Source: an optimization exercise on an open RTL-to-GDS flow (aim: small area). Production flows keep margins and buffers that such runs may drop. RTL that was checked went through simulation tests only; none was proved equivalent to the original. Not every run is shown, and edits may drop behaviour that the tests do not exercise. For runs 10 and 11, only the layout was checked, not whether the RTL still works. Power figures rest on the tool's default switching activity, not on a simulated workload.

==> config.mk <==
export PLATFORM = sky130hd
export DESIGN_NAME = eclsensor
export DESIGN_NICKNAME = eclsensor
export VERILOG_FILES = /design/flow/design.v
export SDC_FILE = /design/flow/constraint.sdc
export NUM_CORES = 4
export LEC_CHECK = 0
export CAP_MARGIN = 20
export CORE_MARGIN = 2
export CORE_UTILIZATION = 45
export PLACE_DENSITY = 0.6
export SLEW_MARGIN = 20
==> constraint.sdc <==
create_clock -name core_clock -period 10.0 [get_ports {clk}]
set_input_delay 2.0000 -clock core_clock [delete_from_list [all_inputs] [get_ports {clk}]]
set_output_delay 2.0000 -clock core_clock [all_outputs]
set_load 0.01 [all_outputs]
==> design.v <==
module eclsensor (clk, rst, txd, rxd, ir_tx, ir_rx, led);
	output [11:0] ir_tx;
	input [19:0] ir_rx;
	output led;
	input clk;
	input rst;
	output reg txd;
	input rxd;
	assign led = 1'b0;
	reg [2:0] pre;
	reg [1:0] bdiv;
	reg [5:0] mdiv;
	wire pre_end = pre == 3'd6;
	wire modulation_edge = pre_end && mdiv == 6'd46;
	always @(posedge clk)
		if (rst) begin
			pre <= 3'd0;
			bdiv <= 2'd0;
			mdiv <= 6'd0;
		end else begin
			pre <= pre_end ? 3'd0 : pre + 1'b1;
			if (pre_end) begin
				bdiv <= bdiv + 1'b1;
				mdiv <= (mdiv == 6'd46) ? 6'd0 : mdiv + 1'b1;
			end
		end
	reg baud_edge;
	always @(posedge clk)
		baud_edge <= !rst && pre_end && bdiv == 2'd3;
	reg modulation_state;
	always @(posedge clk)
		if (rst)
			modulation_state <= 1'b0;
		else if (modulation_edge)
			modulation_state <= !modulation_state;
	reg text_busy;
	reg [7:0] cycle_timer;
	wire state_tx_modulating = cycle_timer < 8'd190;
	wire state_tx_end = modulation_edge && cycle_timer == 8'd228;
	always @(posedge clk)
		if (rst)
			cycle_timer <= 8'd0;
		else if (modulation_edge)
			cycle_timer <= (text_busy || state_tx_end) ? 8'd0 : cycle_timer + 1'b1;
	reg [3:0] current_tx;
	always @(posedge clk)
		if (rst)
			current_tx <= 4'd0;
		else if (state_tx_end)
			current_tx <= (current_tx == 4'd11) ? 4'd0 : current_tx + 1'b1;
	reg ir_on;
	always @(posedge clk)
		ir_on <= !rst && state_tx_modulating && !text_busy && modulation_state;
	genvar gi;
	generate
		for (gi = 0; gi < 12; gi = gi + 1) begin: tx_dec
			assign ir_tx[gi] = ir_on && current_tx == gi;
		end
	endgenerate
	reg [3:0] bs;
	reg [6:0] ci;         
	reg [3:0] dreg;       
	wire req = text_busy && bs == 4'd0;
	wire line_end = req && ci == 7'd82;
	wire is_letter = ci == 7'd1;
	wire [3:0] letter_lo = (current_tx == 4'd0) ? 4'd12 : current_tx;
	wire dig_alpha = dreg[3] && (dreg[2] || dreg[1]);
	wire [7:0] ch =
		!text_busy ? 8'h0a :
		is_letter ? {4'h4, letter_lo} :
		dig_alpha ? {4'h6, dreg - 4'd9} :
		{4'h3, dreg};
	reg bitval;
	always @(*)
		case (bs)
			4'd1: bitval = 1'b0;
			4'd2: bitval = ch[0];
			4'd3: bitval = ch[1];
			4'd4: bitval = ch[2];
			4'd5: bitval = ch[3];
			4'd6: bitval = ch[4];
			4'd7: bitval = ch[5];
			4'd8: bitval = ch[6];
			4'd9: bitval = ch[7];
			default: bitval = 1'b1;
		endcase
	always @(posedge clk)
		if (rst) begin
			bs <= 4'd0;
			txd <= 1'b0;
		end else begin
			if (baud_edge)
				txd <= !bitval;
			if (req)
				bs <= 4'd1;
			else if (baud_edge && bs != 4'd0)
				bs <= (bs == 4'd10) ? 4'd0 : bs + 1'b1;
		end
	always @(posedge clk)
		if (rst)
			text_busy <= 1'b0;
		else if (!text_busy)
			text_busy <= state_tx_end;
		else if (line_end)
			text_busy <= 1'b0;
	always @(posedge clk)
		if (!text_busy)
			ci <= 7'd0;
		else if (req)
			ci <= ci + 1'b1;
	wire cnt_en = !text_busy && !state_tx_end;
	wire lclr = text_busy && line_end;
	reg [3:0] ptr;
	reg clr;
	wire ptr_end = ptr == 4'd9;
	always @(posedge clk)
		if (rst || lclr) begin
			ptr <= 4'd0;
			clr <= 1'b1;
		end else begin
			ptr <= ptr_end ? 4'd0 : ptr + 1'b1;
			if (ptr_end)
				clr <= 1'b0;
		end
	reg [3:0] lcnt [0:19];
	reg [19:0] flag;
	genvar ri;
	generate
		for (ri = 0; ri < 20; ri = ri + 1) begin: rx
			wire ev = cnt_en && !ir_rx[ri];
			wire svc = ptr == (ri >> 1);
			always @(posedge clk) begin
				if (rst)
					lcnt[ri] <= {3'b000, !ir_rx[ri]};
				else if (lclr)
					lcnt[ri] <= 4'd0;
				else
					lcnt[ri] <= lcnt[ri] + ev;
				flag[ri] <= !rst && ((ev && lcnt[ri] == 4'hf) || (flag[ri] && !svc));
			end
		end
	endgenerate
	reg [11:0] ring_a [0:9];
	reg [11:0] ring_b [0:9];
	wire carry_a = flag[{ptr, 1'b0}];
	wire carry_b = flag[{ptr, 1'b1}];
	integer k;
	always @(posedge clk) begin
		for (k = 0; k < 9; k = k + 1) begin
			ring_a[k] <= ring_a[k + 1];
			ring_b[k] <= ring_b[k + 1];
		end
		ring_a[9] <= clr ? 12'd0 : ring_a[0] + carry_a;
		ring_b[9] <= clr ? 12'd0 : ring_b[0] + carry_b;
	end
	wire [15:0] word = ci[2] ? {ring_b[0], lcnt[{ptr, 1'b1}]} : {ring_a[0], lcnt[{ptr, 1'b0}]};
	reg [3:0] nyb;
	always @(*)
		case (ci[1:0])
			2'd0: nyb = word[15:12];
			2'd1: nyb = word[11:8];
			2'd2: nyb = word[7:4];
			default: nyb = word[3:0];
		endcase
	always @(posedge clk)
		if (text_busy && bs == 4'd10) begin
			if (ci[6] && ci[4])
				dreg <= 4'd0;
			else if (ptr == ci[6:3])
				dreg <= nyb;
		end
endmodule
==> run.sh <==
#!/bin/bash
# synth_recipe.tcl (not shown) runs the flow's synth.tcl, then flattens the netlist and writes it again
# the make line also repeats each setting of config.mk as NAME=value (left out here)
make -C /OpenROAD-flow-scripts/flow DESIGN_CONFIG=/design/flow/config.mk WORK_HOME=/design/flow/orfs CLKGATE_MAP_FILE= SYNTH_SCRIPT=/design/flow/synth_recipe.tcl finish
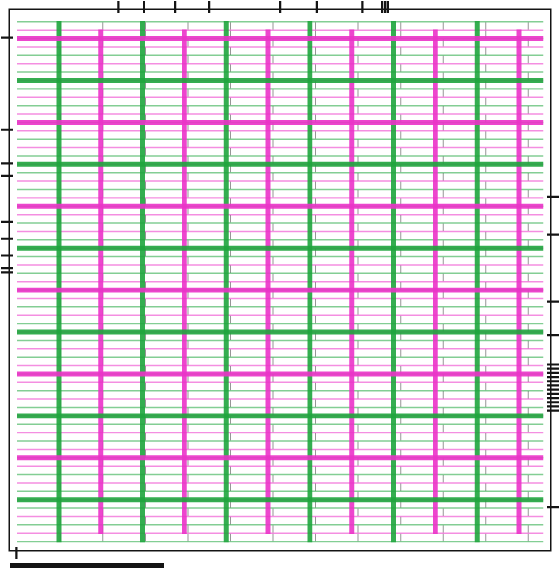
Figure 1: run 1, floorplan with the power grid.
Bar = 50 um. Pins as bars on the die edge. Tap cells in gray.
VSS: drawn in green. VDD: drawn in magenta.
384 tap cells. 12 straps on met4.

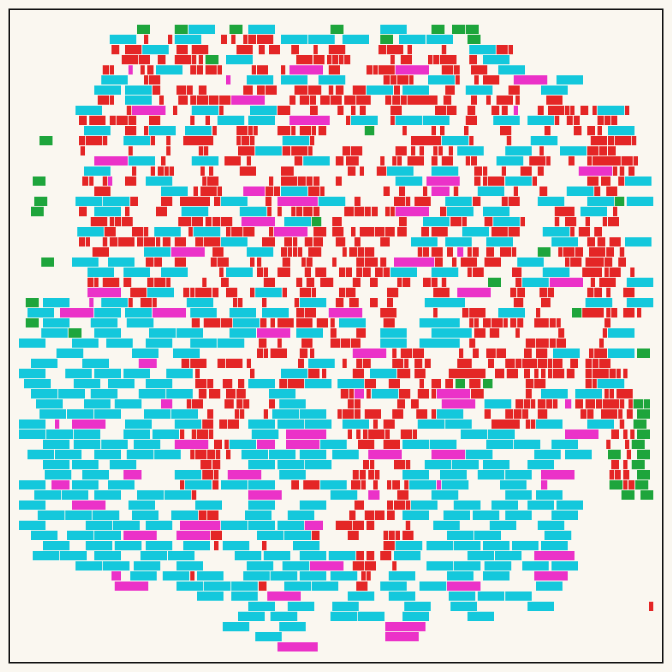
Figure 2: run 1, cells colored by class.
all other logic: drawn in red, cells 791, share of their area 35%. flip-flops: drawn in cyan, cells 388, share of their area 53%. clock drivers and dummy loads: drawn in magenta, cells 69, share of their area 9.6%. other buffers and delay cells: drawn in green, cells 41, share of their area 2.6%.

==> run summary, run 1 <==
Fmax achieved=245 MHz; Pwr Density=216 mW/mm2; vias in the first global route=8251; GRT Overall Usage=17.3%; placed cell area=0.0138 mm2; diodes inserted=0; GRT busiest layer=met2; wire length per cell=15.7 um; Multi-input gate area=0.00507 mm2; # clock sinks=388; commonest non-fill, non-tap cell in the layout=dfxtp_1; TritonRoute pass-1 iters=5; die height=175 um; Worst slew margin=36.8%; met2 routed WL=11.2 mm; Seq/total area=51.3%; r2r worst-path depth=10; Final period util=40.8%; Non-clock buffers, area share=2.55%; Worst path depth=5; Clock buf/inv share=9.28%; Worst Setup SP=current_tx[0]; Design Area, Final=0.0152 mm2; largest net degree at the start of global routing=48; Clock Tree Root=clkbuf_16; worst skew pair latency=540 ps; fraction of layout cells with a size suffix above 1=6.59%; starting density of the core=45.8%; CP endpoint=ir_tx[0]; Detailed Route WL=26.3 mm; YS warnings=4; internal power=2590 uW; Seq/Total Area, Yosys=59.2%; first-pass GRT wire length=42.7 mm; slowest cell delay on critical path=560 ps; synth unique cells=64; worst reg2reg path endpoint=ring_b[9][10]; Lkg Pwr=0.00571 uW; RSZ-0062 raised after global routing=no; Post-route DRC=0; multi-input logic cell count=772; Seq pwr share=48.9%; flip-flop and latch count=388; Critical Path AT=2080 ps; clock share of power=47.6%; mux cell area share after synthesis=1.68%; TritonCTS clock tree=done; total power=3290 uW; Synth Area in Simple Gates=16.2%; post-CTS setup buffer count=0; Adder-Cell Fraction of Synth Area=6.07%; xor/xnor cell area share of the yosys netlist=5.71%; Fin Hold WS=310 ps; GR Util met1=25.1%; critical path's slowest cell=clkdlybuf4s50_1; invs w/o clock=19; CTS Buf Count=39; Tmin final=4080 ps; critical path type=reg -> out; Startpoint Class=flip-flop; CP cell instances=inv_1, ha_1, nand2_1, nor3_1, clkdlybuf4s50_1; synth cell count leaders=dfxtp_1, nor2_1, nand2_1; largest family of logic cells by synthesized area=simple AND/OR/NAND/NOR gates; RR Startpoint=ptr[0]; post-CTS sizing=0; fill cell count=2555; syn nets=1321; switching power=699 uW; most numerous cell in the Yosys netlist=dfxtp_1; met3 Use GR=3.13%; Die Area=0.0307 mm2; cts hold-fix bufs=0; Critical Path RT=8000 ps; Site Rows=62; met3 wire len=1.20 mm; Hold Fails Final Rpt=0; area leader, netlist=dfxtp_1; Global Route met2 Usage=26.1%; fin util=52.9%; initial antenna violation count=0; Mapped Area=0.0132 mm2; Hold Path Stages=0; Reg area=0.00781 mm2; Post-Route Skew=21.7 ps; dominant kind of cell=registers; clk slew on worst S/H paths=60 ps; Core Area=0.0288 mm2; worst slew pin tran=946 ps; Synth top area share=58.3%; final setup fails=0; Logic power comb=116 uW; IO Port Bufs=34; fraction of standard cell area in multi-input logic=33.3%; top flop regs=ring_a: 120 flops, ring_b: 120 flops, lcnt: 80 flops; Pins Over Slew Limit=0; Routed Antenna Nets=0; top power group=registers; DP Worst Slack=6300 ps; setup tns final=0 ps; number of synthesized flops with an enable pin=4; ys async rst share=0%; Well Taps=384; highest metal used=met4; CP Buf/Inv Count=2; die width=175 um; Max IR drop VDD=0.168 mV; Worst R2R Setup Slack=6740 ps; Clock Path Buffers=3; Non-CTS buffers=41; Synth area leaders=dfxtp_1, ha_1, nor2_1; IO Count=37; clock group power=1570 uW; Mapped Avg Cell Area=10.7 um2; placed insts=1604; area delta synth->final=15.5%; Cells after Synth=1234; Remaining Overflow, GRT=0; Switching Fraction=21.2%; status=no timing/DRC/antenna violations; final worst slack=5920 ps; Logic pwr share=3.5%; most frequent cells in the layout=dfxtp_1, nor2_1, nand2_1, ha_1, nand3_1; H-tree Lvls=2; Critical Path End Type=primary output; clock buf count=53; DRT iter0 DRCs=471; Min-Delay Path Class=reg -> reg; Synth Area in Compound Gates=8.67%; via count=8616; worst-path fanout max=5; WL met1=13.3 mm; Worst Hold Path EP=ring_b[3][0]; Seq. pwr=1610 uW; Vias/cell=5.15; Non-Filler Instances=1673; Seq cells post-synth=388; gpl congestion=0.879; fin nets=1348; hpwl dp=17.4 mm; ys flop type=dfxtp_1; max-cap viol count=0; Largest delay share family, worst path=buffers and inverters; HP Start=ring_b[4][0]
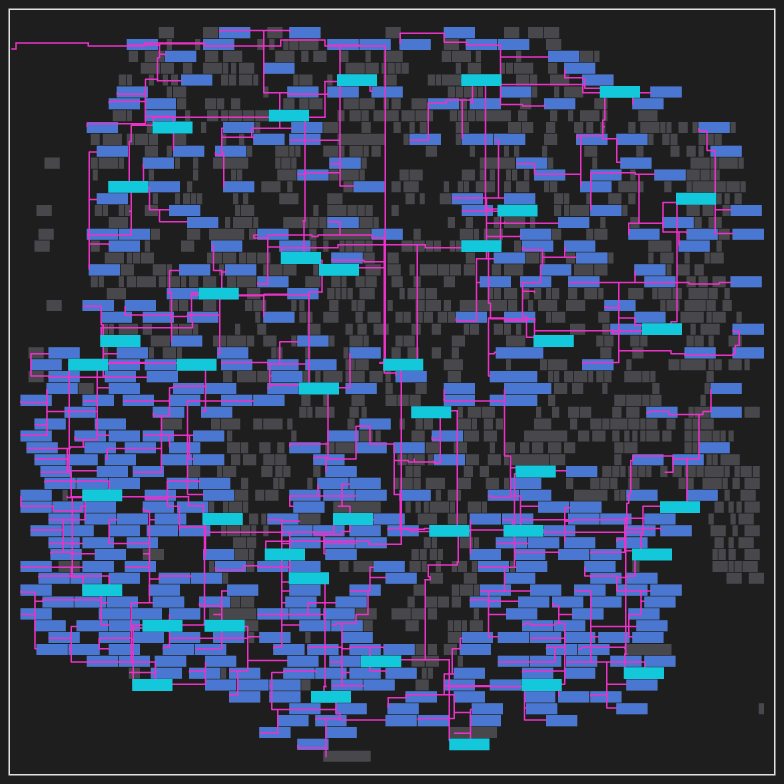
Figure 3: run 1, clock network drawn from the DEF.
clock wires: drawn in magenta, length 4310 um. cells driving clock nets: drawn in cyan, count 39. flip-flops: drawn in blue, count 388.
There are 40 routed clock nets. Position of the flops: widely spread.

Figure 4. Cell outlines without signal wires (run 1).
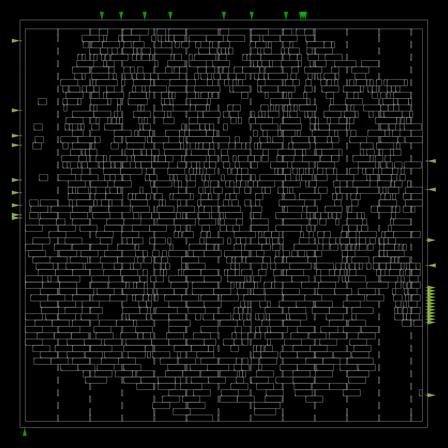

==> run 2: changes to the inputs <==
--- a/config.mk
+++ b/config.mk
@@ -8,5 +8,6 @@
 export CAP_MARGIN = 20
 export CORE_MARGIN = 2
 export CORE_UTILIZATION = 45
+export CTS_BUF_LIST = sky130_fd_sc_hd__clkbuf_4
 export PLACE_DENSITY = 0.6
 export SLEW_MARGIN = 20
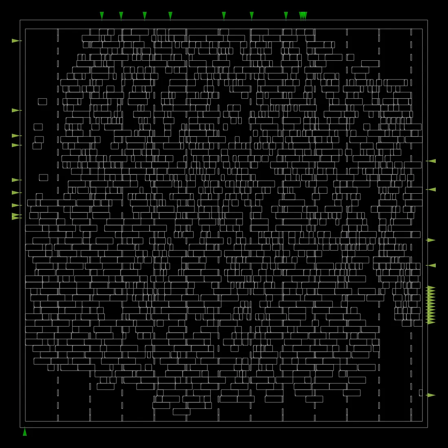
Figure 5: run 2, cell outlines without signal wires.
Site Rows: 62
Well Taps: 384

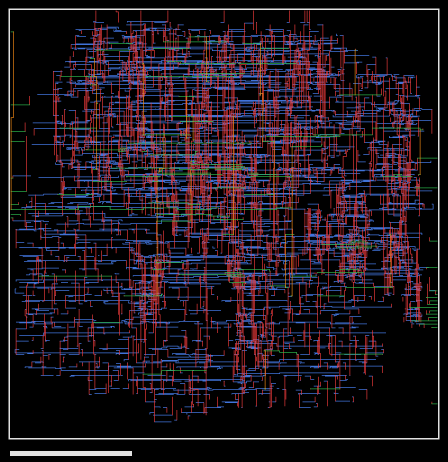
Figure 6: run 2, wiring by layer.
Bar = 50 um.
met1: drawn in blue, wire length 12900 um. met4: drawn in orange, wire length 557 um. met2: drawn in red, wire length 11600 um. met3: drawn in green, wire length 1390 um.

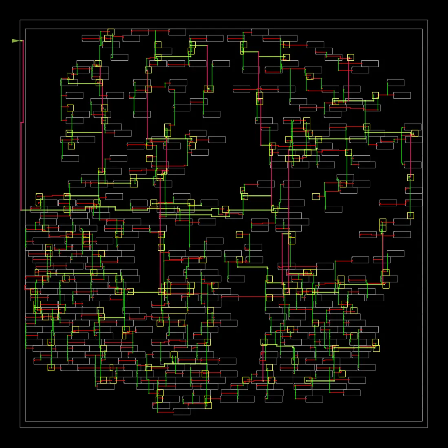
Figure 7: run 2, clock wiring as the flow saved it.
flip-flop and latch count: 388
Post-Route Skew: 32.2 ps
# clock sinks: 388
clock group power: 1250 uW

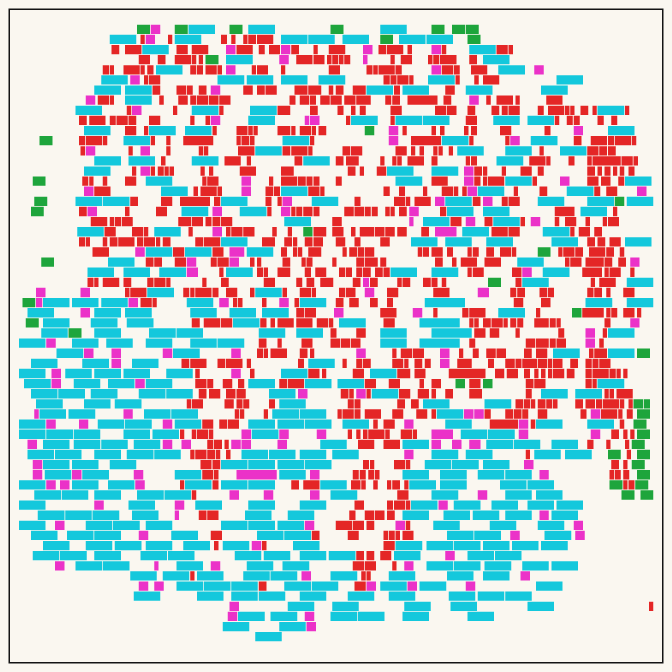
Figure 8: run 2, cells colored by class.
all other logic: drawn in red, cells 791, share of their area 35%. clock drivers and dummy loads: drawn in magenta, cells 153, share of their area 8.1%. flip-flops: drawn in cyan, cells 388, share of their area 54%. other buffers and delay cells: drawn in green, cells 41, share of their area 2.7%.

==> run summary, run 2 <==
status=no timing/DRC/antenna violations; Startpoint Class=flip-flop; Die Area=0.0307 mm2; Fin Hold WS=313 ps; setup tns final=0 ps; Synth top area share=58.3%; Seq pwr share=54.2%; Non-Filler Instances=1758; Switching Fraction=23.1%; Worst path depth=5; Mapped Avg Cell Area=10.7 um2; starting density of the core=45.8%; Clock buf/inv share=7.80%; Synth Area in Simple Gates=16.2%; Critical Path AT=2230 ps; Tmin final=4230 ps; worst slew pin tran=942 ps; largest net degree at the start of global routing=48; ys async rst share=0%; DP Worst Slack=6300 ps; Synth area leaders=dfxtp_1, ha_1, nor2_1; critical path type=reg -> out; placed insts=1604; Cells after Synth=1234; Detailed Route WL=26.5 mm; Logic power comb=116 uW; placed cell area=0.0138 mm2; final setup fails=0; hpwl dp=17.4 mm; worst skew pair latency=720 ps; TritonCTS clock tree=done; most numerous cell in the Yosys netlist=dfxtp_1; ys flop type=dfxtp_1; multi-input logic cell count=772; Max IR drop VDD=0.165 mV; worst reg2reg path endpoint=ring_b[9][10]; most frequent cells in the layout=dfxtp_1, nor2_1, clkbuf_4, nand2_1, ha_1; gpl congestion=0.879; dominant kind of cell=registers; die width=175 um; first-pass GRT wire length=43.7 mm; Vias/cell=5.08; xor/xnor cell area share of the yosys netlist=5.71%; Clock Path Buffers=3; met3 wire len=1.39 mm; switching power=686 uW; clk slew on worst S/H paths=60 ps; fraction of standard cell area in multi-input logic=33.8%; fin util=52.1%; DRT iter0 DRCs=461; Worst slew margin=37.1%; Lkg Pwr=0.00573 uW; Critical Path RT=8000 ps; CP Buf/Inv Count=2; clock share of power=41.9%; Reg area=0.00781 mm2; Min-Delay Path Class=reg -> reg; max-cap viol count=0; Seq/total area=52.1%; mux cell area share after synthesis=1.68%; clock buf count=138; worst-path fanout max=5; Adder-Cell Fraction of Synth Area=6.07%; Non-CTS buffers=41; Pwr Density=198 mW/mm2; critical path's slowest cell=clkdlybuf4s50_1; HP Start=ring_b[6][1]; total power=2970 uW; r2r worst-path depth=10; Worst Setup SP=current_tx[0]; GRT busiest layer=met2; Hold Path Stages=0; top power group=registers; diodes inserted=1; Final period util=42.3%; number of synthesized flops with an enable pin=4; Worst Hold Path EP=ring_b[5][1]; syn nets=1321; invs w/o clock=19; fraction of layout cells with a size suffix above 1=12.4%; Multi-input gate area=0.00507 mm2; CP cell instances=inv_1, ha_1, nand2_1, nor3_1, clkdlybuf4s50_1; area delta synth->final=13.7%; Critical Path End Type=primary output; cts hold-fix bufs=0; CTS Buf Count=97; Seq cells post-synth=388; IO Port Bufs=34; largest family of logic cells by synthesized area=simple AND/OR/NAND/NOR gates; Global Route met2 Usage=26.7%; top flop regs=ring_a: 120 flops, ring_b: 120 flops, lcnt: 80 flops; initial antenna violation count=1; commonest non-fill, non-tap cell in the layout=dfxtp_1; Fmax achieved=236 MHz; Seq/Total Area, Yosys=59.2%; slowest cell delay on critical path=560 ps; Worst R2R Setup Slack=6720 ps; TritonRoute pass-1 iters=5; synth unique cells=64; Mapped Area=0.0132 mm2; WL met1=12.9 mm; Routed Antenna Nets=0; highest metal used=met4; RSZ-0062 raised after global routing=no; fin nets=1406; Synth Area in Compound Gates=8.67%; internal power=2290 uW; final worst slack=5770 ps; fill cell count=2623; Post-route DRC=0; met3 Use GR=3.96%; synth cell count leaders=dfxtp_1, nor2_1, nand2_1; Logic pwr share=3.9%; Remaining Overflow, GRT=0; GR Util met1=24.6%; CP endpoint=ir_tx[0]; Core Area=0.0288 mm2; Pins Over Slew Limit=0; area leader, netlist=dfxtp_1; die height=175 um; H-tree Lvls=3; YS warnings=4; post-CTS setup buffer count=0; met2 routed WL=11.6 mm; Largest delay share family, worst path=buffers and inverters; post-CTS sizing=0; Non-clock buffers, area share=2.59%; vias in the first global route=8868; wire length per cell=15.1 um; via count=8931; Design Area, Final=0.0150 mm2; Clock Tree Root=clkbuf_4; IO Count=37; Hold Fails Final Rpt=0; RR Startpoint=ptr[0]; GRT Overall Usage=17.8%; Seq. pwr=1610 uW
Figure 9. Clock network drawn from the DEF (run 2).
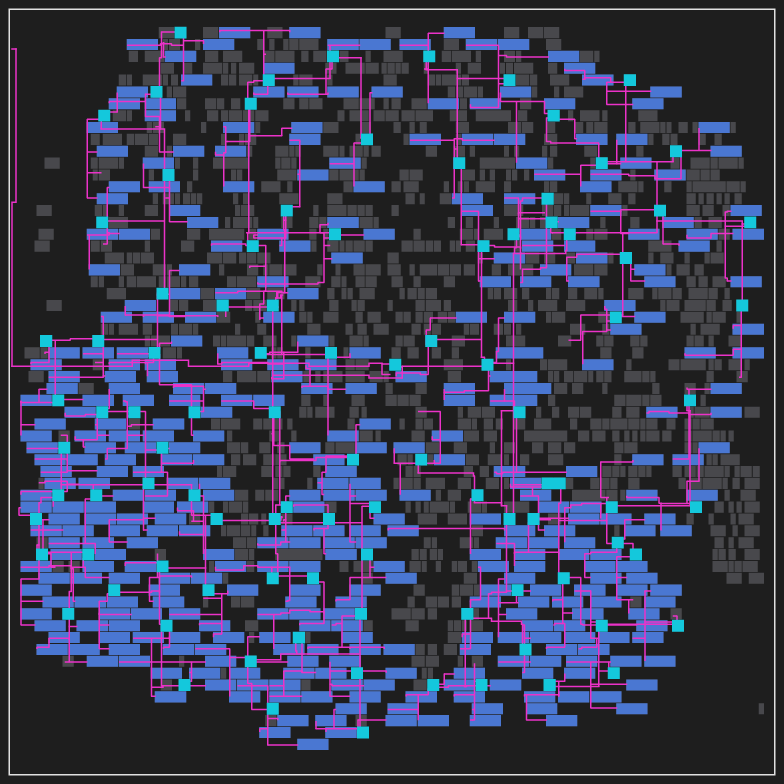

==> run 3: changes to the inputs <==
--- a/config.mk
+++ b/config.mk
@@ -8,6 +8,6 @@
 export CAP_MARGIN = 20
 export CORE_MARGIN = 2
 export CORE_UTILIZATION = 45
-export CTS_BUF_LIST = sky130_fd_sc_hd__clkbuf_4
+export CTS_BUF_LIST = sky130_fd_sc_hd__clkbuf_2
 export PLACE_DENSITY = 0.6
 export SLEW_MARGIN = 20
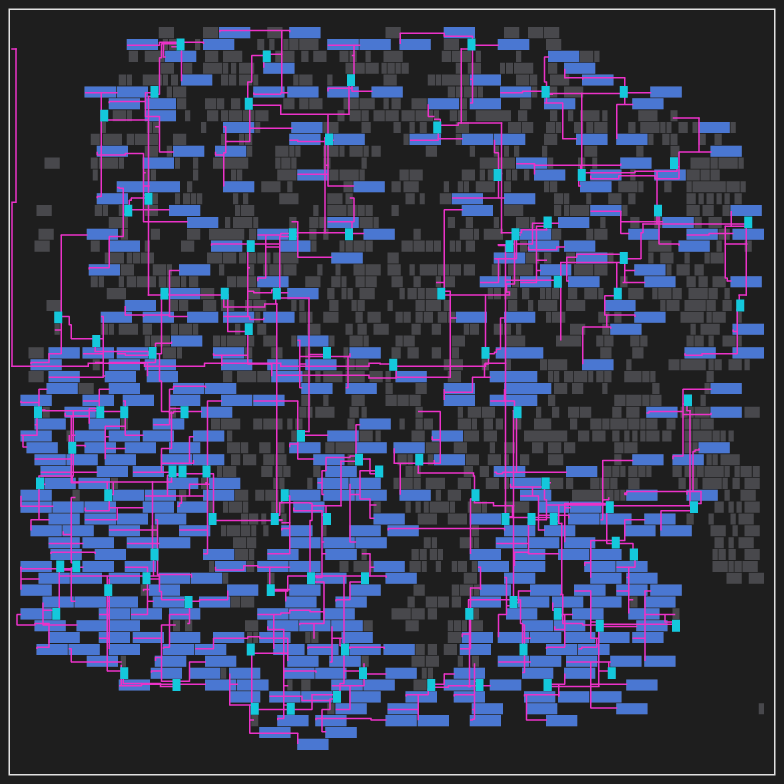
Figure 10: run 3, clock network drawn from the DEF.
flip-flops: drawn in blue, count 388. cells driving clock nets: drawn in cyan, count 96. clock wires: drawn in magenta, length 4650 um.
There are 97 routed clock nets. Position of the flops: widely spread.

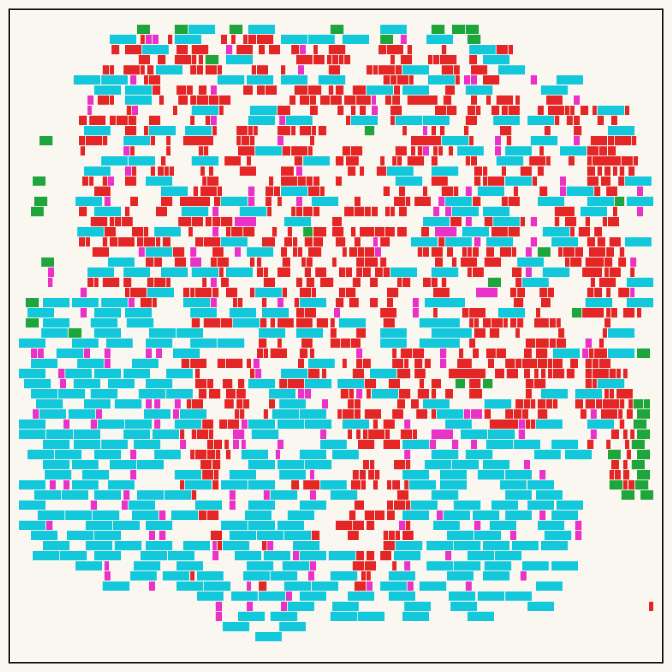
Figure 11: run 3, cells colored by class.
all other logic: drawn in red, cells 791, share of their area 36%. clock drivers and dummy loads: drawn in magenta, cells 166, share of their area 6.1%. other buffers and delay cells: drawn in green, cells 41, share of their area 2.7%. flip-flops: drawn in cyan, cells 388, share of their area 55%.

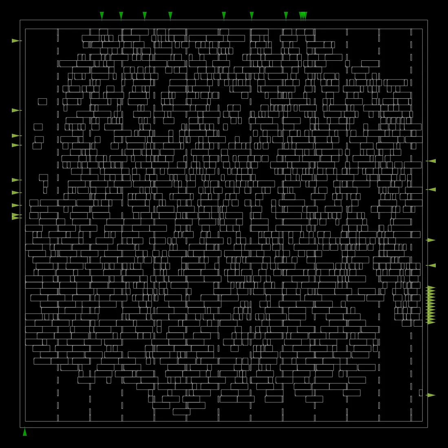
Figure 12: run 3, cell outlines without signal wires.
Core Area: 0.0288 mm2
Non-Filler Instances: 1771
fill cell count: 2698
fin util: 51.0%
Seq/total area: 53.1%

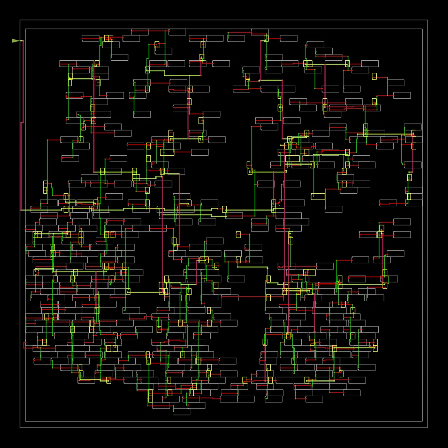
Figure 13: run 3, clock wiring as the flow saved it.
clock group power: 1010 uW
CTS Buf Count: 96

==> run summary, run 3 <==
Clock Tree Root=clkbuf_2; Die Area=0.0307 mm2; die width=175 um; fraction of standard cell area in multi-input logic=34.5%; invs w/o clock=19; worst-path fanout max=5; WL met1=13.1 mm; Critical Path End Type=primary output; Global Route met2 Usage=26.7%; clk slew on worst S/H paths=100 ps; Synth Area in Compound Gates=8.67%; internal power=2020 uW; RSZ-0062 raised after global routing=no; Worst Hold Path EP=ring_a[5][7]; Pins Over Slew Limit=0; fraction of layout cells with a size suffix above 1=12.8%; CP endpoint=ir_tx[0]; DP Worst Slack=6300 ps; Post-route DRC=0; clock buf count=145; number of synthesized flops with an enable pin=4; GR Util met1=24.8%; Pwr Density=186 mW/mm2; Multi-input gate area=0.00507 mm2; setup tns final=0 ps; Hold Path Stages=0; met3 wire len=1.35 mm; largest family of logic cells by synthesized area=simple AND/OR/NAND/NOR gates; final worst slack=5560 ps; HP Start=ring_a[6][7]; r2r worst-path depth=10; Largest delay share family, worst path=buffers and inverters; Logic power comb=117 uW; wire length per cell=15.1 um; area leader, netlist=dfxtp_1; Final period util=44.4%; dominant kind of cell=registers; Worst slew margin=36.7%; Switching Fraction=26.1%; Fmax achieved=225 MHz; xor/xnor cell area share of the yosys netlist=5.71%; synth cell count leaders=dfxtp_1, nor2_1, nand2_1; TritonCTS clock tree=done; most numerous cell in the Yosys netlist=dfxtp_1; Synth area leaders=dfxtp_1, ha_1, nor2_1; gpl congestion=0.879; Tmin final=4440 ps; Lkg Pwr=0.00570 uW; Startpoint Class=flip-flop; placed cell area=0.0138 mm2; Mapped Area=0.0132 mm2; Seq. pwr=1610 uW; Critical Path AT=2440 ps; final setup fails=0; GRT Overall Usage=17.8%; hpwl dp=17.4 mm; flip-flop and latch count=388; Clock Path Buffers=3; area delta synth->final=11.4%; critical path type=reg -> out; ys async rst share=0%; Clock buf/inv share=5.94%; Critical Path RT=8000 ps; vias in the first global route=8822; met3 Use GR=3.70%; Seq pwr share=58.7%; cts hold-fix bufs=0; # clock sinks=388; Well Taps=384; RR Startpoint=ptr[0]; Adder-Cell Fraction of Synth Area=6.07%; Hold Fails Final Rpt=0; placed insts=1604; DRT iter0 DRCs=453; Vias/cell=5.08; synth unique cells=64; Design Area, Final=0.0147 mm2; total power=2740 uW; Seq/Total Area, Yosys=59.2%; CP Buf/Inv Count=2; switching power=714 uW; Reg area=0.00781 mm2; H-tree Lvls=3; Site Rows=62; commonest non-fill, non-tap cell in the layout=dfxtp_1; Seq cells post-synth=388; largest net degree at the start of global routing=48; ys flop type=dfxtp_1; max-cap viol count=0; most frequent cells in the layout=dfxtp_1, clkbuf_2, nor2_1, nand2_1, ha_1; status=no timing/DRC/antenna violations; Synth Area in Simple Gates=16.2%; clock share of power=37.0%; Cells after Synth=1234; worst slew pin tran=948 ps; CP cell instances=inv_1, ha_1, nand2_1, nor3_1, clkdlybuf4s50_1; initial antenna violation count=1; fin nets=1405; Worst Setup SP=current_tx[0]; first-pass GRT wire length=43.7 mm; Min-Delay Path Class=reg -> reg; post-CTS sizing=0; worst reg2reg path endpoint=ring_b[9][10]; top power group=registers; syn nets=1321; highest metal used=met4; critical path's slowest cell=clkdlybuf4s50_1; Worst path depth=5; Routed Antenna Nets=0; met2 routed WL=11.5 mm
Figure 14. Wiring by layer (run 3).
Bar = 50 um.
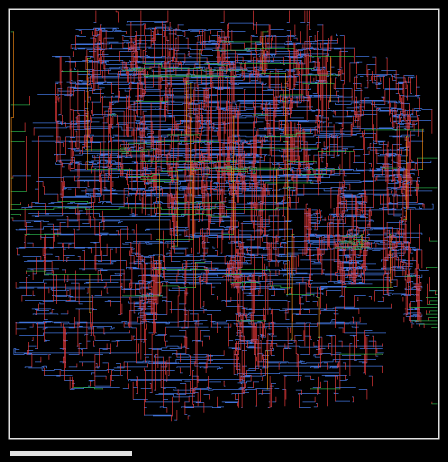

==> run 4: changes to the inputs <==
--- a/config.mk
+++ b/config.mk
@@ -8,6 +8,8 @@
 export CAP_MARGIN = 20
 export CORE_MARGIN = 2
 export CORE_UTILIZATION = 45
-export CTS_BUF_LIST = sky130_fd_sc_hd__clkbuf_2
+export CTS_BUF_LIST = sky130_fd_sc_hd__clkbuf_8 sky130_fd_sc_hd__clkbuf_16
+export CTS_CLUSTER_DIAMETER = 50
+export CTS_CLUSTER_SIZE = 16
 export PLACE_DENSITY = 0.6
 export SLEW_MARGIN = 20
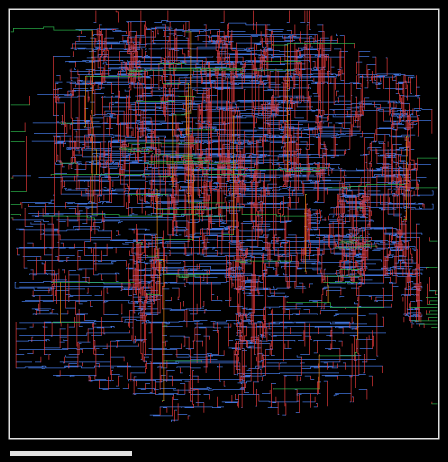
Figure 15: run 4, wiring by layer.
Bar = 50 um.
met3: drawn in green, wire length 1190 um. met1: drawn in blue, wire length 13100 um. met2: drawn in red, wire length 11300 um. met4: drawn in orange, wire length 576 um.

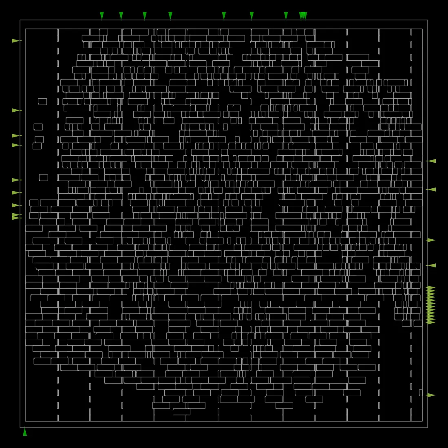
Figure 16: run 4, cell outlines without signal wires.
Non-Filler Instances: 1663
fin util: 52.1%
Seq/total area: 52.0%
fill cell count: 2571

==> run summary, run 4 <==
Adder-Cell Fraction of Synth Area=6.07%; IO Count=37; fin nets=1347; worst reg2reg path endpoint=ring_b[9][10]; Worst Setup SP=current_tx[0]; Worst slew margin=35.5%; wire length per cell=15.7 um; final setup fails=0; CP endpoint=ir_tx[0]; flip-flop and latch count=388; Largest delay share family, worst path=buffers and inverters; switching power=715 uW; Lkg Pwr=0.00561 uW; synth unique cells=64; dominant kind of cell=registers; DP Worst Slack=6300 ps; Clock Path Buffers=3; most frequent cells in the layout=dfxtp_1, nor2_1, nand2_1, ha_1, nand3_1; met3 wire len=1.19 mm; critical path type=reg -> out; Non-clock buffers, area share=2.59%; Worst path depth=5; WL met1=13.1 mm; hpwl dp=17.4 mm; Die Area=0.0307 mm2; Seq/Total Area, Yosys=59.2%; Fmax achieved=246 MHz; worst-path fanout max=5; Core Area=0.0288 mm2; Non-CTS buffers=41; Tmin final=4060 ps; Max IR drop VDD=0.149 mV; die height=175 um; Routed Antenna Nets=0; Remaining Overflow, GRT=0; status=no timing/DRC/antenna violations; IO Port Bufs=34; highest metal used=met4; post-CTS sizing=0; critical path's slowest cell=clkdlybuf4s50_1; Detailed Route WL=26.1 mm; syn nets=1321; vias in the first global route=8248; GR Util met1=25.0%; clk slew on worst S/H paths=60 ps; via count=8614; met2 routed WL=11.3 mm; GRT Overall Usage=17.3%; Switching Fraction=23.2%; clock share of power=44.1%; internal power=2370 uW; Reg area=0.00781 mm2; Worst R2R Setup Slack=6750 ps; Logic pwr share=3.8%; top power group=registers; Fin Hold WS=316 ps; xor/xnor cell area share of the yosys netlist=5.71%; # clock sinks=388; largest net degree at the start of global routing=48; Post-route DRC=0; slowest cell delay on critical path=560 ps; ys async rst share=0%; Seq. pwr=1610 uW; Synth Area in Compound Gates=8.67%
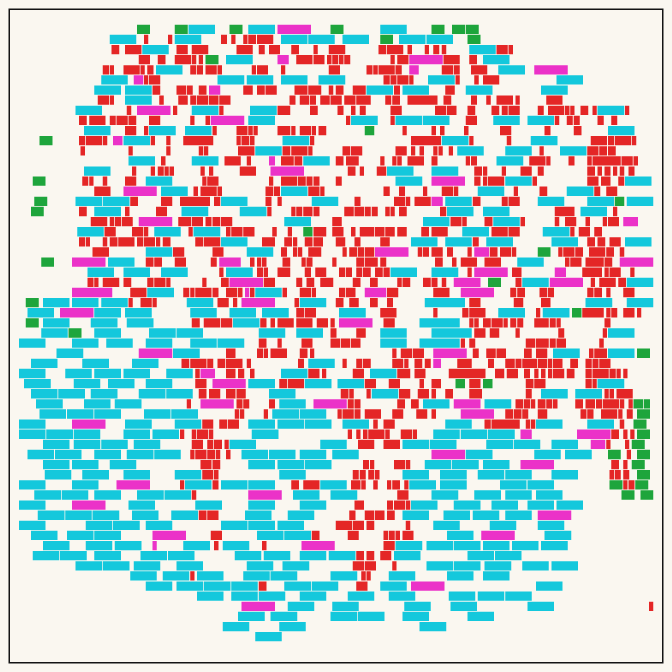
Figure 17: run 4, cells colored by class.
clock drivers and dummy loads: drawn in magenta, cells 59, share of their area 8.2%. other buffers and delay cells: drawn in green, cells 41, share of their area 2.7%. flip-flops: drawn in cyan, cells 388, share of their area 54%. all other logic: drawn in red, cells 791, share of their area 35%.

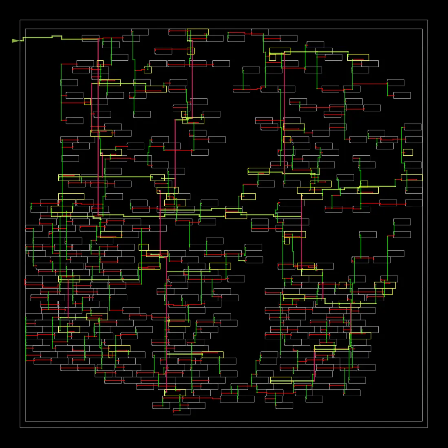
Figure 18: run 4, clock wiring as the flow saved it.
Post-Route Skew: 20.3 ps
clock group power: 1360 uW
clock buf count: 38
CTS Buf Count: 38
worst skew pair latency: 530 ps

Figure 19. Clock network drawn from the DEF (run 4).
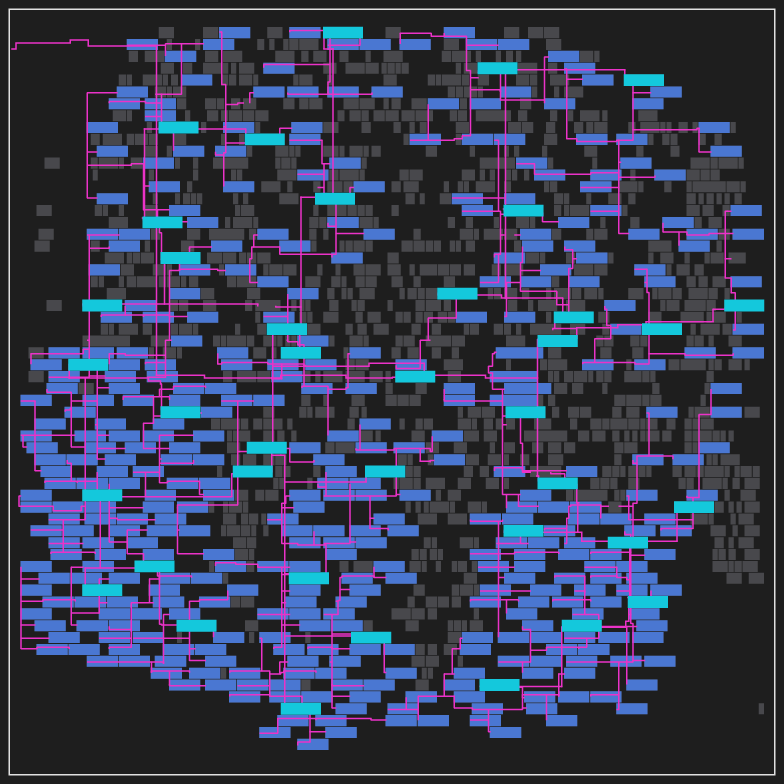

==> run 5: changes to the inputs <==
==> config.mk (replaced) <==
export PLATFORM = sky130hd
export DESIGN_NAME = eclsensor
export DESIGN_NICKNAME = eclsensor
export VERILOG_FILES = /design/flow/design.v
export SDC_FILE = /design/flow/constraint.sdc
export NUM_CORES = 4
export LEC_CHECK = 0
export CAP_MARGIN = 20
export CORE_MARGIN = 2
export CORE_UTILIZATION = 65
export CTS_BUF_LIST = sky130_fd_sc_hd__clkbuf_4 sky130_fd_sc_hd__clkbuf_8
export CTS_CLUSTER_DIAMETER = 40
export CTS_CLUSTER_SIZE = 12
export PLACE_DENSITY = 0.75
export SLEW_MARGIN = 20
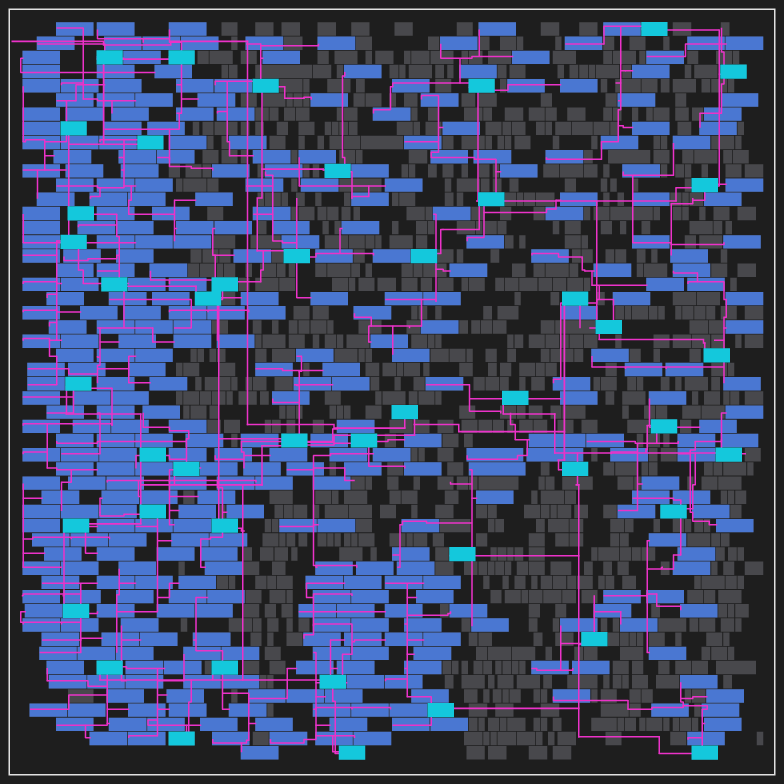
Figure 20: run 5, clock network drawn from the DEF.
flip-flops: drawn in blue, count 388. cells driving clock nets: drawn in cyan, count 45. clock wires: drawn in magenta, length 3900 um.
There are 46 routed clock nets. Position of the flops: widely spread.

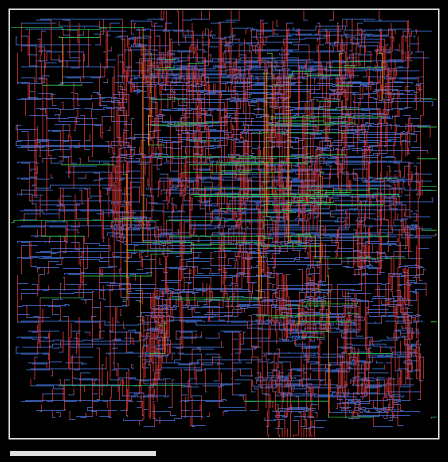
Figure 21: run 5, wiring by layer.
Bar = 50 um.
met1: drawn in blue, wire length 12000 um. met2: drawn in red, wire length 11400 um. met4: drawn in orange, wire length 623 um. met3: drawn in green, wire length 1490 um.

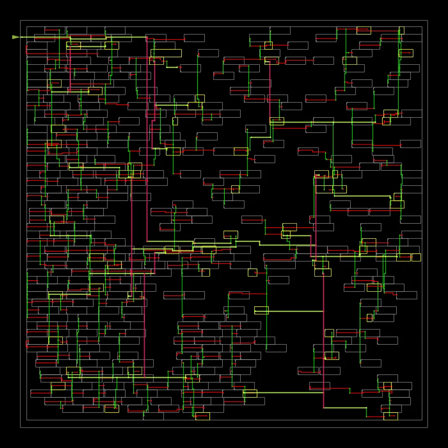
Figure 22: run 5, clock wiring as the flow saved it.
CTS Buf Count: 45
Post-Route Skew: 21.9 ps
worst skew pair latency: 570 ps
clock buf count: 52
clock group power: 1020 uW

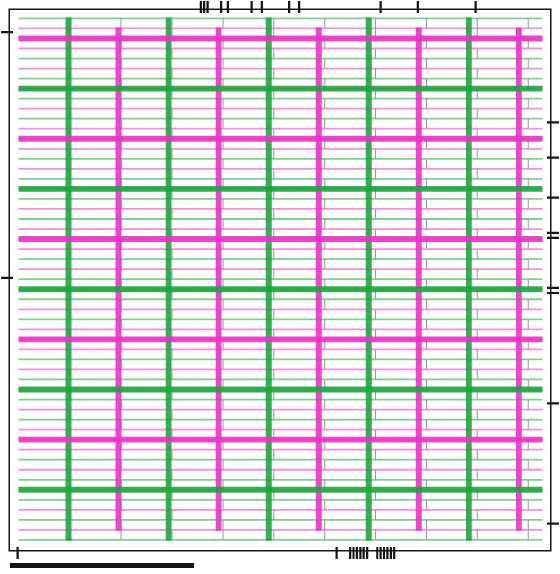
Figure 23: run 5, floorplan with the power grid.
Bar = 50 um. Pins as bars on the die edge. Tap cells in gray.
VDD: drawn in magenta. VSS: drawn in green.
10 straps on met4. 37 signal pins sit on the boundary. 10 straps on met5.

==> run summary, run 5 <==
RSZ-0062 raised after global routing=no; first-pass GRT wire length=42.0 mm; Worst Hold Path EP=ring_b[3][6]; Lkg Pwr=0.00546 uW; dominant kind of cell=registers; Seq pwr share=58.6%; Post-route DRC=0; synth unique cells=64; Worst path depth=5; TritonRoute pass-1 iters=5; mux cell area share after synthesis=1.68%; Max IR drop VDD=0.189 mV; Synth Area in Simple Gates=16.2%; setup tns final=0 ps; Pwr Density=189 mW/mm2; area leader, netlist=dfxtp_1; Remaining Overflow, GRT=0; Design Area, Final=0.0145 mm2; DP Worst Slack=6380 ps; via count=8690; gpl congestion=0.922; IO Count=37; switching power=631 uW; CP endpoint=ir_tx[0]; diodes inserted=0; Die Area=0.0214 mm2; DRT iter0 DRCs=601; IO Port Bufs=34; internal power=2110 uW; met2 routed WL=11.4 mm; largest family of logic cells by synthesized area=simple AND/OR/NAND/NOR gates; total power=2740 uW; Worst R2R Setup Slack=6780 ps; Adder-Cell Fraction of Synth Area=6.07%; Reg area=0.00781 mm2; Min-Delay Path Class=reg -> reg; Non-CTS buffers=42; H-tree Lvls=2; placed cell area=0.0137 mm2; Critical Path RT=8000 ps; fin util=72.1%; WL met1=12.0 mm; Vias/cell=5.58; Logic power comb=117 uW; placed insts=1491; Startpoint Class=flip-flop; Core Area=0.0201 mm2; status=no timing/DRC/antenna violations; Synth area leaders=dfxtp_1, ha_1, nor2_1; worst-path fanout max=5; Clock buf/inv share=5.75%; met3 wire len=1.49 mm; Site Rows=52; Seq/Total Area, Yosys=59.2%; most frequent cells in the layout=dfxtp_1, nor2_1, nand2_1, ha_1, nand3_1; Worst Setup SP=current_tx[0]; met3 Use GR=4.78%; xor/xnor cell area share of the yosys netlist=5.71%; worst slew pin tran=923 ps; post-CTS setup buffer count=0; RR Startpoint=ptr[0]; ys flop type=dfxtp_1; largest net degree at the start of global routing=48; initial antenna violation count=1; Critical Path AT=2120 ps; hpwl dp=16.9 mm; YS warnings=4; Multi-input gate area=0.00506 mm2; slowest cell delay on critical path=570 ps; GRT busiest layer=met2; wire length per cell=16.4 um; commonest non-fill, non-tap cell in the layout=dfxtp_1; vias in the first global route=8450; Clock Path Buffers=3; Hold Fails Final Rpt=0; Mapped Area=0.0132 mm2; Well Taps=270; Routed Antenna Nets=0; die height=146 um; Tmin final=4120 ps; invs w/o clock=19; Fin Hold WS=316 ps; Final period util=41.2%; Synth top area share=58.3%; cts hold-fix bufs=0; Cells after Synth=1234; Critical Path End Type=primary output; Switching Fraction=23.0%; Mapped Avg Cell Area=10.7 um2; r2r worst-path depth=10; fraction of layout cells with a size suffix above 1=7.07%; Detailed Route WL=25.5 mm; GRT Overall Usage=24.2%; Synth Area in Compound Gates=8.67%; top power group=registers; fill cell count=1452; critical path type=reg -> out; synth cell count leaders=dfxtp_1, nor2_1, nand2_1; GR Util met1=33.7%; CP Buf/Inv Count=2; critical path's slowest cell=clkdlybuf4s50_1; fin nets=1355; Clock Tree Root=clkbuf_8; final setup fails=0; Seq. pwr=1610 uW; ys async rst share=0%; TritonCTS clock tree=done; flip-flop and latch count=388; post-CTS sizing=0; max-cap viol count=0; Worst slew margin=38.4%; Largest delay share family, worst path=buffers and inverters; multi-input logic cell count=772; worst reg2reg path endpoint=ring_a[9][8]; Seq/total area=53.8%; top flop regs=ring_a: 120 flops, ring_b: 120 flops, lcnt: 80 flops; fraction of standard cell area in multi-input logic=34.9%; Fmax achieved=243 MHz; Seq cells post-synth=388; clk slew on worst S/H paths=70 ps; CP cell instances=inv_1, ha_1, nand2_1, nor3_1, clkdlybuf4s50_1; syn nets=1321; starting density of the core=65.6%; number of synthesized flops with an enable pin=4; Hold Path Stages=0; # clock sinks=388; area delta synth->final=9.98%; Pins Over Slew Limit=0; Logic pwr share=4.3%; HP Start=ring_b[4][6]; Non-Filler Instances=1558; most numerous cell in the Yosys netlist=dfxtp_1
Figure 24. Cell outlines without signal wires (run 5).
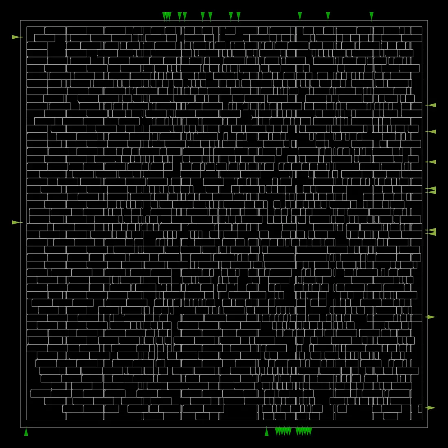

==> run 6: changes to the inputs <==
==> flow/run.sh (new file) <==
#!/bin/bash
# Standard ORFS layout with two changes: clock tree synthesis without dummy
# load cells and with small clock buffers, and the smallest buffer on ports.
set -euo pipefail
export CTS_ARGS="-sink_clustering_enable -repair_clock_nets -dont_use_dummy_load -buf_list sky130_fd_sc_hd__clkbuf_2"
export BUFFER_PORTS_ARGS="-buffer_cell sky130_fd_sc_hd__buf_1"
bash standard.sh > standard.log 2>&1
==> standard.sh (new file) <==
#!/bin/bash
# synth_recipe.tcl (not shown) runs the flow's synth.tcl, then flattens the netlist and writes it again
# the make line also repeats each setting of config.mk as NAME=value (left out here)
make -C /OpenROAD-flow-scripts/flow DESIGN_CONFIG=/design/flow/config.mk WORK_HOME=/design/flow/orfs CLKGATE_MAP_FILE= SYNTH_SCRIPT=/design/flow/synth_recipe.tcl "${@:-finish}"
==> config.mk (replaced) <==
export PLATFORM = sky130hd
export DESIGN_NAME = eclsensor
export DESIGN_NICKNAME = eclsensor
export VERILOG_FILES = /design/flow/design.v
export SDC_FILE = /design/flow/constraint.sdc
export NUM_CORES = 4
export LEC_CHECK = 0
export CAP_MARGIN = 20
export CORE_MARGIN = 2
export CORE_UTILIZATION = 45
export PLACE_DENSITY = 0.6
export SLEW_MARGIN = 20
removed: run.sh
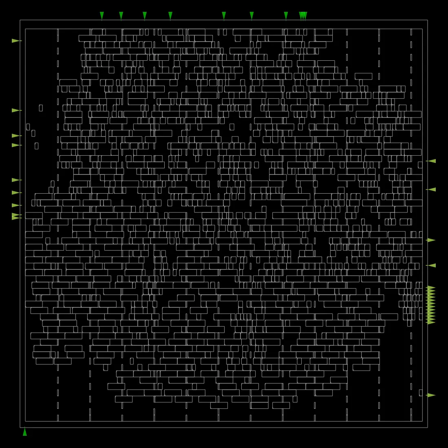
Figure 25: run 6, cell outlines without signal wires.
Non-Filler Instances: 1699
Seq/total area: 55.4%

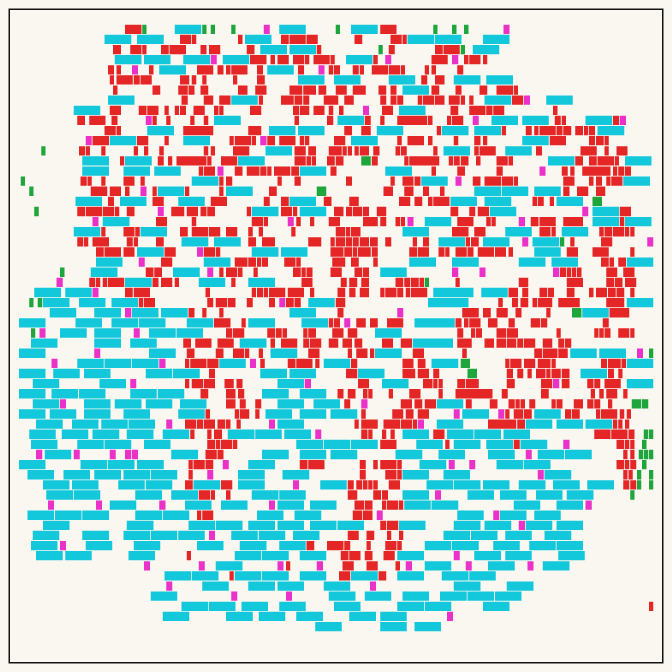
Figure 26: run 6, cells colored by class.
flip-flops: drawn in cyan, cells 388, share of their area 57%. all other logic: drawn in red, cells 791, share of their area 38%. cells driving clock nets: drawn in magenta, cells 93, share of their area 3.4%. other buffers and delay cells: drawn in green, cells 41, share of their area 1.3%.

==> run summary, run 6 <==
status=no timing/DRC/antenna violations; synth unique cells=64; IO Port Bufs=34; multi-input logic cell count=772; clock buf count=93; Fin Hold WS=258 ps; synth cell count leaders=dfxtp_1, nor2_1, nand2_1; die height=175 um; Max IR drop VDD=0.121 mV; internal power=1860 uW; Mapped Avg Cell Area=10.7 um2; GRT Overall Usage=17.2%; Vias/cell=5.16; Seq/Total Area, Yosys=59.2%; Detailed Route WL=26.0 mm; DP Worst Slack=6330 ps; Global Route met2 Usage=25.5%; wire length per cell=15.3 um; RR Startpoint=ptr[0]; xor/xnor cell area share of the yosys netlist=5.71%; TritonRoute pass-1 iters=6; H-tree Lvls=3; Synth area leaders=dfxtp_1, ha_1, nor2_1; number of synthesized flops with an enable pin=4; GR Util met1=23.8%; switching power=609 uW; critical path type=reg -> out; Seq cells post-synth=388; Final period util=39.1%; Die Area=0.0307 mm2; fill cell count=2723; Synth Area in Simple Gates=16.2%; Worst Setup SP=current_tx[0]; Worst path depth=5; top flop regs=ring_a: 120 flops, ring_b: 120 flops, lcnt: 80 flops; vias in the first global route=8450; worst skew pair latency=880 ps; Critical Path End Type=primary output; Multi-input gate area=0.00507 mm2; met3 wire len=1.22 mm; most numerous cell in the Yosys netlist=dfxtp_1; DRT iter0 DRCs=403; area delta synth->final=6.77%; ys flop type=dfxtp_1; Seq pwr share=65.1%; die width=175 um; Non-CTS buffers=41; Well Taps=384; clock share of power=30.4%; Logic power comb=110 uW; Worst Hold Path EP=ring_a[1][8]; via count=8762; Synth Area in Compound Gates=8.67%; RSZ-0062 raised after global routing=no; Critical Path AT=1910 ps; hpwl dp=17.1 mm; Largest delay share family, worst path=flip-flops; met2 routed WL=11.3 mm; initial antenna violation count=1; HP Start=ring_a[2][8]; CP Buf/Inv Count=2; Post-Route Skew=120 ps; WL met1=12.9 mm; Startpoint Class=flip-flop; invs w/o clock=19; Fmax achieved=256 MHz; total power=2470 uW; TritonCTS clock tree=done; Clock buf/inv share=3.31%; CP endpoint=ir_tx[0]; Routed Antenna Nets=0; Adder-Cell Fraction of Synth Area=6.07%; # clock sinks=388; highest metal used=met4; Synth top area share=58.3%; Hold Fails Final Rpt=0; Worst R2R Setup Slack=6730 ps; YS warnings=4; starting density of the core=45.8%; IO Count=37; Pins Over Slew Limit=0; Critical Path RT=8000 ps; commonest non-fill, non-tap cell in the layout=dfxtp_1; critical path's slowest cell=dfxtp_1; Core Area=0.0288 mm2; Cells after Synth=1234; Clock Tree Root=clkbuf_2; Worst slew margin=35.4%; ys async rst share=0%; flip-flop and latch count=388; Lkg Pwr=0.00534 uW; gpl congestion=0.879; first-pass GRT wire length=42.0 mm; clk slew on worst S/H paths=90 ps; top power group=registers; Seq. pwr=1610 uW; Switching Fraction=24.7%; Logic pwr share=4.5%; GRT busiest layer=met2; dominant kind of cell=registers; Remaining Overflow, GRT=0; CP cell instances=inv_1, ha_1, nand2_1, nor3_1, buf_1; Tmin final=3910 ps; placed insts=1604; final setup fails=0; post-CTS setup buffer count=0; clock group power=750 uW; Hold Path Stages=0; Clock Path Buffers=3; area leader, netlist=dfxtp_1; setup tns final=0 ps; Pwr Density=175 mW/mm2; worst-path fanout max=5; slowest cell delay on critical path=350 ps; placed cell area=0.0136 mm2; Post-route DRC=0; cts hold-fix bufs=0; Site Rows=62; CTS Buf Count=93; worst slew pin tran=970 ps; fin nets=1402; Mapped Area=0.0132 mm2; diodes inserted=2; final worst slack=6090 ps; most frequent cells in the layout=dfxtp_1, nor2_1, nand2_1, clkbuf_2, ha_1; worst reg2reg path endpoint=ring_b[9][10]; Reg area=0.00781 mm2; largest net degree at the start of global routing=48; mux cell area share after synthesis=1.68%; met3 Use GR=4.42%; r2r worst-path depth=10; largest family of logic cells by synthesized area=simple AND/OR/NAND/NOR gates; fin util=48.9%; Non-clock buffers, area share=1.29%; Design Area, Final=0.0141 mm2; Min-Delay Path Class=reg -> reg; fraction of layout cells with a size suffix above 1=8.83%; post-CTS sizing=0; max-cap viol count=0; syn nets=1321; fraction of standard cell area in multi-input logic=36.0%
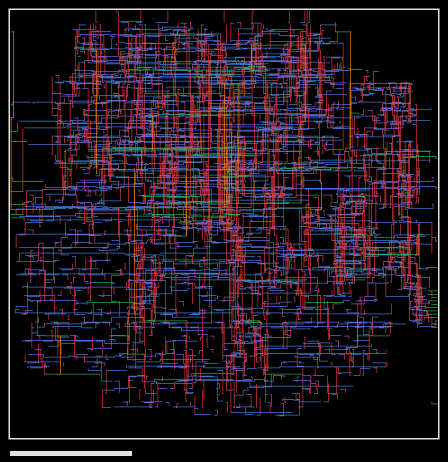
Figure 27: run 6, wiring by layer.
Bar = 50 um.
met4: drawn in orange, wire length 639 um. met2: drawn in red, wire length 11300 um. met3: drawn in green, wire length 1220 um. met1: drawn in blue, wire length 12900 um.

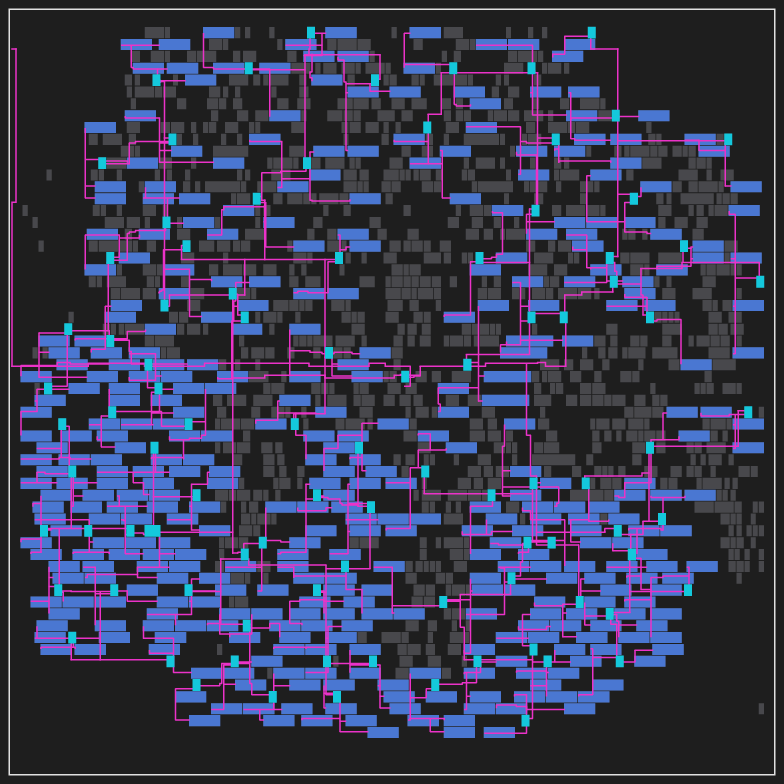
Figure 28: run 6, clock network drawn from the DEF.
flip-flops: drawn in blue, count 388. clock wires: drawn in magenta, length 4520 um. cells driving clock nets: drawn in cyan, count 93.
Position of the flops: widely spread. There are 94 routed clock nets.

Figure 29. Clock wiring as the flow saved it (run 6).
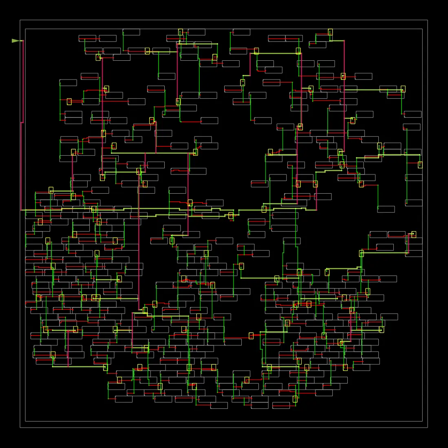

==> run 7: changes to the inputs <==
==> flow/run.sh (replaced) <==
#!/bin/bash
# Standard ORFS layout with two changes: clock tree synthesis without dummy
# load cells and with small clock buffers, and the smallest buffer on ports.
set -euo pipefail
export CTS_ARGS="-sink_clustering_enable -repair_clock_nets -dont_use_dummy_load -buf_list sky130_fd_sc_hd__clkbuf_4 -sink_clustering_size 10 -sink_clustering_max_diameter 40"
export BUFFER_PORTS_ARGS="-buffer_cell sky130_fd_sc_hd__buf_1"
bash standard.sh > standard.log 2>&1
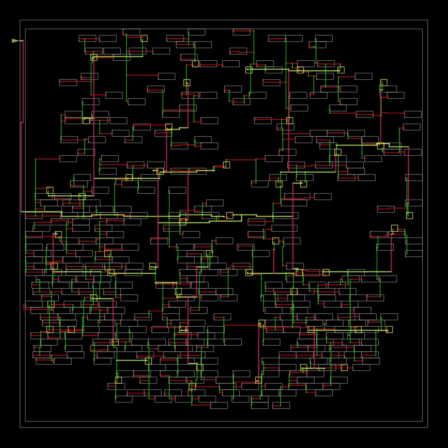
Figure 30: run 7, clock wiring as the flow saved it.
CTS Buf Count: 53
worst skew pair latency: 700 ps
clock buf count: 53

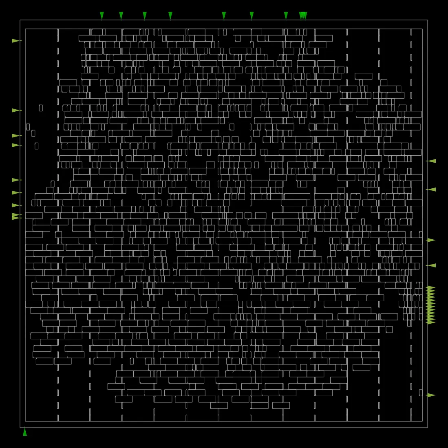
Figure 31: run 7, cell outlines without signal wires.
fin util: 48.7%
fill cell count: 2699
Seq/total area: 55.7%
Non-Filler Instances: 1659

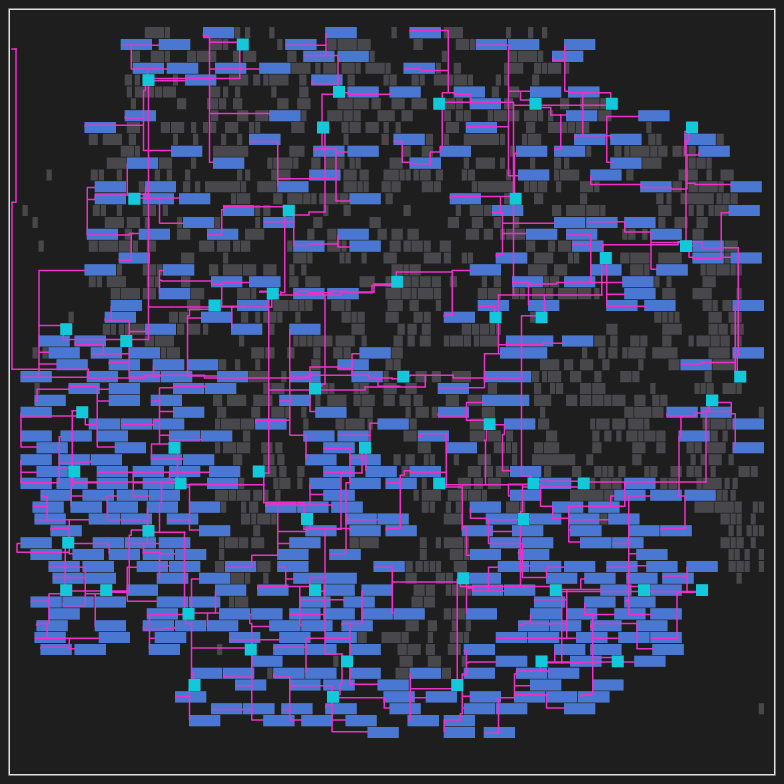
Figure 32: run 7, clock network drawn from the DEF.
cells driving clock nets: drawn in cyan, count 53. flip-flops: drawn in blue, count 388. clock wires: drawn in magenta, length 4260 um.
There are 54 routed clock nets.

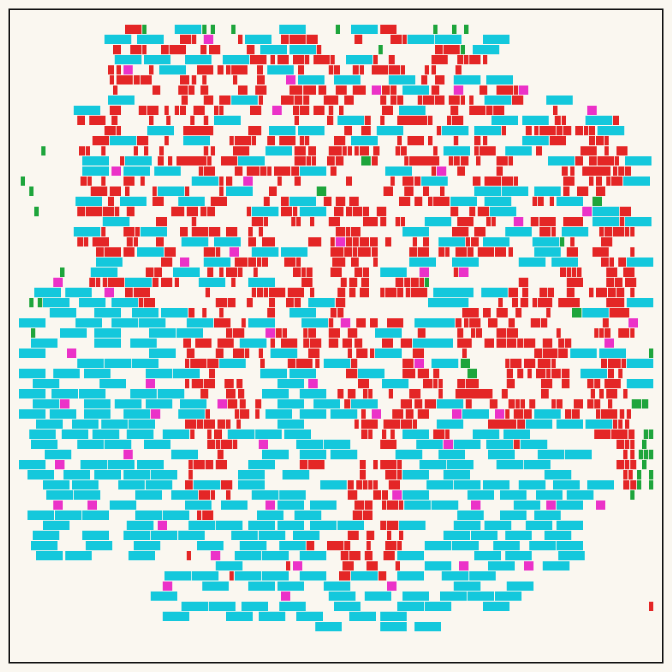
Figure 33: run 7, cells colored by class.
other buffers and delay cells: drawn in green, cells 41, share of their area 1.3%. all other logic: drawn in red, cells 791, share of their area 38%. flip-flops: drawn in cyan, cells 388, share of their area 58%. cells driving clock nets: drawn in magenta, cells 53, share of their area 2.9%.

==> run summary, run 7 <==
max-cap viol count=0; CP endpoint=ir_tx[0]; status=no timing/DRC/antenna violations; worst-path fanout max=5; Synth Area in Simple Gates=16.2%; Seq cells post-synth=388; critical path's slowest cell=dfxtp_1; post-CTS setup buffer count=0; mux cell area share after synthesis=1.68%; YS warnings=4; top flop regs=ring_a: 120 flops, ring_b: 120 flops, lcnt: 80 flops; TritonCTS clock tree=done; switching power=564 uW; met3 Use GR=3.13%; via count=8574; Vias/cell=5.17; fraction of layout cells with a size suffix above 1=5.97%; CP Buf/Inv Count=2; Worst path depth=5; die width=175 um; largest net degree at the start of global routing=48; final worst slack=6190 ps; largest family of logic cells by synthesized area=simple AND/OR/NAND/NOR gates; placed cell area=0.0136 mm2; Worst Hold Path EP=ring_a[7][4]; multi-input logic cell count=772; Post-route DRC=0; most frequent cells in the layout=dfxtp_1, nor2_1, nand2_1, ha_1, clkbuf_4; RR Startpoint=ptr[0]; Max IR drop VDD=0.124 mV; final setup fails=0; Worst R2R Setup Slack=6810 ps; Die Area=0.0307 mm2; gpl congestion=0.879; ys flop type=dfxtp_1; setup tns final=0 ps; TritonRoute pass-1 iters=5; synth cell count leaders=dfxtp_1, nor2_1, nand2_1; Clock buf/inv share=2.84%; Seq pwr share=66.3%; hpwl dp=17.1 mm; highest metal used=met4; HP Start=ring_a[8][4]; clock group power=708 uW; Synth top area share=58.3%; Site Rows=62; placed insts=1604; met2 routed WL=10.9 mm; area leader, netlist=dfxtp_1; Worst Setup SP=current_tx[0]; CP cell instances=inv_1, ha_1, nand2_1, nor3_1, buf_1; RSZ-0062 raised after global routing=no; Post-Route Skew=96.1 ps; Mapped Area=0.0132 mm2; flip-flop and latch count=388; Design Area, Final=0.0140 mm2; IO Port Bufs=34; Hold Fails Final Rpt=0; starting density of the core=45.8%; Adder-Cell Fraction of Synth Area=6.07%; Remaining Overflow, GRT=0; Final period util=38.1%; # clock sinks=388; met3 wire len=1.17 mm; syn nets=1321; Worst slew margin=36.6%; Min-Delay Path Class=reg -> reg; Synth area leaders=dfxtp_1, ha_1, nor2_1; Pins Over Slew Limit=0; DP Worst Slack=6330 ps; commonest non-fill, non-tap cell in the layout=dfxtp_1; diodes inserted=2; Startpoint Class=flip-flop; Non-clock buffers, area share=1.29%; worst slew pin tran=951 ps; number of synthesized flops with an enable pin=4; Reg area=0.00781 mm2; post-CTS sizing=0; worst reg2reg path endpoint=ring_a[9][8]; Switching Fraction=23.3%; GRT Overall Usage=16.9%; Hold Path Stages=0; Well Taps=384; Critical Path AT=1810 ps; Lkg Pwr=0.00519 uW; Synth Area in Compound Gates=8.67%; area delta synth->final=6.26%; Clock Tree Root=clkbuf_4; Seq. pwr=1610 uW; clk slew on worst S/H paths=90 ps; fraction of standard cell area in multi-input logic=36.2%; most numerous cell in the Yosys netlist=dfxtp_1; cts hold-fix bufs=0; Mapped Avg Cell Area=10.7 um2; xor/xnor cell area share of the yosys netlist=5.71%; Logic power comb=110 uW; GR Util met1=24.3%; die height=175 um; ys async rst share=0%; vias in the first global route=8135; total power=2430 uW; critical path type=reg -> out; Non-CTS buffers=41; H-tree Lvls=2; first-pass GRT wire length=41.4 mm; Global Route met2 Usage=25.1%; Largest delay share family, worst path=flip-flops
Figure 34. Wiring by layer (run 7).
Bar = 50 um.
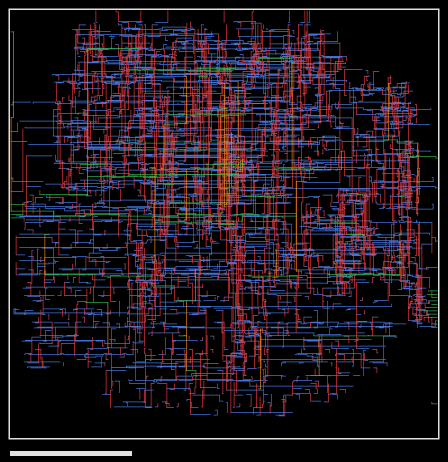

==> run 8: changes to the inputs <==
==> flow/run.sh (replaced) <==
#!/bin/bash
# Standard ORFS layout with these changes: clock tree synthesis without dummy
# load cells and with small clock buffers, the smallest buffer on ports,
# and downsizing of non-critical cells after global routing.
set -euo pipefail
export CTS_ARGS="-sink_clustering_enable -repair_clock_nets -dont_use_dummy_load -buf_list sky130_fd_sc_hd__clkbuf_4 -sink_clustering_size 10 -sink_clustering_max_diameter 40"
export BUFFER_PORTS_ARGS="-buffer_cell sky130_fd_sc_hd__buf_1"
export RECOVER_POWER=100
bash standard.sh > standard.log 2>&1
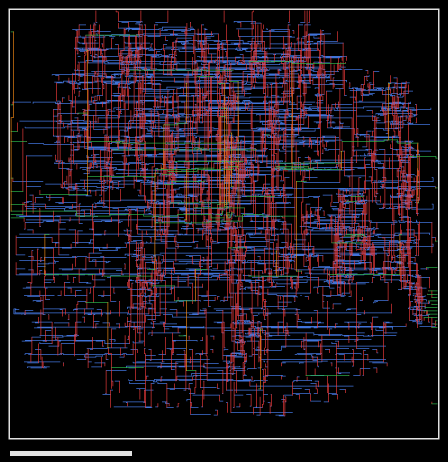
Figure 35: run 8, wiring by layer.
Bar = 50 um.
met3: drawn in green, wire length 1060 um. met4: drawn in orange, wire length 705 um. met1: drawn in blue, wire length 13100 um. met2: drawn in red, wire length 10900 um.

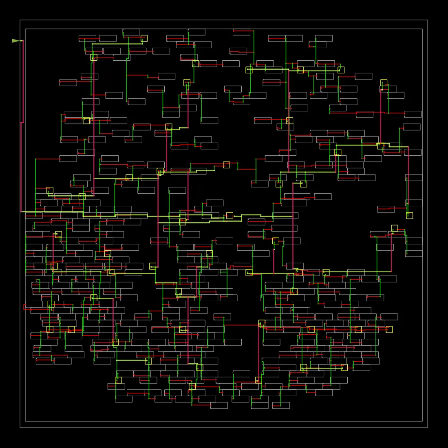
Figure 36: run 8, clock wiring as the flow saved it.
clock group power: 707 uW
Post-Route Skew: 95.3 ps

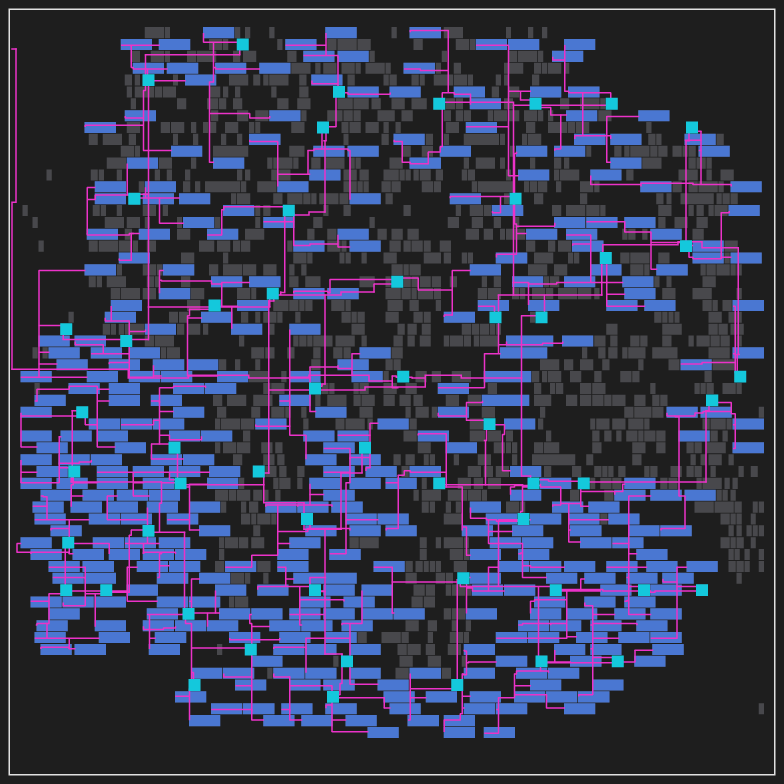
Figure 37: run 8, clock network drawn from the DEF.
flip-flops: drawn in blue, count 388. clock wires: drawn in magenta, length 4250 um. cells driving clock nets: drawn in cyan, count 53.
Position of the flops: widely spread. There are 54 routed clock nets.

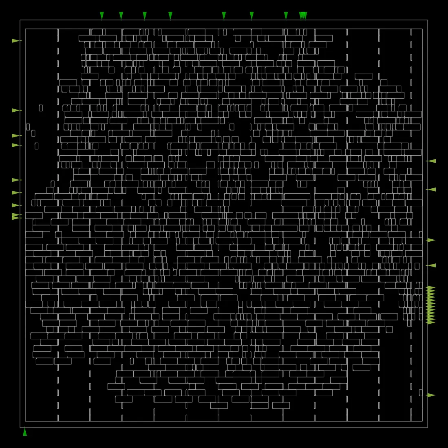
Figure 38: run 8, cell outlines without signal wires.
Seq/total area: 55.9%
fill cell count: 2707

==> run summary, run 8 <==
status=complete, but fails checks; Failing Checks=max-capacitance violations, max-slew violations; Remaining Overflow, GRT=0; critical path type=in -> reg; Critical Path End Type=flip-flop; Synth Area in Compound Gates=8.67%; syn nets=1321; Well Taps=384; most frequent cells in the layout=dfxtp_1, nor2_1, nand2_1, ha_1, clkbuf_4; RR Startpoint=bs[1]; Fmax achieved=189 MHz; Routed Antenna Nets=0; # clock sinks=388; Multi-input gate area=0.00505 mm2; CP Buf/Inv Count=3; Logic power comb=109 uW; Non-Filler Instances=1659; met3 Use GR=3.13%; Synth Area in Simple Gates=16.2%; Site Rows=62; Global Route met2 Usage=25.1%; TritonRoute pass-1 iters=6; fin nets=1362; clock share of power=29.2%; internal power=1860 uW; Post-route DRC=0; Pins Over Slew Limit=134; vias in the first global route=8135; synth cell count leaders=dfxtp_1, nor2_1, nand2_1; Worst Hold Path EP=ring_a[7][4]; Logic pwr share=4.5%; first-pass GRT wire length=41.4 mm; CTS Buf Count=53; dominant kind of cell=registers; DP Worst Slack=6330 ps; Largest delay share family, worst path=buffers and inverters; Tmin final=5280 ps; Worst slew margin=-65.4%; diodes inserted=2; placed cell area=0.0136 mm2; critical path's slowest cell=clkbuf_1; Pwr Density=173 mW/mm2; Non-CTS buffers=41; invs w/o clock=19; Detailed Route WL=25.7 mm; WL met1=13.1 mm; YS warnings=4; gpl congestion=0.879; die width=175 um; worst skew pair latency=700 ps; Seq/Total Area, Yosys=59.2%; Seq pwr share=66.3%; flip-flop and latch count=388; via count=8559; commonest non-fill, non-tap cell in the layout=dfxtp_1; Seq. pwr=1610 uW; Fin Hold WS=269 ps; highest metal used=met4; starting density of the core=45.8%; area leader, netlist=dfxtp_1; Die Area=0.0307 mm2; Reg area=0.00781 mm2; largest family of logic cells by synthesized area=simple AND/OR/NAND/NOR gates; Design Area, Final=0.0140 mm2; met3 wire len=1.06 mm; Clock buf/inv share=2.85%; area delta synth->final=5.98%; Adder-Cell Fraction of Synth Area=6.07%; fin util=48.6%; synth unique cells=64; placed insts=1604; setup tns final=0 ps; TritonCTS clock tree=done; top power group=registers; Core Area=0.0288 mm2; IO Count=37; switching power=563 uW; IO Port Bufs=34; initial antenna violation count=1; Synth area leaders=dfxtp_1, ha_1, nor2_1; GRT busiest layer=met2; Final period util=52.8%; max-cap viol count=3; Clock Path Buffers=3; DRT iter0 DRCs=504; total power=2420 uW
Figure 39. Cells colored by class (run 8).
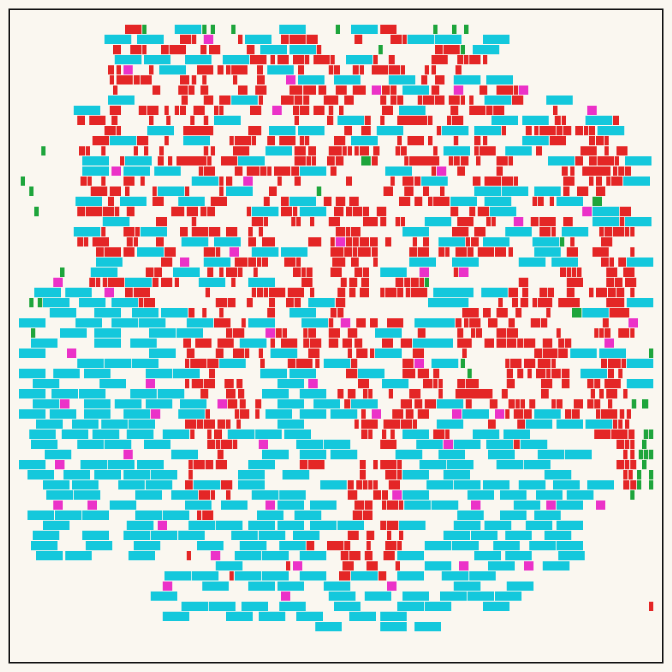

==> run 9: changes to the inputs <==
--- a/design.v
+++ b/design.v
@@ -122,38 +122,34 @@
 			if (ptr_end)
 				clr <= 1'b0;
 		end
-	reg [3:0] lcnt [0:19];
-	reg [19:0] flag;
+	reg [4:0] lcnt [0:19];
 	genvar ri;
 	generate
 		for (ri = 0; ri < 20; ri = ri + 1) begin: rx
 			wire ev = cnt_en && !ir_rx[ri];
-			wire svc = ptr == (ri >> 1);
-			always @(posedge clk) begin
+			always @(posedge clk)
 				if (rst)
-					lcnt[ri] <= {3'b000, !ir_rx[ri]};
+					lcnt[ri] <= {4'b0000, !ir_rx[ri]};
 				else if (lclr)
-					lcnt[ri] <= 4'd0;
+					lcnt[ri] <= 5'd0;
 				else
 					lcnt[ri] <= lcnt[ri] + ev;
-				flag[ri] <= !rst && ((ev && lcnt[ri] == 4'hf) || (flag[ri] && !svc));
-			end
 		end
 	endgenerate
 	reg [11:0] ring_a [0:9];
 	reg [11:0] ring_b [0:9];
-	wire carry_a = flag[{ptr, 1'b0}];
-	wire carry_b = flag[{ptr, 1'b1}];
+	wire la = lcnt[{ptr, 1'b0}][4];
+	wire lb = lcnt[{ptr, 1'b1}][4];
 	integer k;
 	always @(posedge clk) begin
 		for (k = 0; k < 9; k = k + 1) begin
 			ring_a[k] <= ring_a[k + 1];
 			ring_b[k] <= ring_b[k + 1];
 		end
-		ring_a[9] <= clr ? 12'd0 : ring_a[0] + carry_a;
-		ring_b[9] <= clr ? 12'd0 : ring_b[0] + carry_b;
+		ring_a[9] <= clr ? 12'd0 : {ring_a[0][11:1] + (ring_a[0][0] && !la), la};
+		ring_b[9] <= clr ? 12'd0 : {ring_b[0][11:1] + (ring_b[0][0] && !lb), lb};
 	end
-	wire [15:0] word = ci[2] ? {ring_b[0], lcnt[{ptr, 1'b1}]} : {ring_a[0], lcnt[{ptr, 1'b0}]};
+	wire [15:0] word = ci[2] ? {ring_b[0], lcnt[{ptr, 1'b1}][3:0]} : {ring_a[0], lcnt[{ptr, 1'b0}][3:0]};
 	reg [3:0] nyb;
 	always @(*)
 		case (ci[1:0])
==> flow/run.sh (replaced) <==
#!/bin/bash
# Standard ORFS layout with two changes: clock tree synthesis without dummy
# load cells and with small clock buffers, and the smallest buffer on ports.
set -euo pipefail
export CTS_ARGS="-sink_clustering_enable -repair_clock_nets -dont_use_dummy_load -buf_list sky130_fd_sc_hd__clkbuf_4 -sink_clustering_size 10 -sink_clustering_max_diameter 40"
export BUFFER_PORTS_ARGS="-buffer_cell sky130_fd_sc_hd__buf_1"
bash standard.sh > standard.log 2>&1
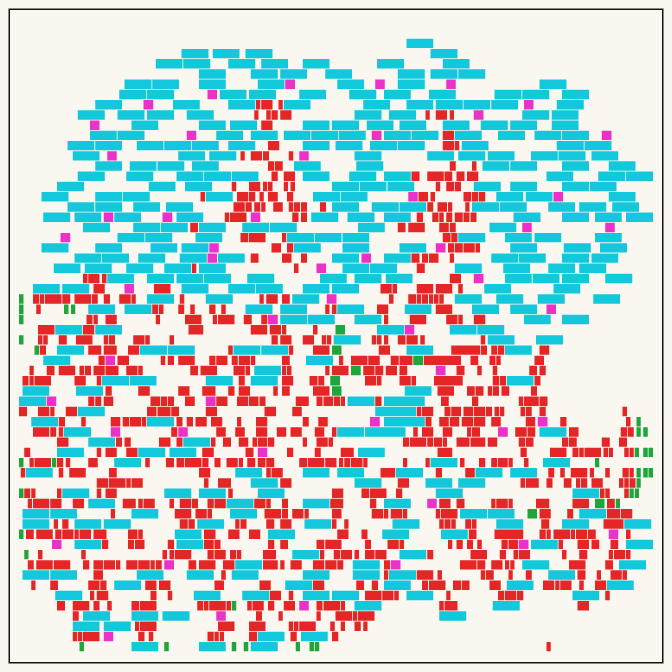
Figure 40: run 9, cells colored by class.
flip-flops: drawn in cyan, cells 388, share of their area 59%. other buffers and delay cells: drawn in green, cells 42, share of their area 1.4%. cells driving clock nets: drawn in magenta, cells 51, share of their area 2.9%. all other logic: drawn in red, cells 751, share of their area 37%.

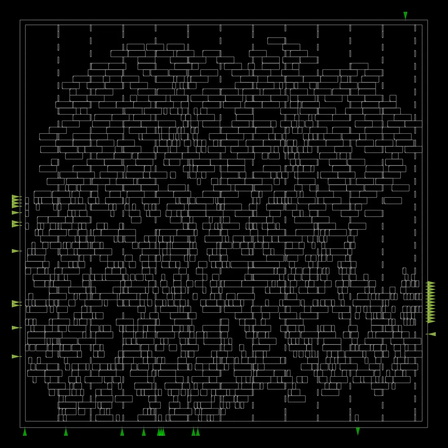
Figure 41: run 9, cell outlines without signal wires.
fin util: 48.4%
Core Area: 0.0285 mm2

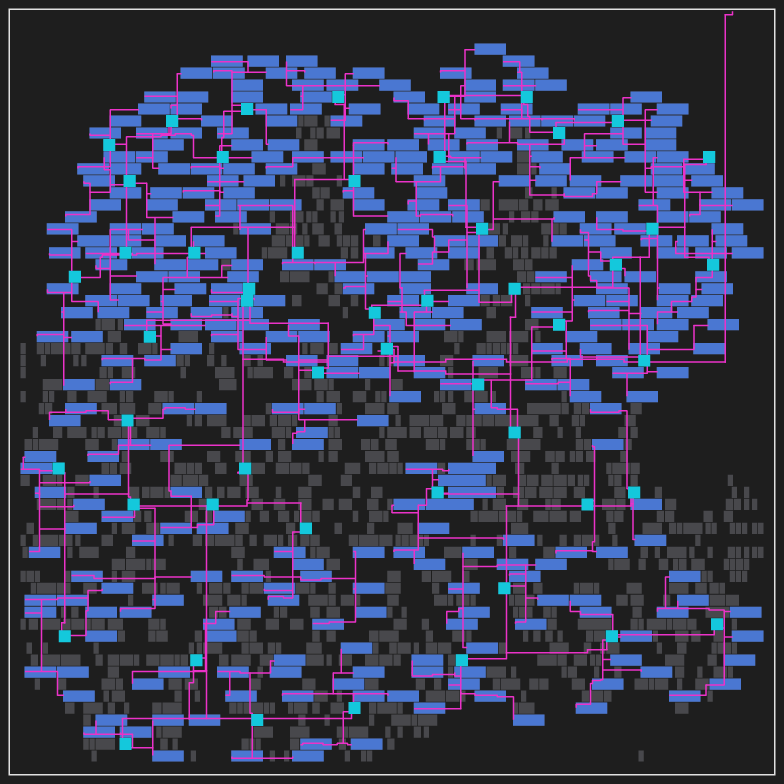
Figure 42: run 9, clock network drawn from the DEF.
flip-flops: drawn in blue, count 388. cells driving clock nets: drawn in cyan, count 51. clock wires: drawn in magenta, length 4100 um.
There are 52 routed clock nets. Position of the flops: widely spread.

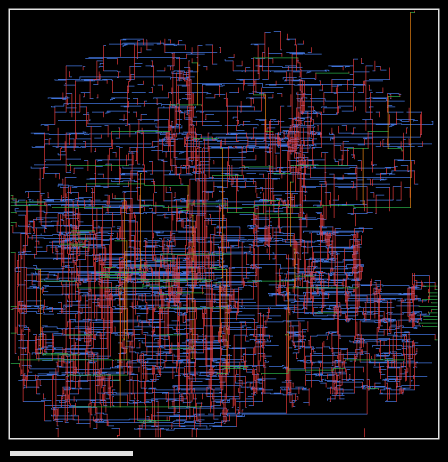
Figure 43: run 9, wiring by layer.
Bar = 50 um.
met3: drawn in green, wire length 1180 um. met4: drawn in orange, wire length 637 um. met2: drawn in red, wire length 10400 um. met1: drawn in blue, wire length 11800 um.

==> run summary, run 9 <==
Pwr Density=174 mW/mm2; # clock sinks=388; Clock buf/inv share=2.78%; syn nets=1276; r2r worst-path depth=12; status=no timing/DRC/antenna violations; TritonCTS clock tree=done; invs w/o clock=21; DRT iter0 DRCs=410; Worst R2R Setup Slack=6400 ps; Worst Hold Path EP=ring_a[7][6]; Max IR drop VDD=0.0980 mV; clock buf count=51; Seq cells post-synth=388; fraction of standard cell area in multi-input logic=35.1%; top flop regs=ring_a: 120 flops, ring_b: 120 flops, lcnt: 100 flops; Site Rows=62; Vias/cell=5.03; Remaining Overflow, GRT=0; Final period util=38.1%; first-pass GRT wire length=39.7 mm; ys flop type=dfxtp_1; ys async rst share=0%; Tmin final=3810 ps; worst skew pair latency=670 ps; post-CTS setup buffer count=0; switching power=540 uW; cts hold-fix bufs=0; Synth Area in Simple Gates=14.8%; number of synthesized flops with an enable pin=4; die width=173 um; flip-flop and latch count=388; hpwl dp=15.5 mm; worst reg2reg path endpoint=ring_a[9][9]; Critical Path AT=1810 ps; critical path's slowest cell=dfxtp_1; internal power=1850 uW; placed cell area=0.0134 mm2; highest metal used=met4; IO Port Bufs=34; die height=173 um; Hold Path Stages=0; Non-Filler Instances=1617; initial antenna violation count=1; DP Worst Slack=6390 ps; CP Buf/Inv Count=2; Logic pwr share=4.6%; setup tns final=0 ps; Synth Area in Compound Gates=8.58%; Critical Path End Type=primary output; critical path type=reg -> out; Switching Fraction=22.6%; Routed Antenna Nets=0; Seq. pwr=1600 uW; Synth top area share=59.5%; worst slew pin tran=948 ps; gpl congestion=0.828; most numerous cell in the Yosys netlist=dfxtp_1; GRT busiest layer=met2; clock share of power=28.7%; Well Taps=384; Fmax achieved=263 MHz; Detailed Route WL=23.9 mm; Seq pwr share=66.7%; met3 wire len=1.18 mm; max-cap viol count=0; Clock Path Buffers=3; Worst path depth=5; YS warnings=4; final setup fails=0
Figure 44. Floorplan with the power grid (run 9).
Bar = 50 um. Pins as bars on the die edge. Tap cells in gray.
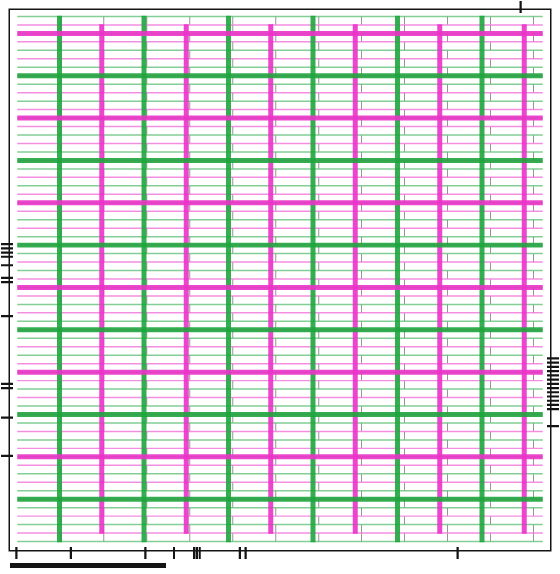

==> run 10: changes to the inputs <==
--- a/design.v
+++ b/design.v
@@ -109,47 +109,53 @@
 		else if (req)
 			ci <= ci + 1'b1;
 	wire cnt_en = !text_busy && !state_tx_end;
-	wire lclr = text_busy && line_end;
-	reg [3:0] ptr;
+	wire lclr = line_end;
+	reg [2:0] ptr;
 	reg clr;
-	wire ptr_end = ptr == 4'd9;
 	always @(posedge clk)
 		if (rst || lclr) begin
-			ptr <= 4'd0;
+			ptr <= 3'd0;
 			clr <= 1'b1;
 		end else begin
-			ptr <= ptr_end ? 4'd0 : ptr + 1'b1;
-			if (ptr_end)
+			ptr <= ptr + 1'b1;
+			if (ptr == 3'd7)
 				clr <= 1'b0;
 		end
-	reg [4:0] lcnt [0:19];
+	reg [3:0] lcnt [0:19];
 	genvar ri;
 	generate
 		for (ri = 0; ri < 20; ri = ri + 1) begin: rx
 			wire ev = cnt_en && !ir_rx[ri];
 			always @(posedge clk)
 				if (rst)
-					lcnt[ri] <= {4'b0000, !ir_rx[ri]};
+					lcnt[ri] <= {3'b000, !ir_rx[ri]};
 				else if (lclr)
-					lcnt[ri] <= 5'd0;
+					lcnt[ri] <= 4'd0;
 				else
 					lcnt[ri] <= lcnt[ri] + ev;
 		end
 	endgenerate
-	reg [11:0] ring_a [0:9];
-	reg [11:0] ring_b [0:9];
-	wire la = lcnt[{ptr, 1'b0}][4];
-	wire lb = lcnt[{ptr, 1'b1}][4];
+	reg [12:0] ring_a [0:7];
+	reg [12:0] ring_b [0:7];
+	reg [12:0] ring_c [0:3];
+	wire la = lcnt[{2'b00, ptr}][3];
+	wire lb = lcnt[{2'b01, ptr}][3];
+	wire lc = lcnt[{3'b100, ptr[1:0]}][3];
 	integer k;
 	always @(posedge clk) begin
-		for (k = 0; k < 9; k = k + 1) begin
+		for (k = 0; k < 7; k = k + 1) begin
 			ring_a[k] <= ring_a[k + 1];
 			ring_b[k] <= ring_b[k + 1];
 		end
-		ring_a[9] <= clr ? 12'd0 : {ring_a[0][11:1] + (ring_a[0][0] && !la), la};
-		ring_b[9] <= clr ? 12'd0 : {ring_b[0][11:1] + (ring_b[0][0] && !lb), lb};
+		for (k = 0; k < 3; k = k + 1)
+			ring_c[k] <= ring_c[k + 1];
+		ring_a[7] <= {clr ? 12'd0 : ring_a[0][12:1] + (ring_a[0][0] && !la), la};
+		ring_b[7] <= {clr ? 12'd0 : ring_b[0][12:1] + (ring_b[0][0] && !lb), lb};
+		ring_c[3] <= {clr ? 12'd0 : ring_c[0][12:1] + (ring_c[0][0] && !lc), lc};
 	end
-	wire [15:0] word = ci[2] ? {ring_b[0], lcnt[{ptr, 1'b1}][3:0]} : {ring_a[0], lcnt[{ptr, 1'b0}][3:0]};
+	wire [4:0] rsel = ci[6:2];
+	wire [12:0] rword = rsel[4] ? ring_c[0] : rsel[3] ? ring_b[0] : ring_a[0];
+	wire [15:0] word = {rword[12:1], lcnt[rsel]};
 	reg [3:0] nyb;
 	always @(*)
 		case (ci[1:0])
@@ -162,7 +168,7 @@
 		if (text_busy && bs == 4'd10) begin
 			if (ci[6] && ci[4])
 				dreg <= 4'd0;
-			else if (ptr == ci[6:3])
+			else if (ptr == rsel[2:0])
 				dreg <= nyb;
 		end
 endmodule
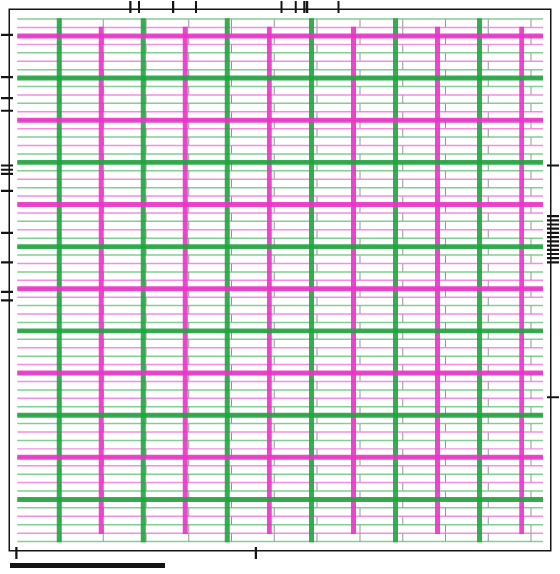
Figure 45: run 10, floorplan with the power grid.
Bar = 50 um. Pins as bars on the die edge. Tap cells in gray.
VSS: drawn in green. VDD: drawn in magenta.
The core has 62 rows. 63 met1 rails follow the rows. 384 tap cells.

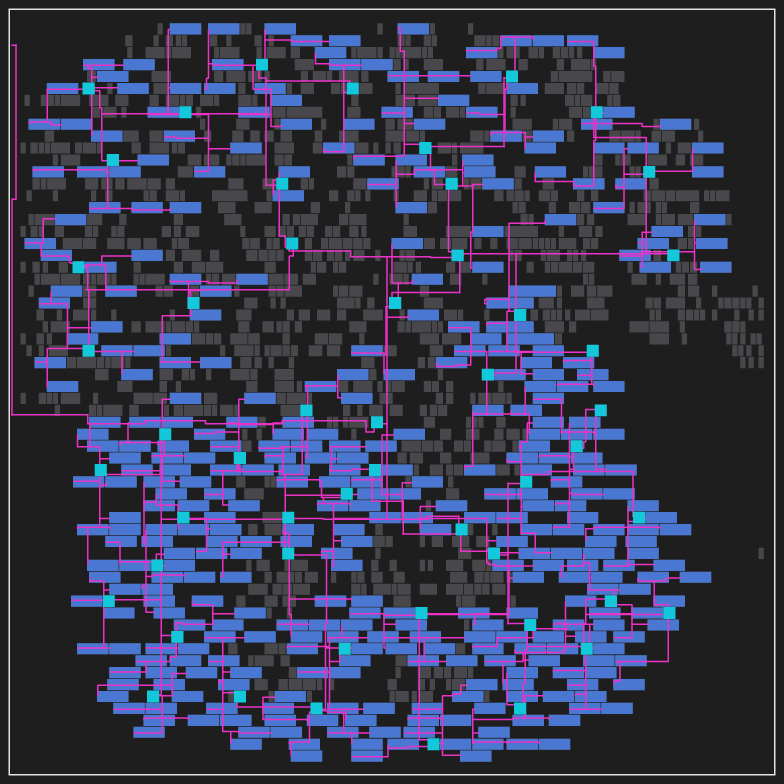
Figure 46: run 10, clock network drawn from the DEF.
clock wires: drawn in magenta, length 3970 um. cells driving clock nets: drawn in cyan, count 51. flip-flops: drawn in blue, count 387.
There are 52 routed clock nets. Position of the flops: widely spread.

==> run summary, run 10 <==
status=no timing/DRC/antenna violations; Die Area=0.0304 mm2; Mapped Area=0.0131 mm2; r2r worst-path depth=14; WL met1=12.0 mm; GR Util met1=23.0%; CP cell instances=inv_1, ha_1, nand2_1, nor3_1, buf_1; Clock buf/inv share=2.76%; Synth area leaders=dfxtp_1, ha_1, nor2_1; Min-Delay Path Class=reg -> reg; Seq. pwr=1600 uW; Tmin final=3810 ps; Clock Tree Root=clkbuf_4; clock group power=679 uW; mux cell area share after synthesis=3.34%; Critical Path End Type=primary output; commonest non-fill, non-tap cell in the layout=dfxtp_1; worst-path fanout max=6; invs w/o clock=31; die height=174 um; Lkg Pwr=0.00536 uW; fin nets=1346; Fmax achieved=263 MHz; area leader, netlist=dfxtp_1; Worst Setup SP=current_tx[0]; Non-clock buffers, area share=1.57%; most frequent cells in the layout=dfxtp_1, nor2_1, nand2_1, ha_1, nand3_1; worst slew pin tran=963 ps; Startpoint Class=flip-flop; Cells after Synth=1209; TritonCTS clock tree=done; DP Worst Slack=6530 ps; post-CTS sizing=0; # clock sinks=387; number of synthesized flops with an enable pin=4; CP Buf/Inv Count=2; RR Startpoint=ptr[1]; clock share of power=28.8%; Non-CTS buffers=45; most numerous cell in the Yosys netlist=dfxtp_1; initial antenna violation count=2; Synth Area in Compound Gates=6.95%; worst skew pair latency=670 ps; highest metal used=met4; fin util=48.5%; gpl congestion=0.846; dominant kind of cell=registers; TritonRoute pass-1 iters=6; Worst slew margin=35.7%; placed cell area=0.0135 mm2; Routed Antenna Nets=0; diodes inserted=1; Post-Route Skew=93.1 ps; met2 routed WL=10.3 mm; post-CTS setup buffer count=0; critical path type=reg -> out; DRT iter0 DRCs=497; final setup fails=0; Reg area=0.00779 mm2; fraction of layout cells with a size suffix above 1=7.98%
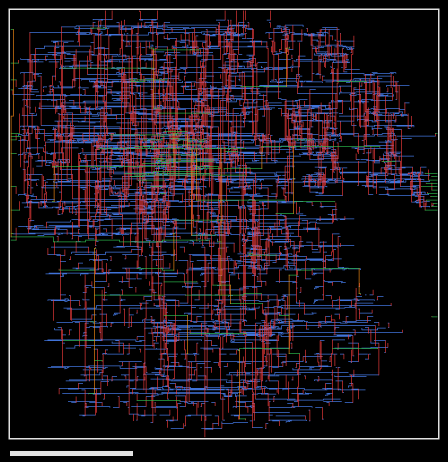
Figure 47: run 10, wiring by layer.
Bar = 50 um.
met3: drawn in green, wire length 1170 um. met2: drawn in red, wire length 10300 um. met1: drawn in blue, wire length 12000 um. met4: drawn in orange, wire length 476 um.

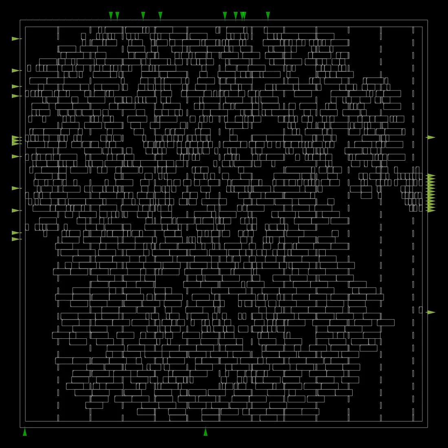
Figure 48: run 10, cell outlines without signal wires.
Core Area: 0.0286 mm2
Seq/total area: 56.1%

Figure 49. Clock wiring as the flow saved it (run 10).
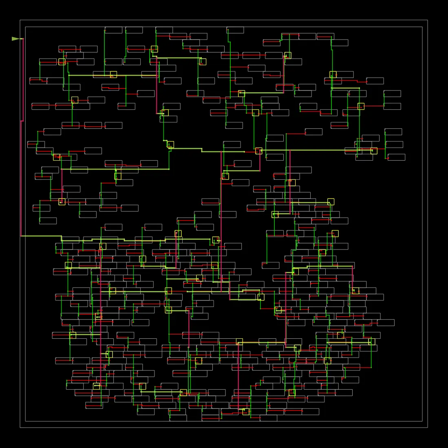

==> run 11: changes to the inputs <==
--- a/design.v
+++ b/design.v
@@ -42,19 +42,19 @@
 			cycle_timer <= 8'd0;
 		else if (modulation_edge)
 			cycle_timer <= (text_busy || state_tx_end) ? 8'd0 : cycle_timer + 1'b1;
-	reg [3:0] current_tx;
+	reg [3:0] tx_num;
 	always @(posedge clk)
 		if (rst)
-			current_tx <= 4'd0;
+			tx_num <= 4'd12;
 		else if (state_tx_end)
-			current_tx <= (current_tx == 4'd11) ? 4'd0 : current_tx + 1'b1;
+			tx_num <= (tx_num == 4'd12) ? 4'd1 : tx_num + 1'b1;
 	reg ir_on;
 	always @(posedge clk)
 		ir_on <= !rst && state_tx_modulating && !text_busy && modulation_state;
 	genvar gi;
 	generate
 		for (gi = 0; gi < 12; gi = gi + 1) begin: tx_dec
-			assign ir_tx[gi] = ir_on && current_tx == gi;
+			assign ir_tx[gi] = ir_on && tx_num == (gi == 0 ? 12 : gi);
 		end
 	endgenerate
 	reg [3:0] bs;
@@ -63,11 +63,10 @@
 	wire req = text_busy && bs == 4'd0;
 	wire line_end = req && ci == 7'd82;
 	wire is_letter = ci == 7'd1;
-	wire [3:0] letter_lo = (current_tx == 4'd0) ? 4'd12 : current_tx;
 	wire dig_alpha = dreg[3] && (dreg[2] || dreg[1]);
 	wire [7:0] ch =
 		!text_busy ? 8'h0a :
-		is_letter ? {4'h4, letter_lo} :
+		is_letter ? {4'h4, tx_num} :
 		dig_alpha ? {4'h6, dreg - 4'd9} :
 		{4'h3, dreg};
 	reg bitval;
@@ -109,53 +108,51 @@
 		else if (req)
 			ci <= ci + 1'b1;
 	wire cnt_en = !text_busy && !state_tx_end;
-	wire lclr = line_end;
-	reg [2:0] ptr;
+	wire lclr = text_busy && line_end;
+	reg [3:0] ptr;
+	reg h;
 	reg clr;
+	wire ptr_end = ptr == 4'd9;
 	always @(posedge clk)
 		if (rst || lclr) begin
-			ptr <= 3'd0;
+			ptr <= 4'd0;
+			h <= 1'b0;
 			clr <= 1'b1;
 		end else begin
-			ptr <= ptr + 1'b1;
-			if (ptr == 3'd7)
+			ptr <= ptr_end ? 4'd0 : ptr + 1'b1;
+			if (ptr_end) begin
+				h <= !h;
 				clr <= 1'b0;
+			end
 		end
-	reg [3:0] lcnt [0:19];
+	reg [4:0] lcnt [0:19];
 	genvar ri;
 	generate
 		for (ri = 0; ri < 20; ri = ri + 1) begin: rx
 			wire ev = cnt_en && !ir_rx[ri];
 			always @(posedge clk)
 				if (rst)
-					lcnt[ri] <= {3'b000, !ir_rx[ri]};
+					lcnt[ri] <= {4'b0000, !ir_rx[ri]};
 				else if (lclr)
-					lcnt[ri] <= 4'd0;
+					lcnt[ri] <= 5'd0;
 				else
 					lcnt[ri] <= lcnt[ri] + ev;
 		end
 	endgenerate
-	reg [12:0] ring_a [0:7];
-	reg [12:0] ring_b [0:7];
-	reg [12:0] ring_c [0:3];
-	wire la = lcnt[{2'b00, ptr}][3];
-	wire lb = lcnt[{2'b01, ptr}][3];
-	wire lc = lcnt[{3'b100, ptr[1:0]}][3];
+	reg [11:0] ring [0:19];
+	wire le = lcnt[{ptr, 1'b0}][4];
+	wire lo = lcnt[{ptr, 1'b1}][4];
+	wire l0 = h ? lo : le;
+	wire l1 = h ? le : lo;
 	integer k;
 	always @(posedge clk) begin
-		for (k = 0; k < 7; k = k + 1) begin
-			ring_a[k] <= ring_a[k + 1];
-			ring_b[k] <= ring_b[k + 1];
-		end
-		for (k = 0; k < 3; k = k + 1)
-			ring_c[k] <= ring_c[k + 1];
-		ring_a[7] <= {clr ? 12'd0 : ring_a[0][12:1] + (ring_a[0][0] && !la), la};
-		ring_b[7] <= {clr ? 12'd0 : ring_b[0][12:1] + (ring_b[0][0] && !lb), lb};
-		ring_c[3] <= {clr ? 12'd0 : ring_c[0][12:1] + (ring_c[0][0] && !lc), lc};
+		for (k = 0; k < 19; k = k + 1)
+			if (k != 9)
+				ring[k] <= ring[k + 1];
+		ring[19] <= clr ? 12'd0 : {ring[0][11:1] + (ring[0][0] && !l0), l0};
+		ring[9] <= clr ? 12'd0 : {ring[10][11:1] + (ring[10][0] && !l1), l1};
 	end
-	wire [4:0] rsel = ci[6:2];
-	wire [12:0] rword = rsel[4] ? ring_c[0] : rsel[3] ? ring_b[0] : ring_a[0];
-	wire [15:0] word = {rword[12:1], lcnt[rsel]};
+	wire [15:0] word = {ring[0], lcnt[{ptr, h}][3:0]};
 	reg [3:0] nyb;
 	always @(*)
 		case (ci[1:0])
@@ -168,7 +165,7 @@
 		if (text_busy && bs == 4'd10) begin
 			if (ci[6] && ci[4])
 				dreg <= 4'd0;
-			else if (ptr == rsel[2:0])
+			else if ({ptr, h} == ci[6:2])
 				dreg <= nyb;
 		end
 endmodule
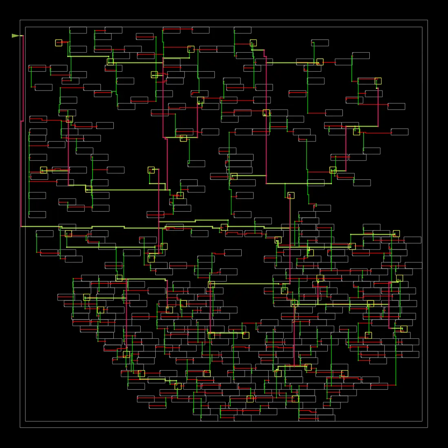
Figure 50: run 11, clock wiring as the flow saved it.
clock buf count: 51
# clock sinks: 389
flip-flop and latch count: 389
Post-Route Skew: 102 ps
clock group power: 693 uW

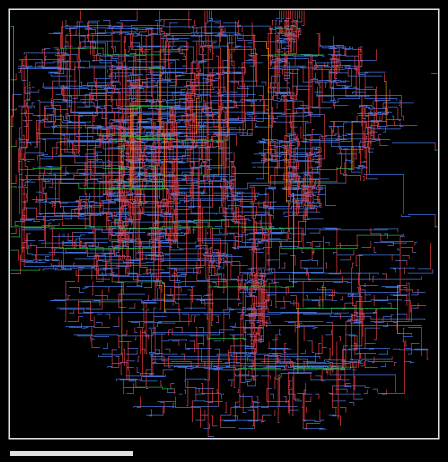
Figure 51: run 11, wiring by layer.
Bar = 50 um.
met1: drawn in blue, wire length 12300 um. met2: drawn in red, wire length 10700 um. met3: drawn in green, wire length 1050 um. met4: drawn in orange, wire length 710 um.

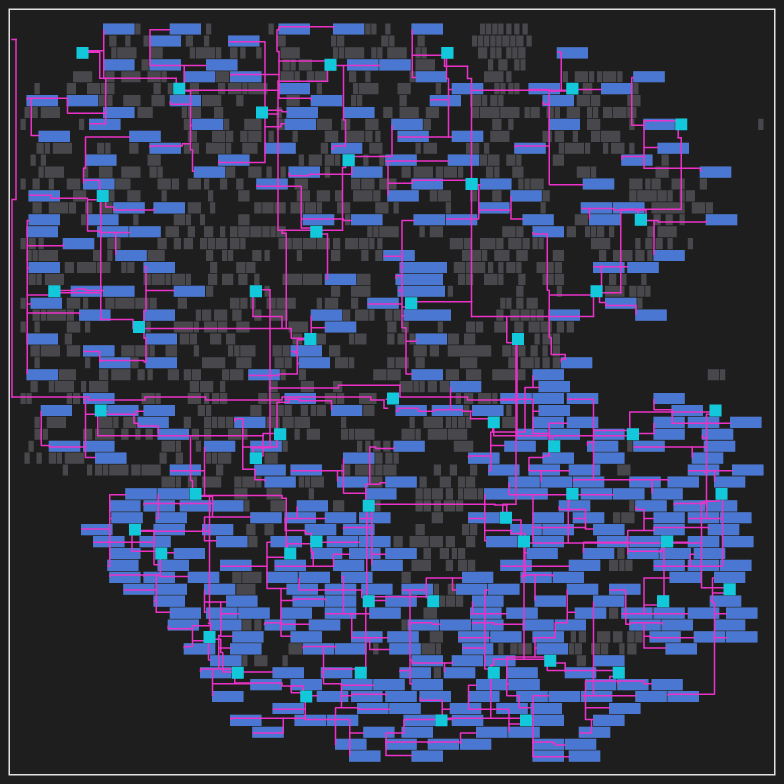
Figure 52: run 11, clock network drawn from the DEF.
flip-flops: drawn in blue, count 389. cells driving clock nets: drawn in cyan, count 51. clock wires: drawn in magenta, length 4220 um.
There are 52 routed clock nets. Position of the flops: widely spread.

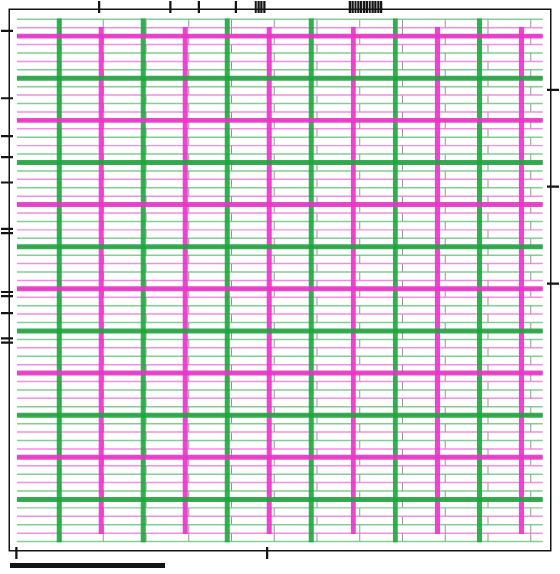
Figure 53: run 11, floorplan with the power grid.
Bar = 50 um. Pins as bars on the die edge. Tap cells in gray.
VDD: drawn in magenta. VSS: drawn in green.
63 met1 rails follow the rows. 37 signal pins sit on the boundary. The core has 62 rows. 12 straps on met4. 384 tap cells.

==> run summary, run 11 <==
invs w/o clock=18; Design Area, Final=0.0138 mm2; met2 routed WL=10.7 mm; worst reg2reg path endpoint=ring[9][11]; CTS Buf Count=51; setup tns final=0 ps; post-CTS setup buffer count=0; Seq. pwr=1600 uW; Worst path depth=15; CP cell instances=buf_4, clkinv_1, ha_1, nor4b_1, a32o_1, a22oi_1, and2_1, mux2i_1, nor2b_1, ha_1, ha_1, and3_1, nand3_1, xor2_1, nor2_1; post-CTS sizing=0; Hold Fails Final Rpt=0; top flop regs=ring: 240 flops, lcnt: 100 flops, cycle_timer: 8 flops; Worst R2R Setup Slack=6140 ps; Switching Fraction=22.9%; RR Startpoint=ptr[1]; Core Area=0.0286 mm2; Hold Path Stages=0; synth unique cells=64; Non-clock buffers, area share=1.30%; Synth Area in Compound Gates=7.98%; mux cell area share after synthesis=1.13%; H-tree Lvls=2; Routed Antenna Nets=0; most frequent cells in the layout=dfxtp_1, nor2_1, nand2_1, nand3_1, ha_1; clock share of power=28.8%; Largest delay share family, worst path=simple AND/OR/NAND/NOR gates; DP Worst Slack=6090 ps; Clock Tree Root=clkbuf_4; syn nets=1311; fin util=48.4%; placed cell area=0.0135 mm2; Clock buf/inv share=2.77%; via count=8299; fraction of layout cells with a size suffix above 1=6.24%; critical path type=reg -> reg; Tmin final=3860 ps; number of synthesized flops with an enable pin=4; Synth top area share=59.0%; Fmax achieved=259 MHz; status=no timing/DRC/antenna violations; Synth area leaders=dfxtp_1, ha_1, nor2_1; Seq pwr share=66.5%; worst skew pair latency=700 ps; switching power=551 uW; critical path's slowest cell=ha_1; IO Count=37; GR Util met1=23.2%; Pins Over Slew Limit=0; ys flop type=dfxtp_1; GRT busiest layer=met2; Synth Area in Simple Gates=15.7%; area leader, netlist=dfxtp_1; TritonCTS clock tree=done; Non-CTS buffers=41; CP endpoint=ring[9][11]; synth cell count leaders=dfxtp_1, nor2_1, nand2_1; xor/xnor cell area share of the yosys netlist=6.44%; Worst Hold Path EP=ring[3][4]; CP Buf/Inv Count=2; fin nets=1355; fill cell count=2687; largest family of logic cells by synthesized area=simple AND/OR/NAND/NOR gates; worst-path fanout max=31; vias in the first global route=7974; Final period util=38.6%; r2r worst-path depth=15; total power=2410 uW; die width=174 um; diodes inserted=2; largest net degree at the start of global routing=65; Well Taps=384; Site Rows=62; Worst Setup SP=ptr[1]; met3 Use GR=3.22%; cts hold-fix bufs=0; placed insts=1599; final setup fails=0; starting density of the core=45.6%; commonest non-fill, non-tap cell in the layout=dfxtp_1
Figure 54. Cell outlines without signal wires (run 11).
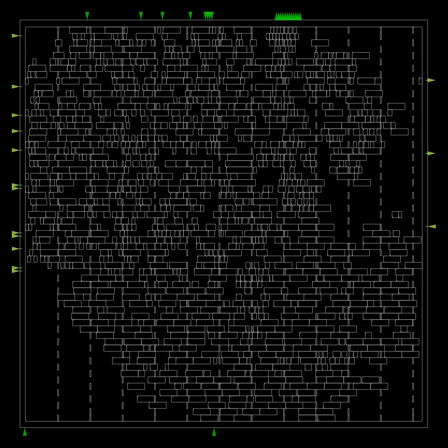

--- run 12: outline of the changes from run 11 ---
design.v: 171 -> 177 lines; modules unchanged: 0
  eclsensor: edited, 171 -> 177 lines
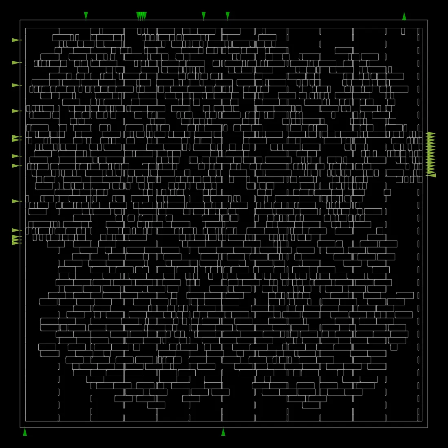
Figure 55: run 12, cell outlines without signal wires.
fill cell count: 2585
flip-flop and latch count: 388
Core Area: 0.0278 mm2
Seq/total area: 57.5%
Site Rows: 61

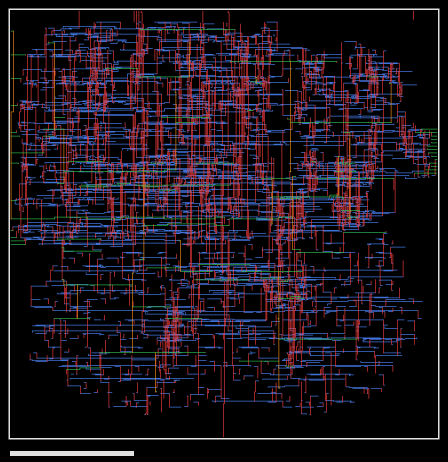
Figure 56: run 12, wiring by layer.
Bar = 50 um.
met1: drawn in blue, wire length 11800 um. met2: drawn in red, wire length 9790 um. met4: drawn in orange, wire length 497 um. met3: drawn in green, wire length 1130 um.

==> run summary, run 12 <==
Clock Tree Root=clkbuf_4; cts hold-fix bufs=0; multi-input logic cell count=711; TritonCTS clock tree=done; Detailed Route WL=23.2 mm; CP endpoint=ir_tx[8]; worst slew pin tran=974 ps; Max IR drop VDD=0.0843 mV; top flop regs=ring_a: 120 flops, ring_b: 120 flops, lcnt: 100 flops; Die Area=0.0296 mm2; # clock sinks=388; critical path's slowest cell=dfxtp_1; Non-CTS buffers=44; area leader, netlist=dfxtp_1; fraction of standard cell area in multi-input logic=34.2%; Logic power comb=110 uW; RSZ-0062 raised after global routing=no; total power=2410 uW; Synth Area in Simple Gates=14.3%; switching power=548 uW; worst skew pair latency=680 ps; largest family of logic cells by synthesized area=simple AND/OR/NAND/NOR gates; Tmin final=3660 ps; WL met1=11.8 mm; DRT iter0 DRCs=414; status=no timing/DRC/antenna violations; Seq/Total Area, Yosys=61.5%; wire length per cell=14.6 um; area delta synth->final=6.90%; Well Taps=378; highest metal used=met4; Clock buf/inv share=2.93%; Switching Fraction=22.8%; Worst path depth=3; TritonRoute pass-1 iters=7; Fmax achieved=273 MHz; H-tree Lvls=2; synth unique cells=64; clk slew on worst S/H paths=100 ps; Remaining Overflow, GRT=0; Critical Path RT=8000 ps; ys flop type=dfxtp_1; YS warnings=4; Global Route met2 Usage=24.6%; top power group=registers; final setup fails=0; Mapped Area=0.0127 mm2; fin nets=1297; IO Count=37; number of synthesized flops with an enable pin=4; Reg area=0.00781 mm2; vias in the first global route=7596; Hold Fails Final Rpt=0; commonest non-fill, non-tap cell in the layout=dfxtp_1; Synth area leaders=dfxtp_1, ha_1, xor2_1; max-cap viol count=0; gpl congestion=0.839; Non-Filler Instances=1589; Critical Path AT=1660 ps; ys async rst share=0%; worst-path fanout max=9; Design Area, Final=0.0136 mm2; clock share of power=29.2%; Lkg Pwr=0.00519 uW; synth cell count leaders=dfxtp_1, nor2_1, nand3_1; DP Worst Slack=6350 ps; CP Buf/Inv Count=1; Pins Over Slew Limit=0; CP cell instances=nand3_1, nor3_1, buf_1; met3 Use GR=3.23%; placed insts=1535; Pwr Density=177 mW/mm2; GRT busiest layer=met2; initial antenna violation count=1; largest net degree at the start of global routing=63; GR Util met1=23.1%; via count=8002; post-CTS sizing=0; Non-clock buffers, area share=1.49%; Seq. pwr=1590 uW; most frequent cells in the layout=dfxtp_1, nor2_1, nand3_1, nand2_1, xor2_1; Logic pwr share=4.6%; Clock Path Buffers=3; most numerous cell in the Yosys netlist=dfxtp_1; Largest delay share family, worst path=flip-flops; Min-Delay Path Class=reg -> reg; syn nets=1247; IO Port Bufs=34; Worst Setup SP=tx_num[3]; placed cell area=0.0132 mm2; Synth top area share=60.5%; Synth Area in Compound Gates=8.61%; die height=172 um; Worst Hold Path EP=ring_b[6][4]; Cells after Synth=1162; fin util=48.9%; Mapped Avg Cell Area=10.9 um2; Worst slew margin=35.1%; clock buf count=53; GRT Overall Usage=16.2%; critical path type=reg -> out; Adder-Cell Fraction of Synth Area=6.11%; worst reg2reg path endpoint=ring_a[9][11]; Seq cells post-synth=388; setup tns final=0 ps; die width=172 um; diodes inserted=1; Startpoint Class=flip-flop; Fin Hold WS=299 ps; dominant kind of cell=registers; first-pass GRT wire length=38.1 mm; met3 wire len=1.13 mm; final worst slack=6340 ps
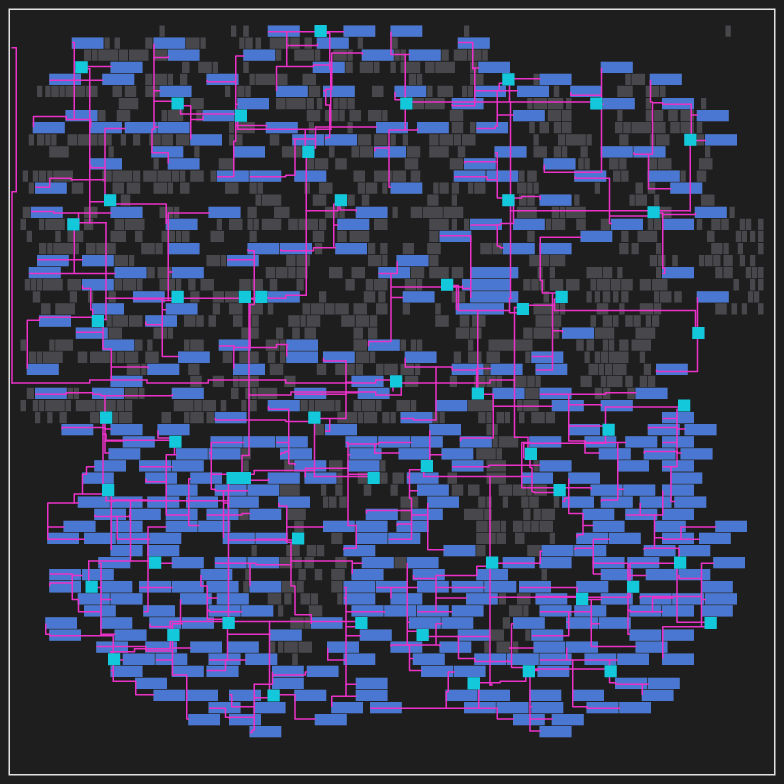
Figure 57: run 12, clock network drawn from the DEF.
cells driving clock nets: drawn in cyan, count 53. flip-flops: drawn in blue, count 388. clock wires: drawn in magenta, length 4240 um.
Position of the flops: widely spread. There are 54 routed clock nets.

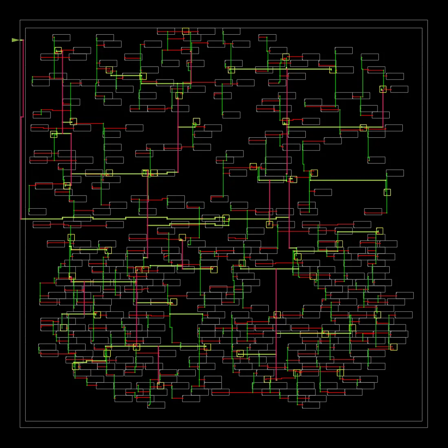
Figure 58: run 12, clock wiring as the flow saved it.
clock group power: 704 uW
Post-Route Skew: 77.7 ps


==> layout pictures side by side <==
Cells colored by class.
picture 1
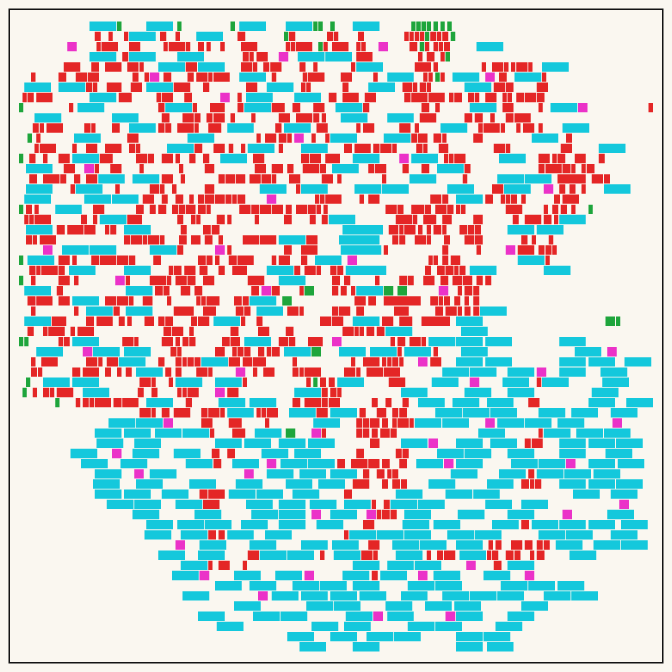
picture 2
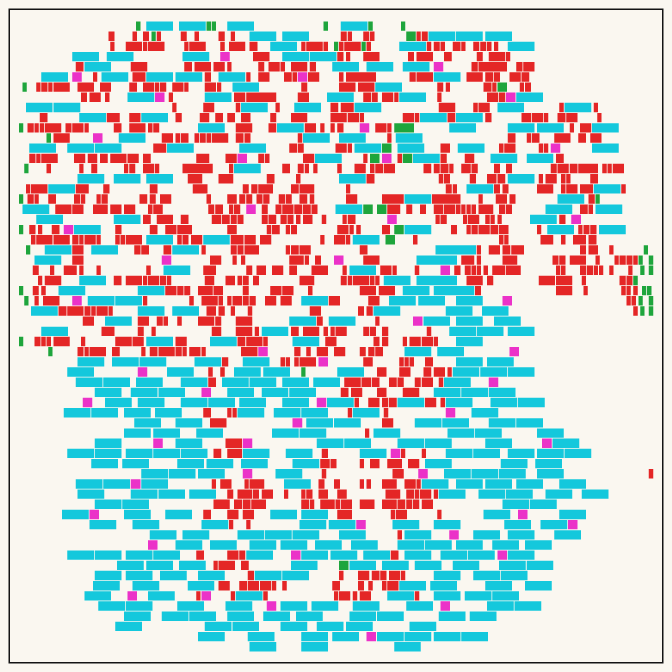
picture 3
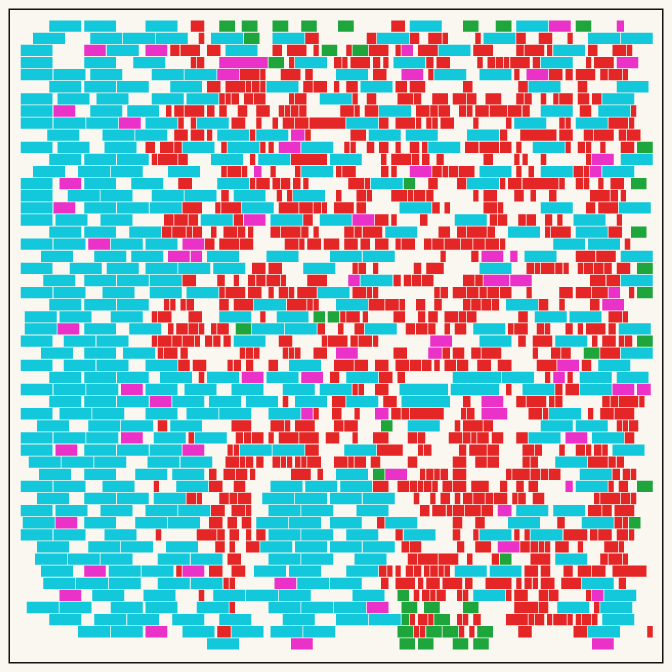
picture 4
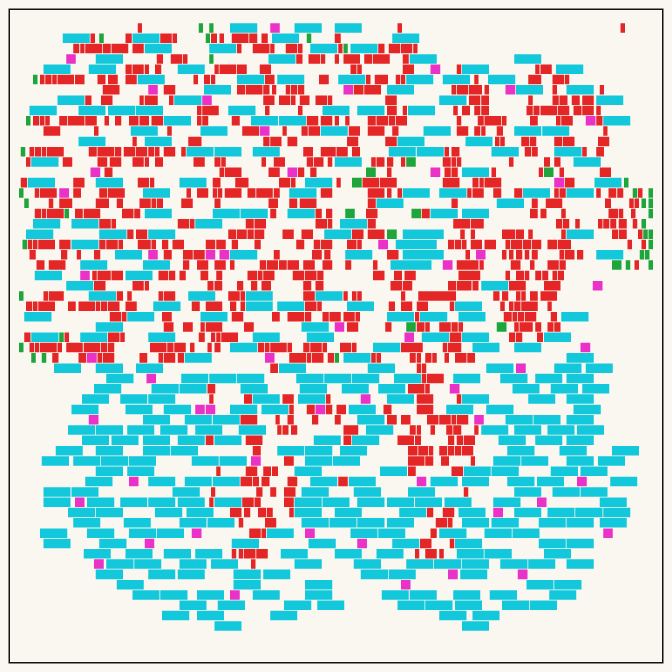
- highest utilization: picture 3
- run 11 = picture 1
- run 5 = picture 3
- run 10 = picture 2
- run 12 = picture 4

-- separate check: timing with driven ports --
No port has a modelled driver above. Below, the same layouts with a new extraction and two added sets of constraints. Step 1: set_driving_cell puts a clkbuf_16 on clk and a buf_2 on each other input, an assumption about the parent block. Step 2 adds t to the input delays and takes it off the output delays; t is the mean of the earliest and latest rising clock arrival at the registers after step 1. Input paths then give back, and output paths get back, about the clock's delay inside the block. Slacks: no drivers / after step 1 / after step 2; pairs: no drivers / after step 1.
run	t, ns	setup WS [ns]	hold slack, ns	worst setup path after step 2
run 1	0.579	5.920 / 5.869 / 6.320	0.310 / 0.310 / 0.310	input to register
run 2	0.740	5.768 / 5.727 / 6.316	0.313 / 0.313 / 0.313	input to register
run 3	0.916	5.559 / 5.520 / 6.348	0.298 / 0.298 / 0.298	input to register
run 4	0.575	5.942 / 5.892 / 6.338	0.316 / 0.316 / 0.316	input to register
run 5	0.607	5.883 / 5.836 / 6.323	0.316 / 0.316 / 0.316	input to register
run 6	0.854	6.089 / 6.045 / 6.265	0.258 / 0.258 / 0.258	input to register
run 7	0.698	6.191 / 6.147 / 6.309	0.269 / 0.269 / 0.269	input to register
run 8	0.693	4.716 / 4.737 / 4.045	0.269 / 0.269 / 0.269	input to register
run 9	0.673	6.192 / 6.150 / 6.400	0.289 / 0.289 / 0.289	register to register
run 10	0.668	6.193 / 6.152 / 6.566	0.298 / 0.298 / 0.298	input to register
run 11	0.690	6.142 / 6.132 / 6.142	0.262 / 0.262 / 0.262	register to register
run 12	0.685	6.341 / 6.300 / 6.344	0.299 / 0.299 / 0.299	input to register
The setup slack of run 8, which loses most, moves by +0.021 ns with the drivers and by -0.671 ns with both steps.
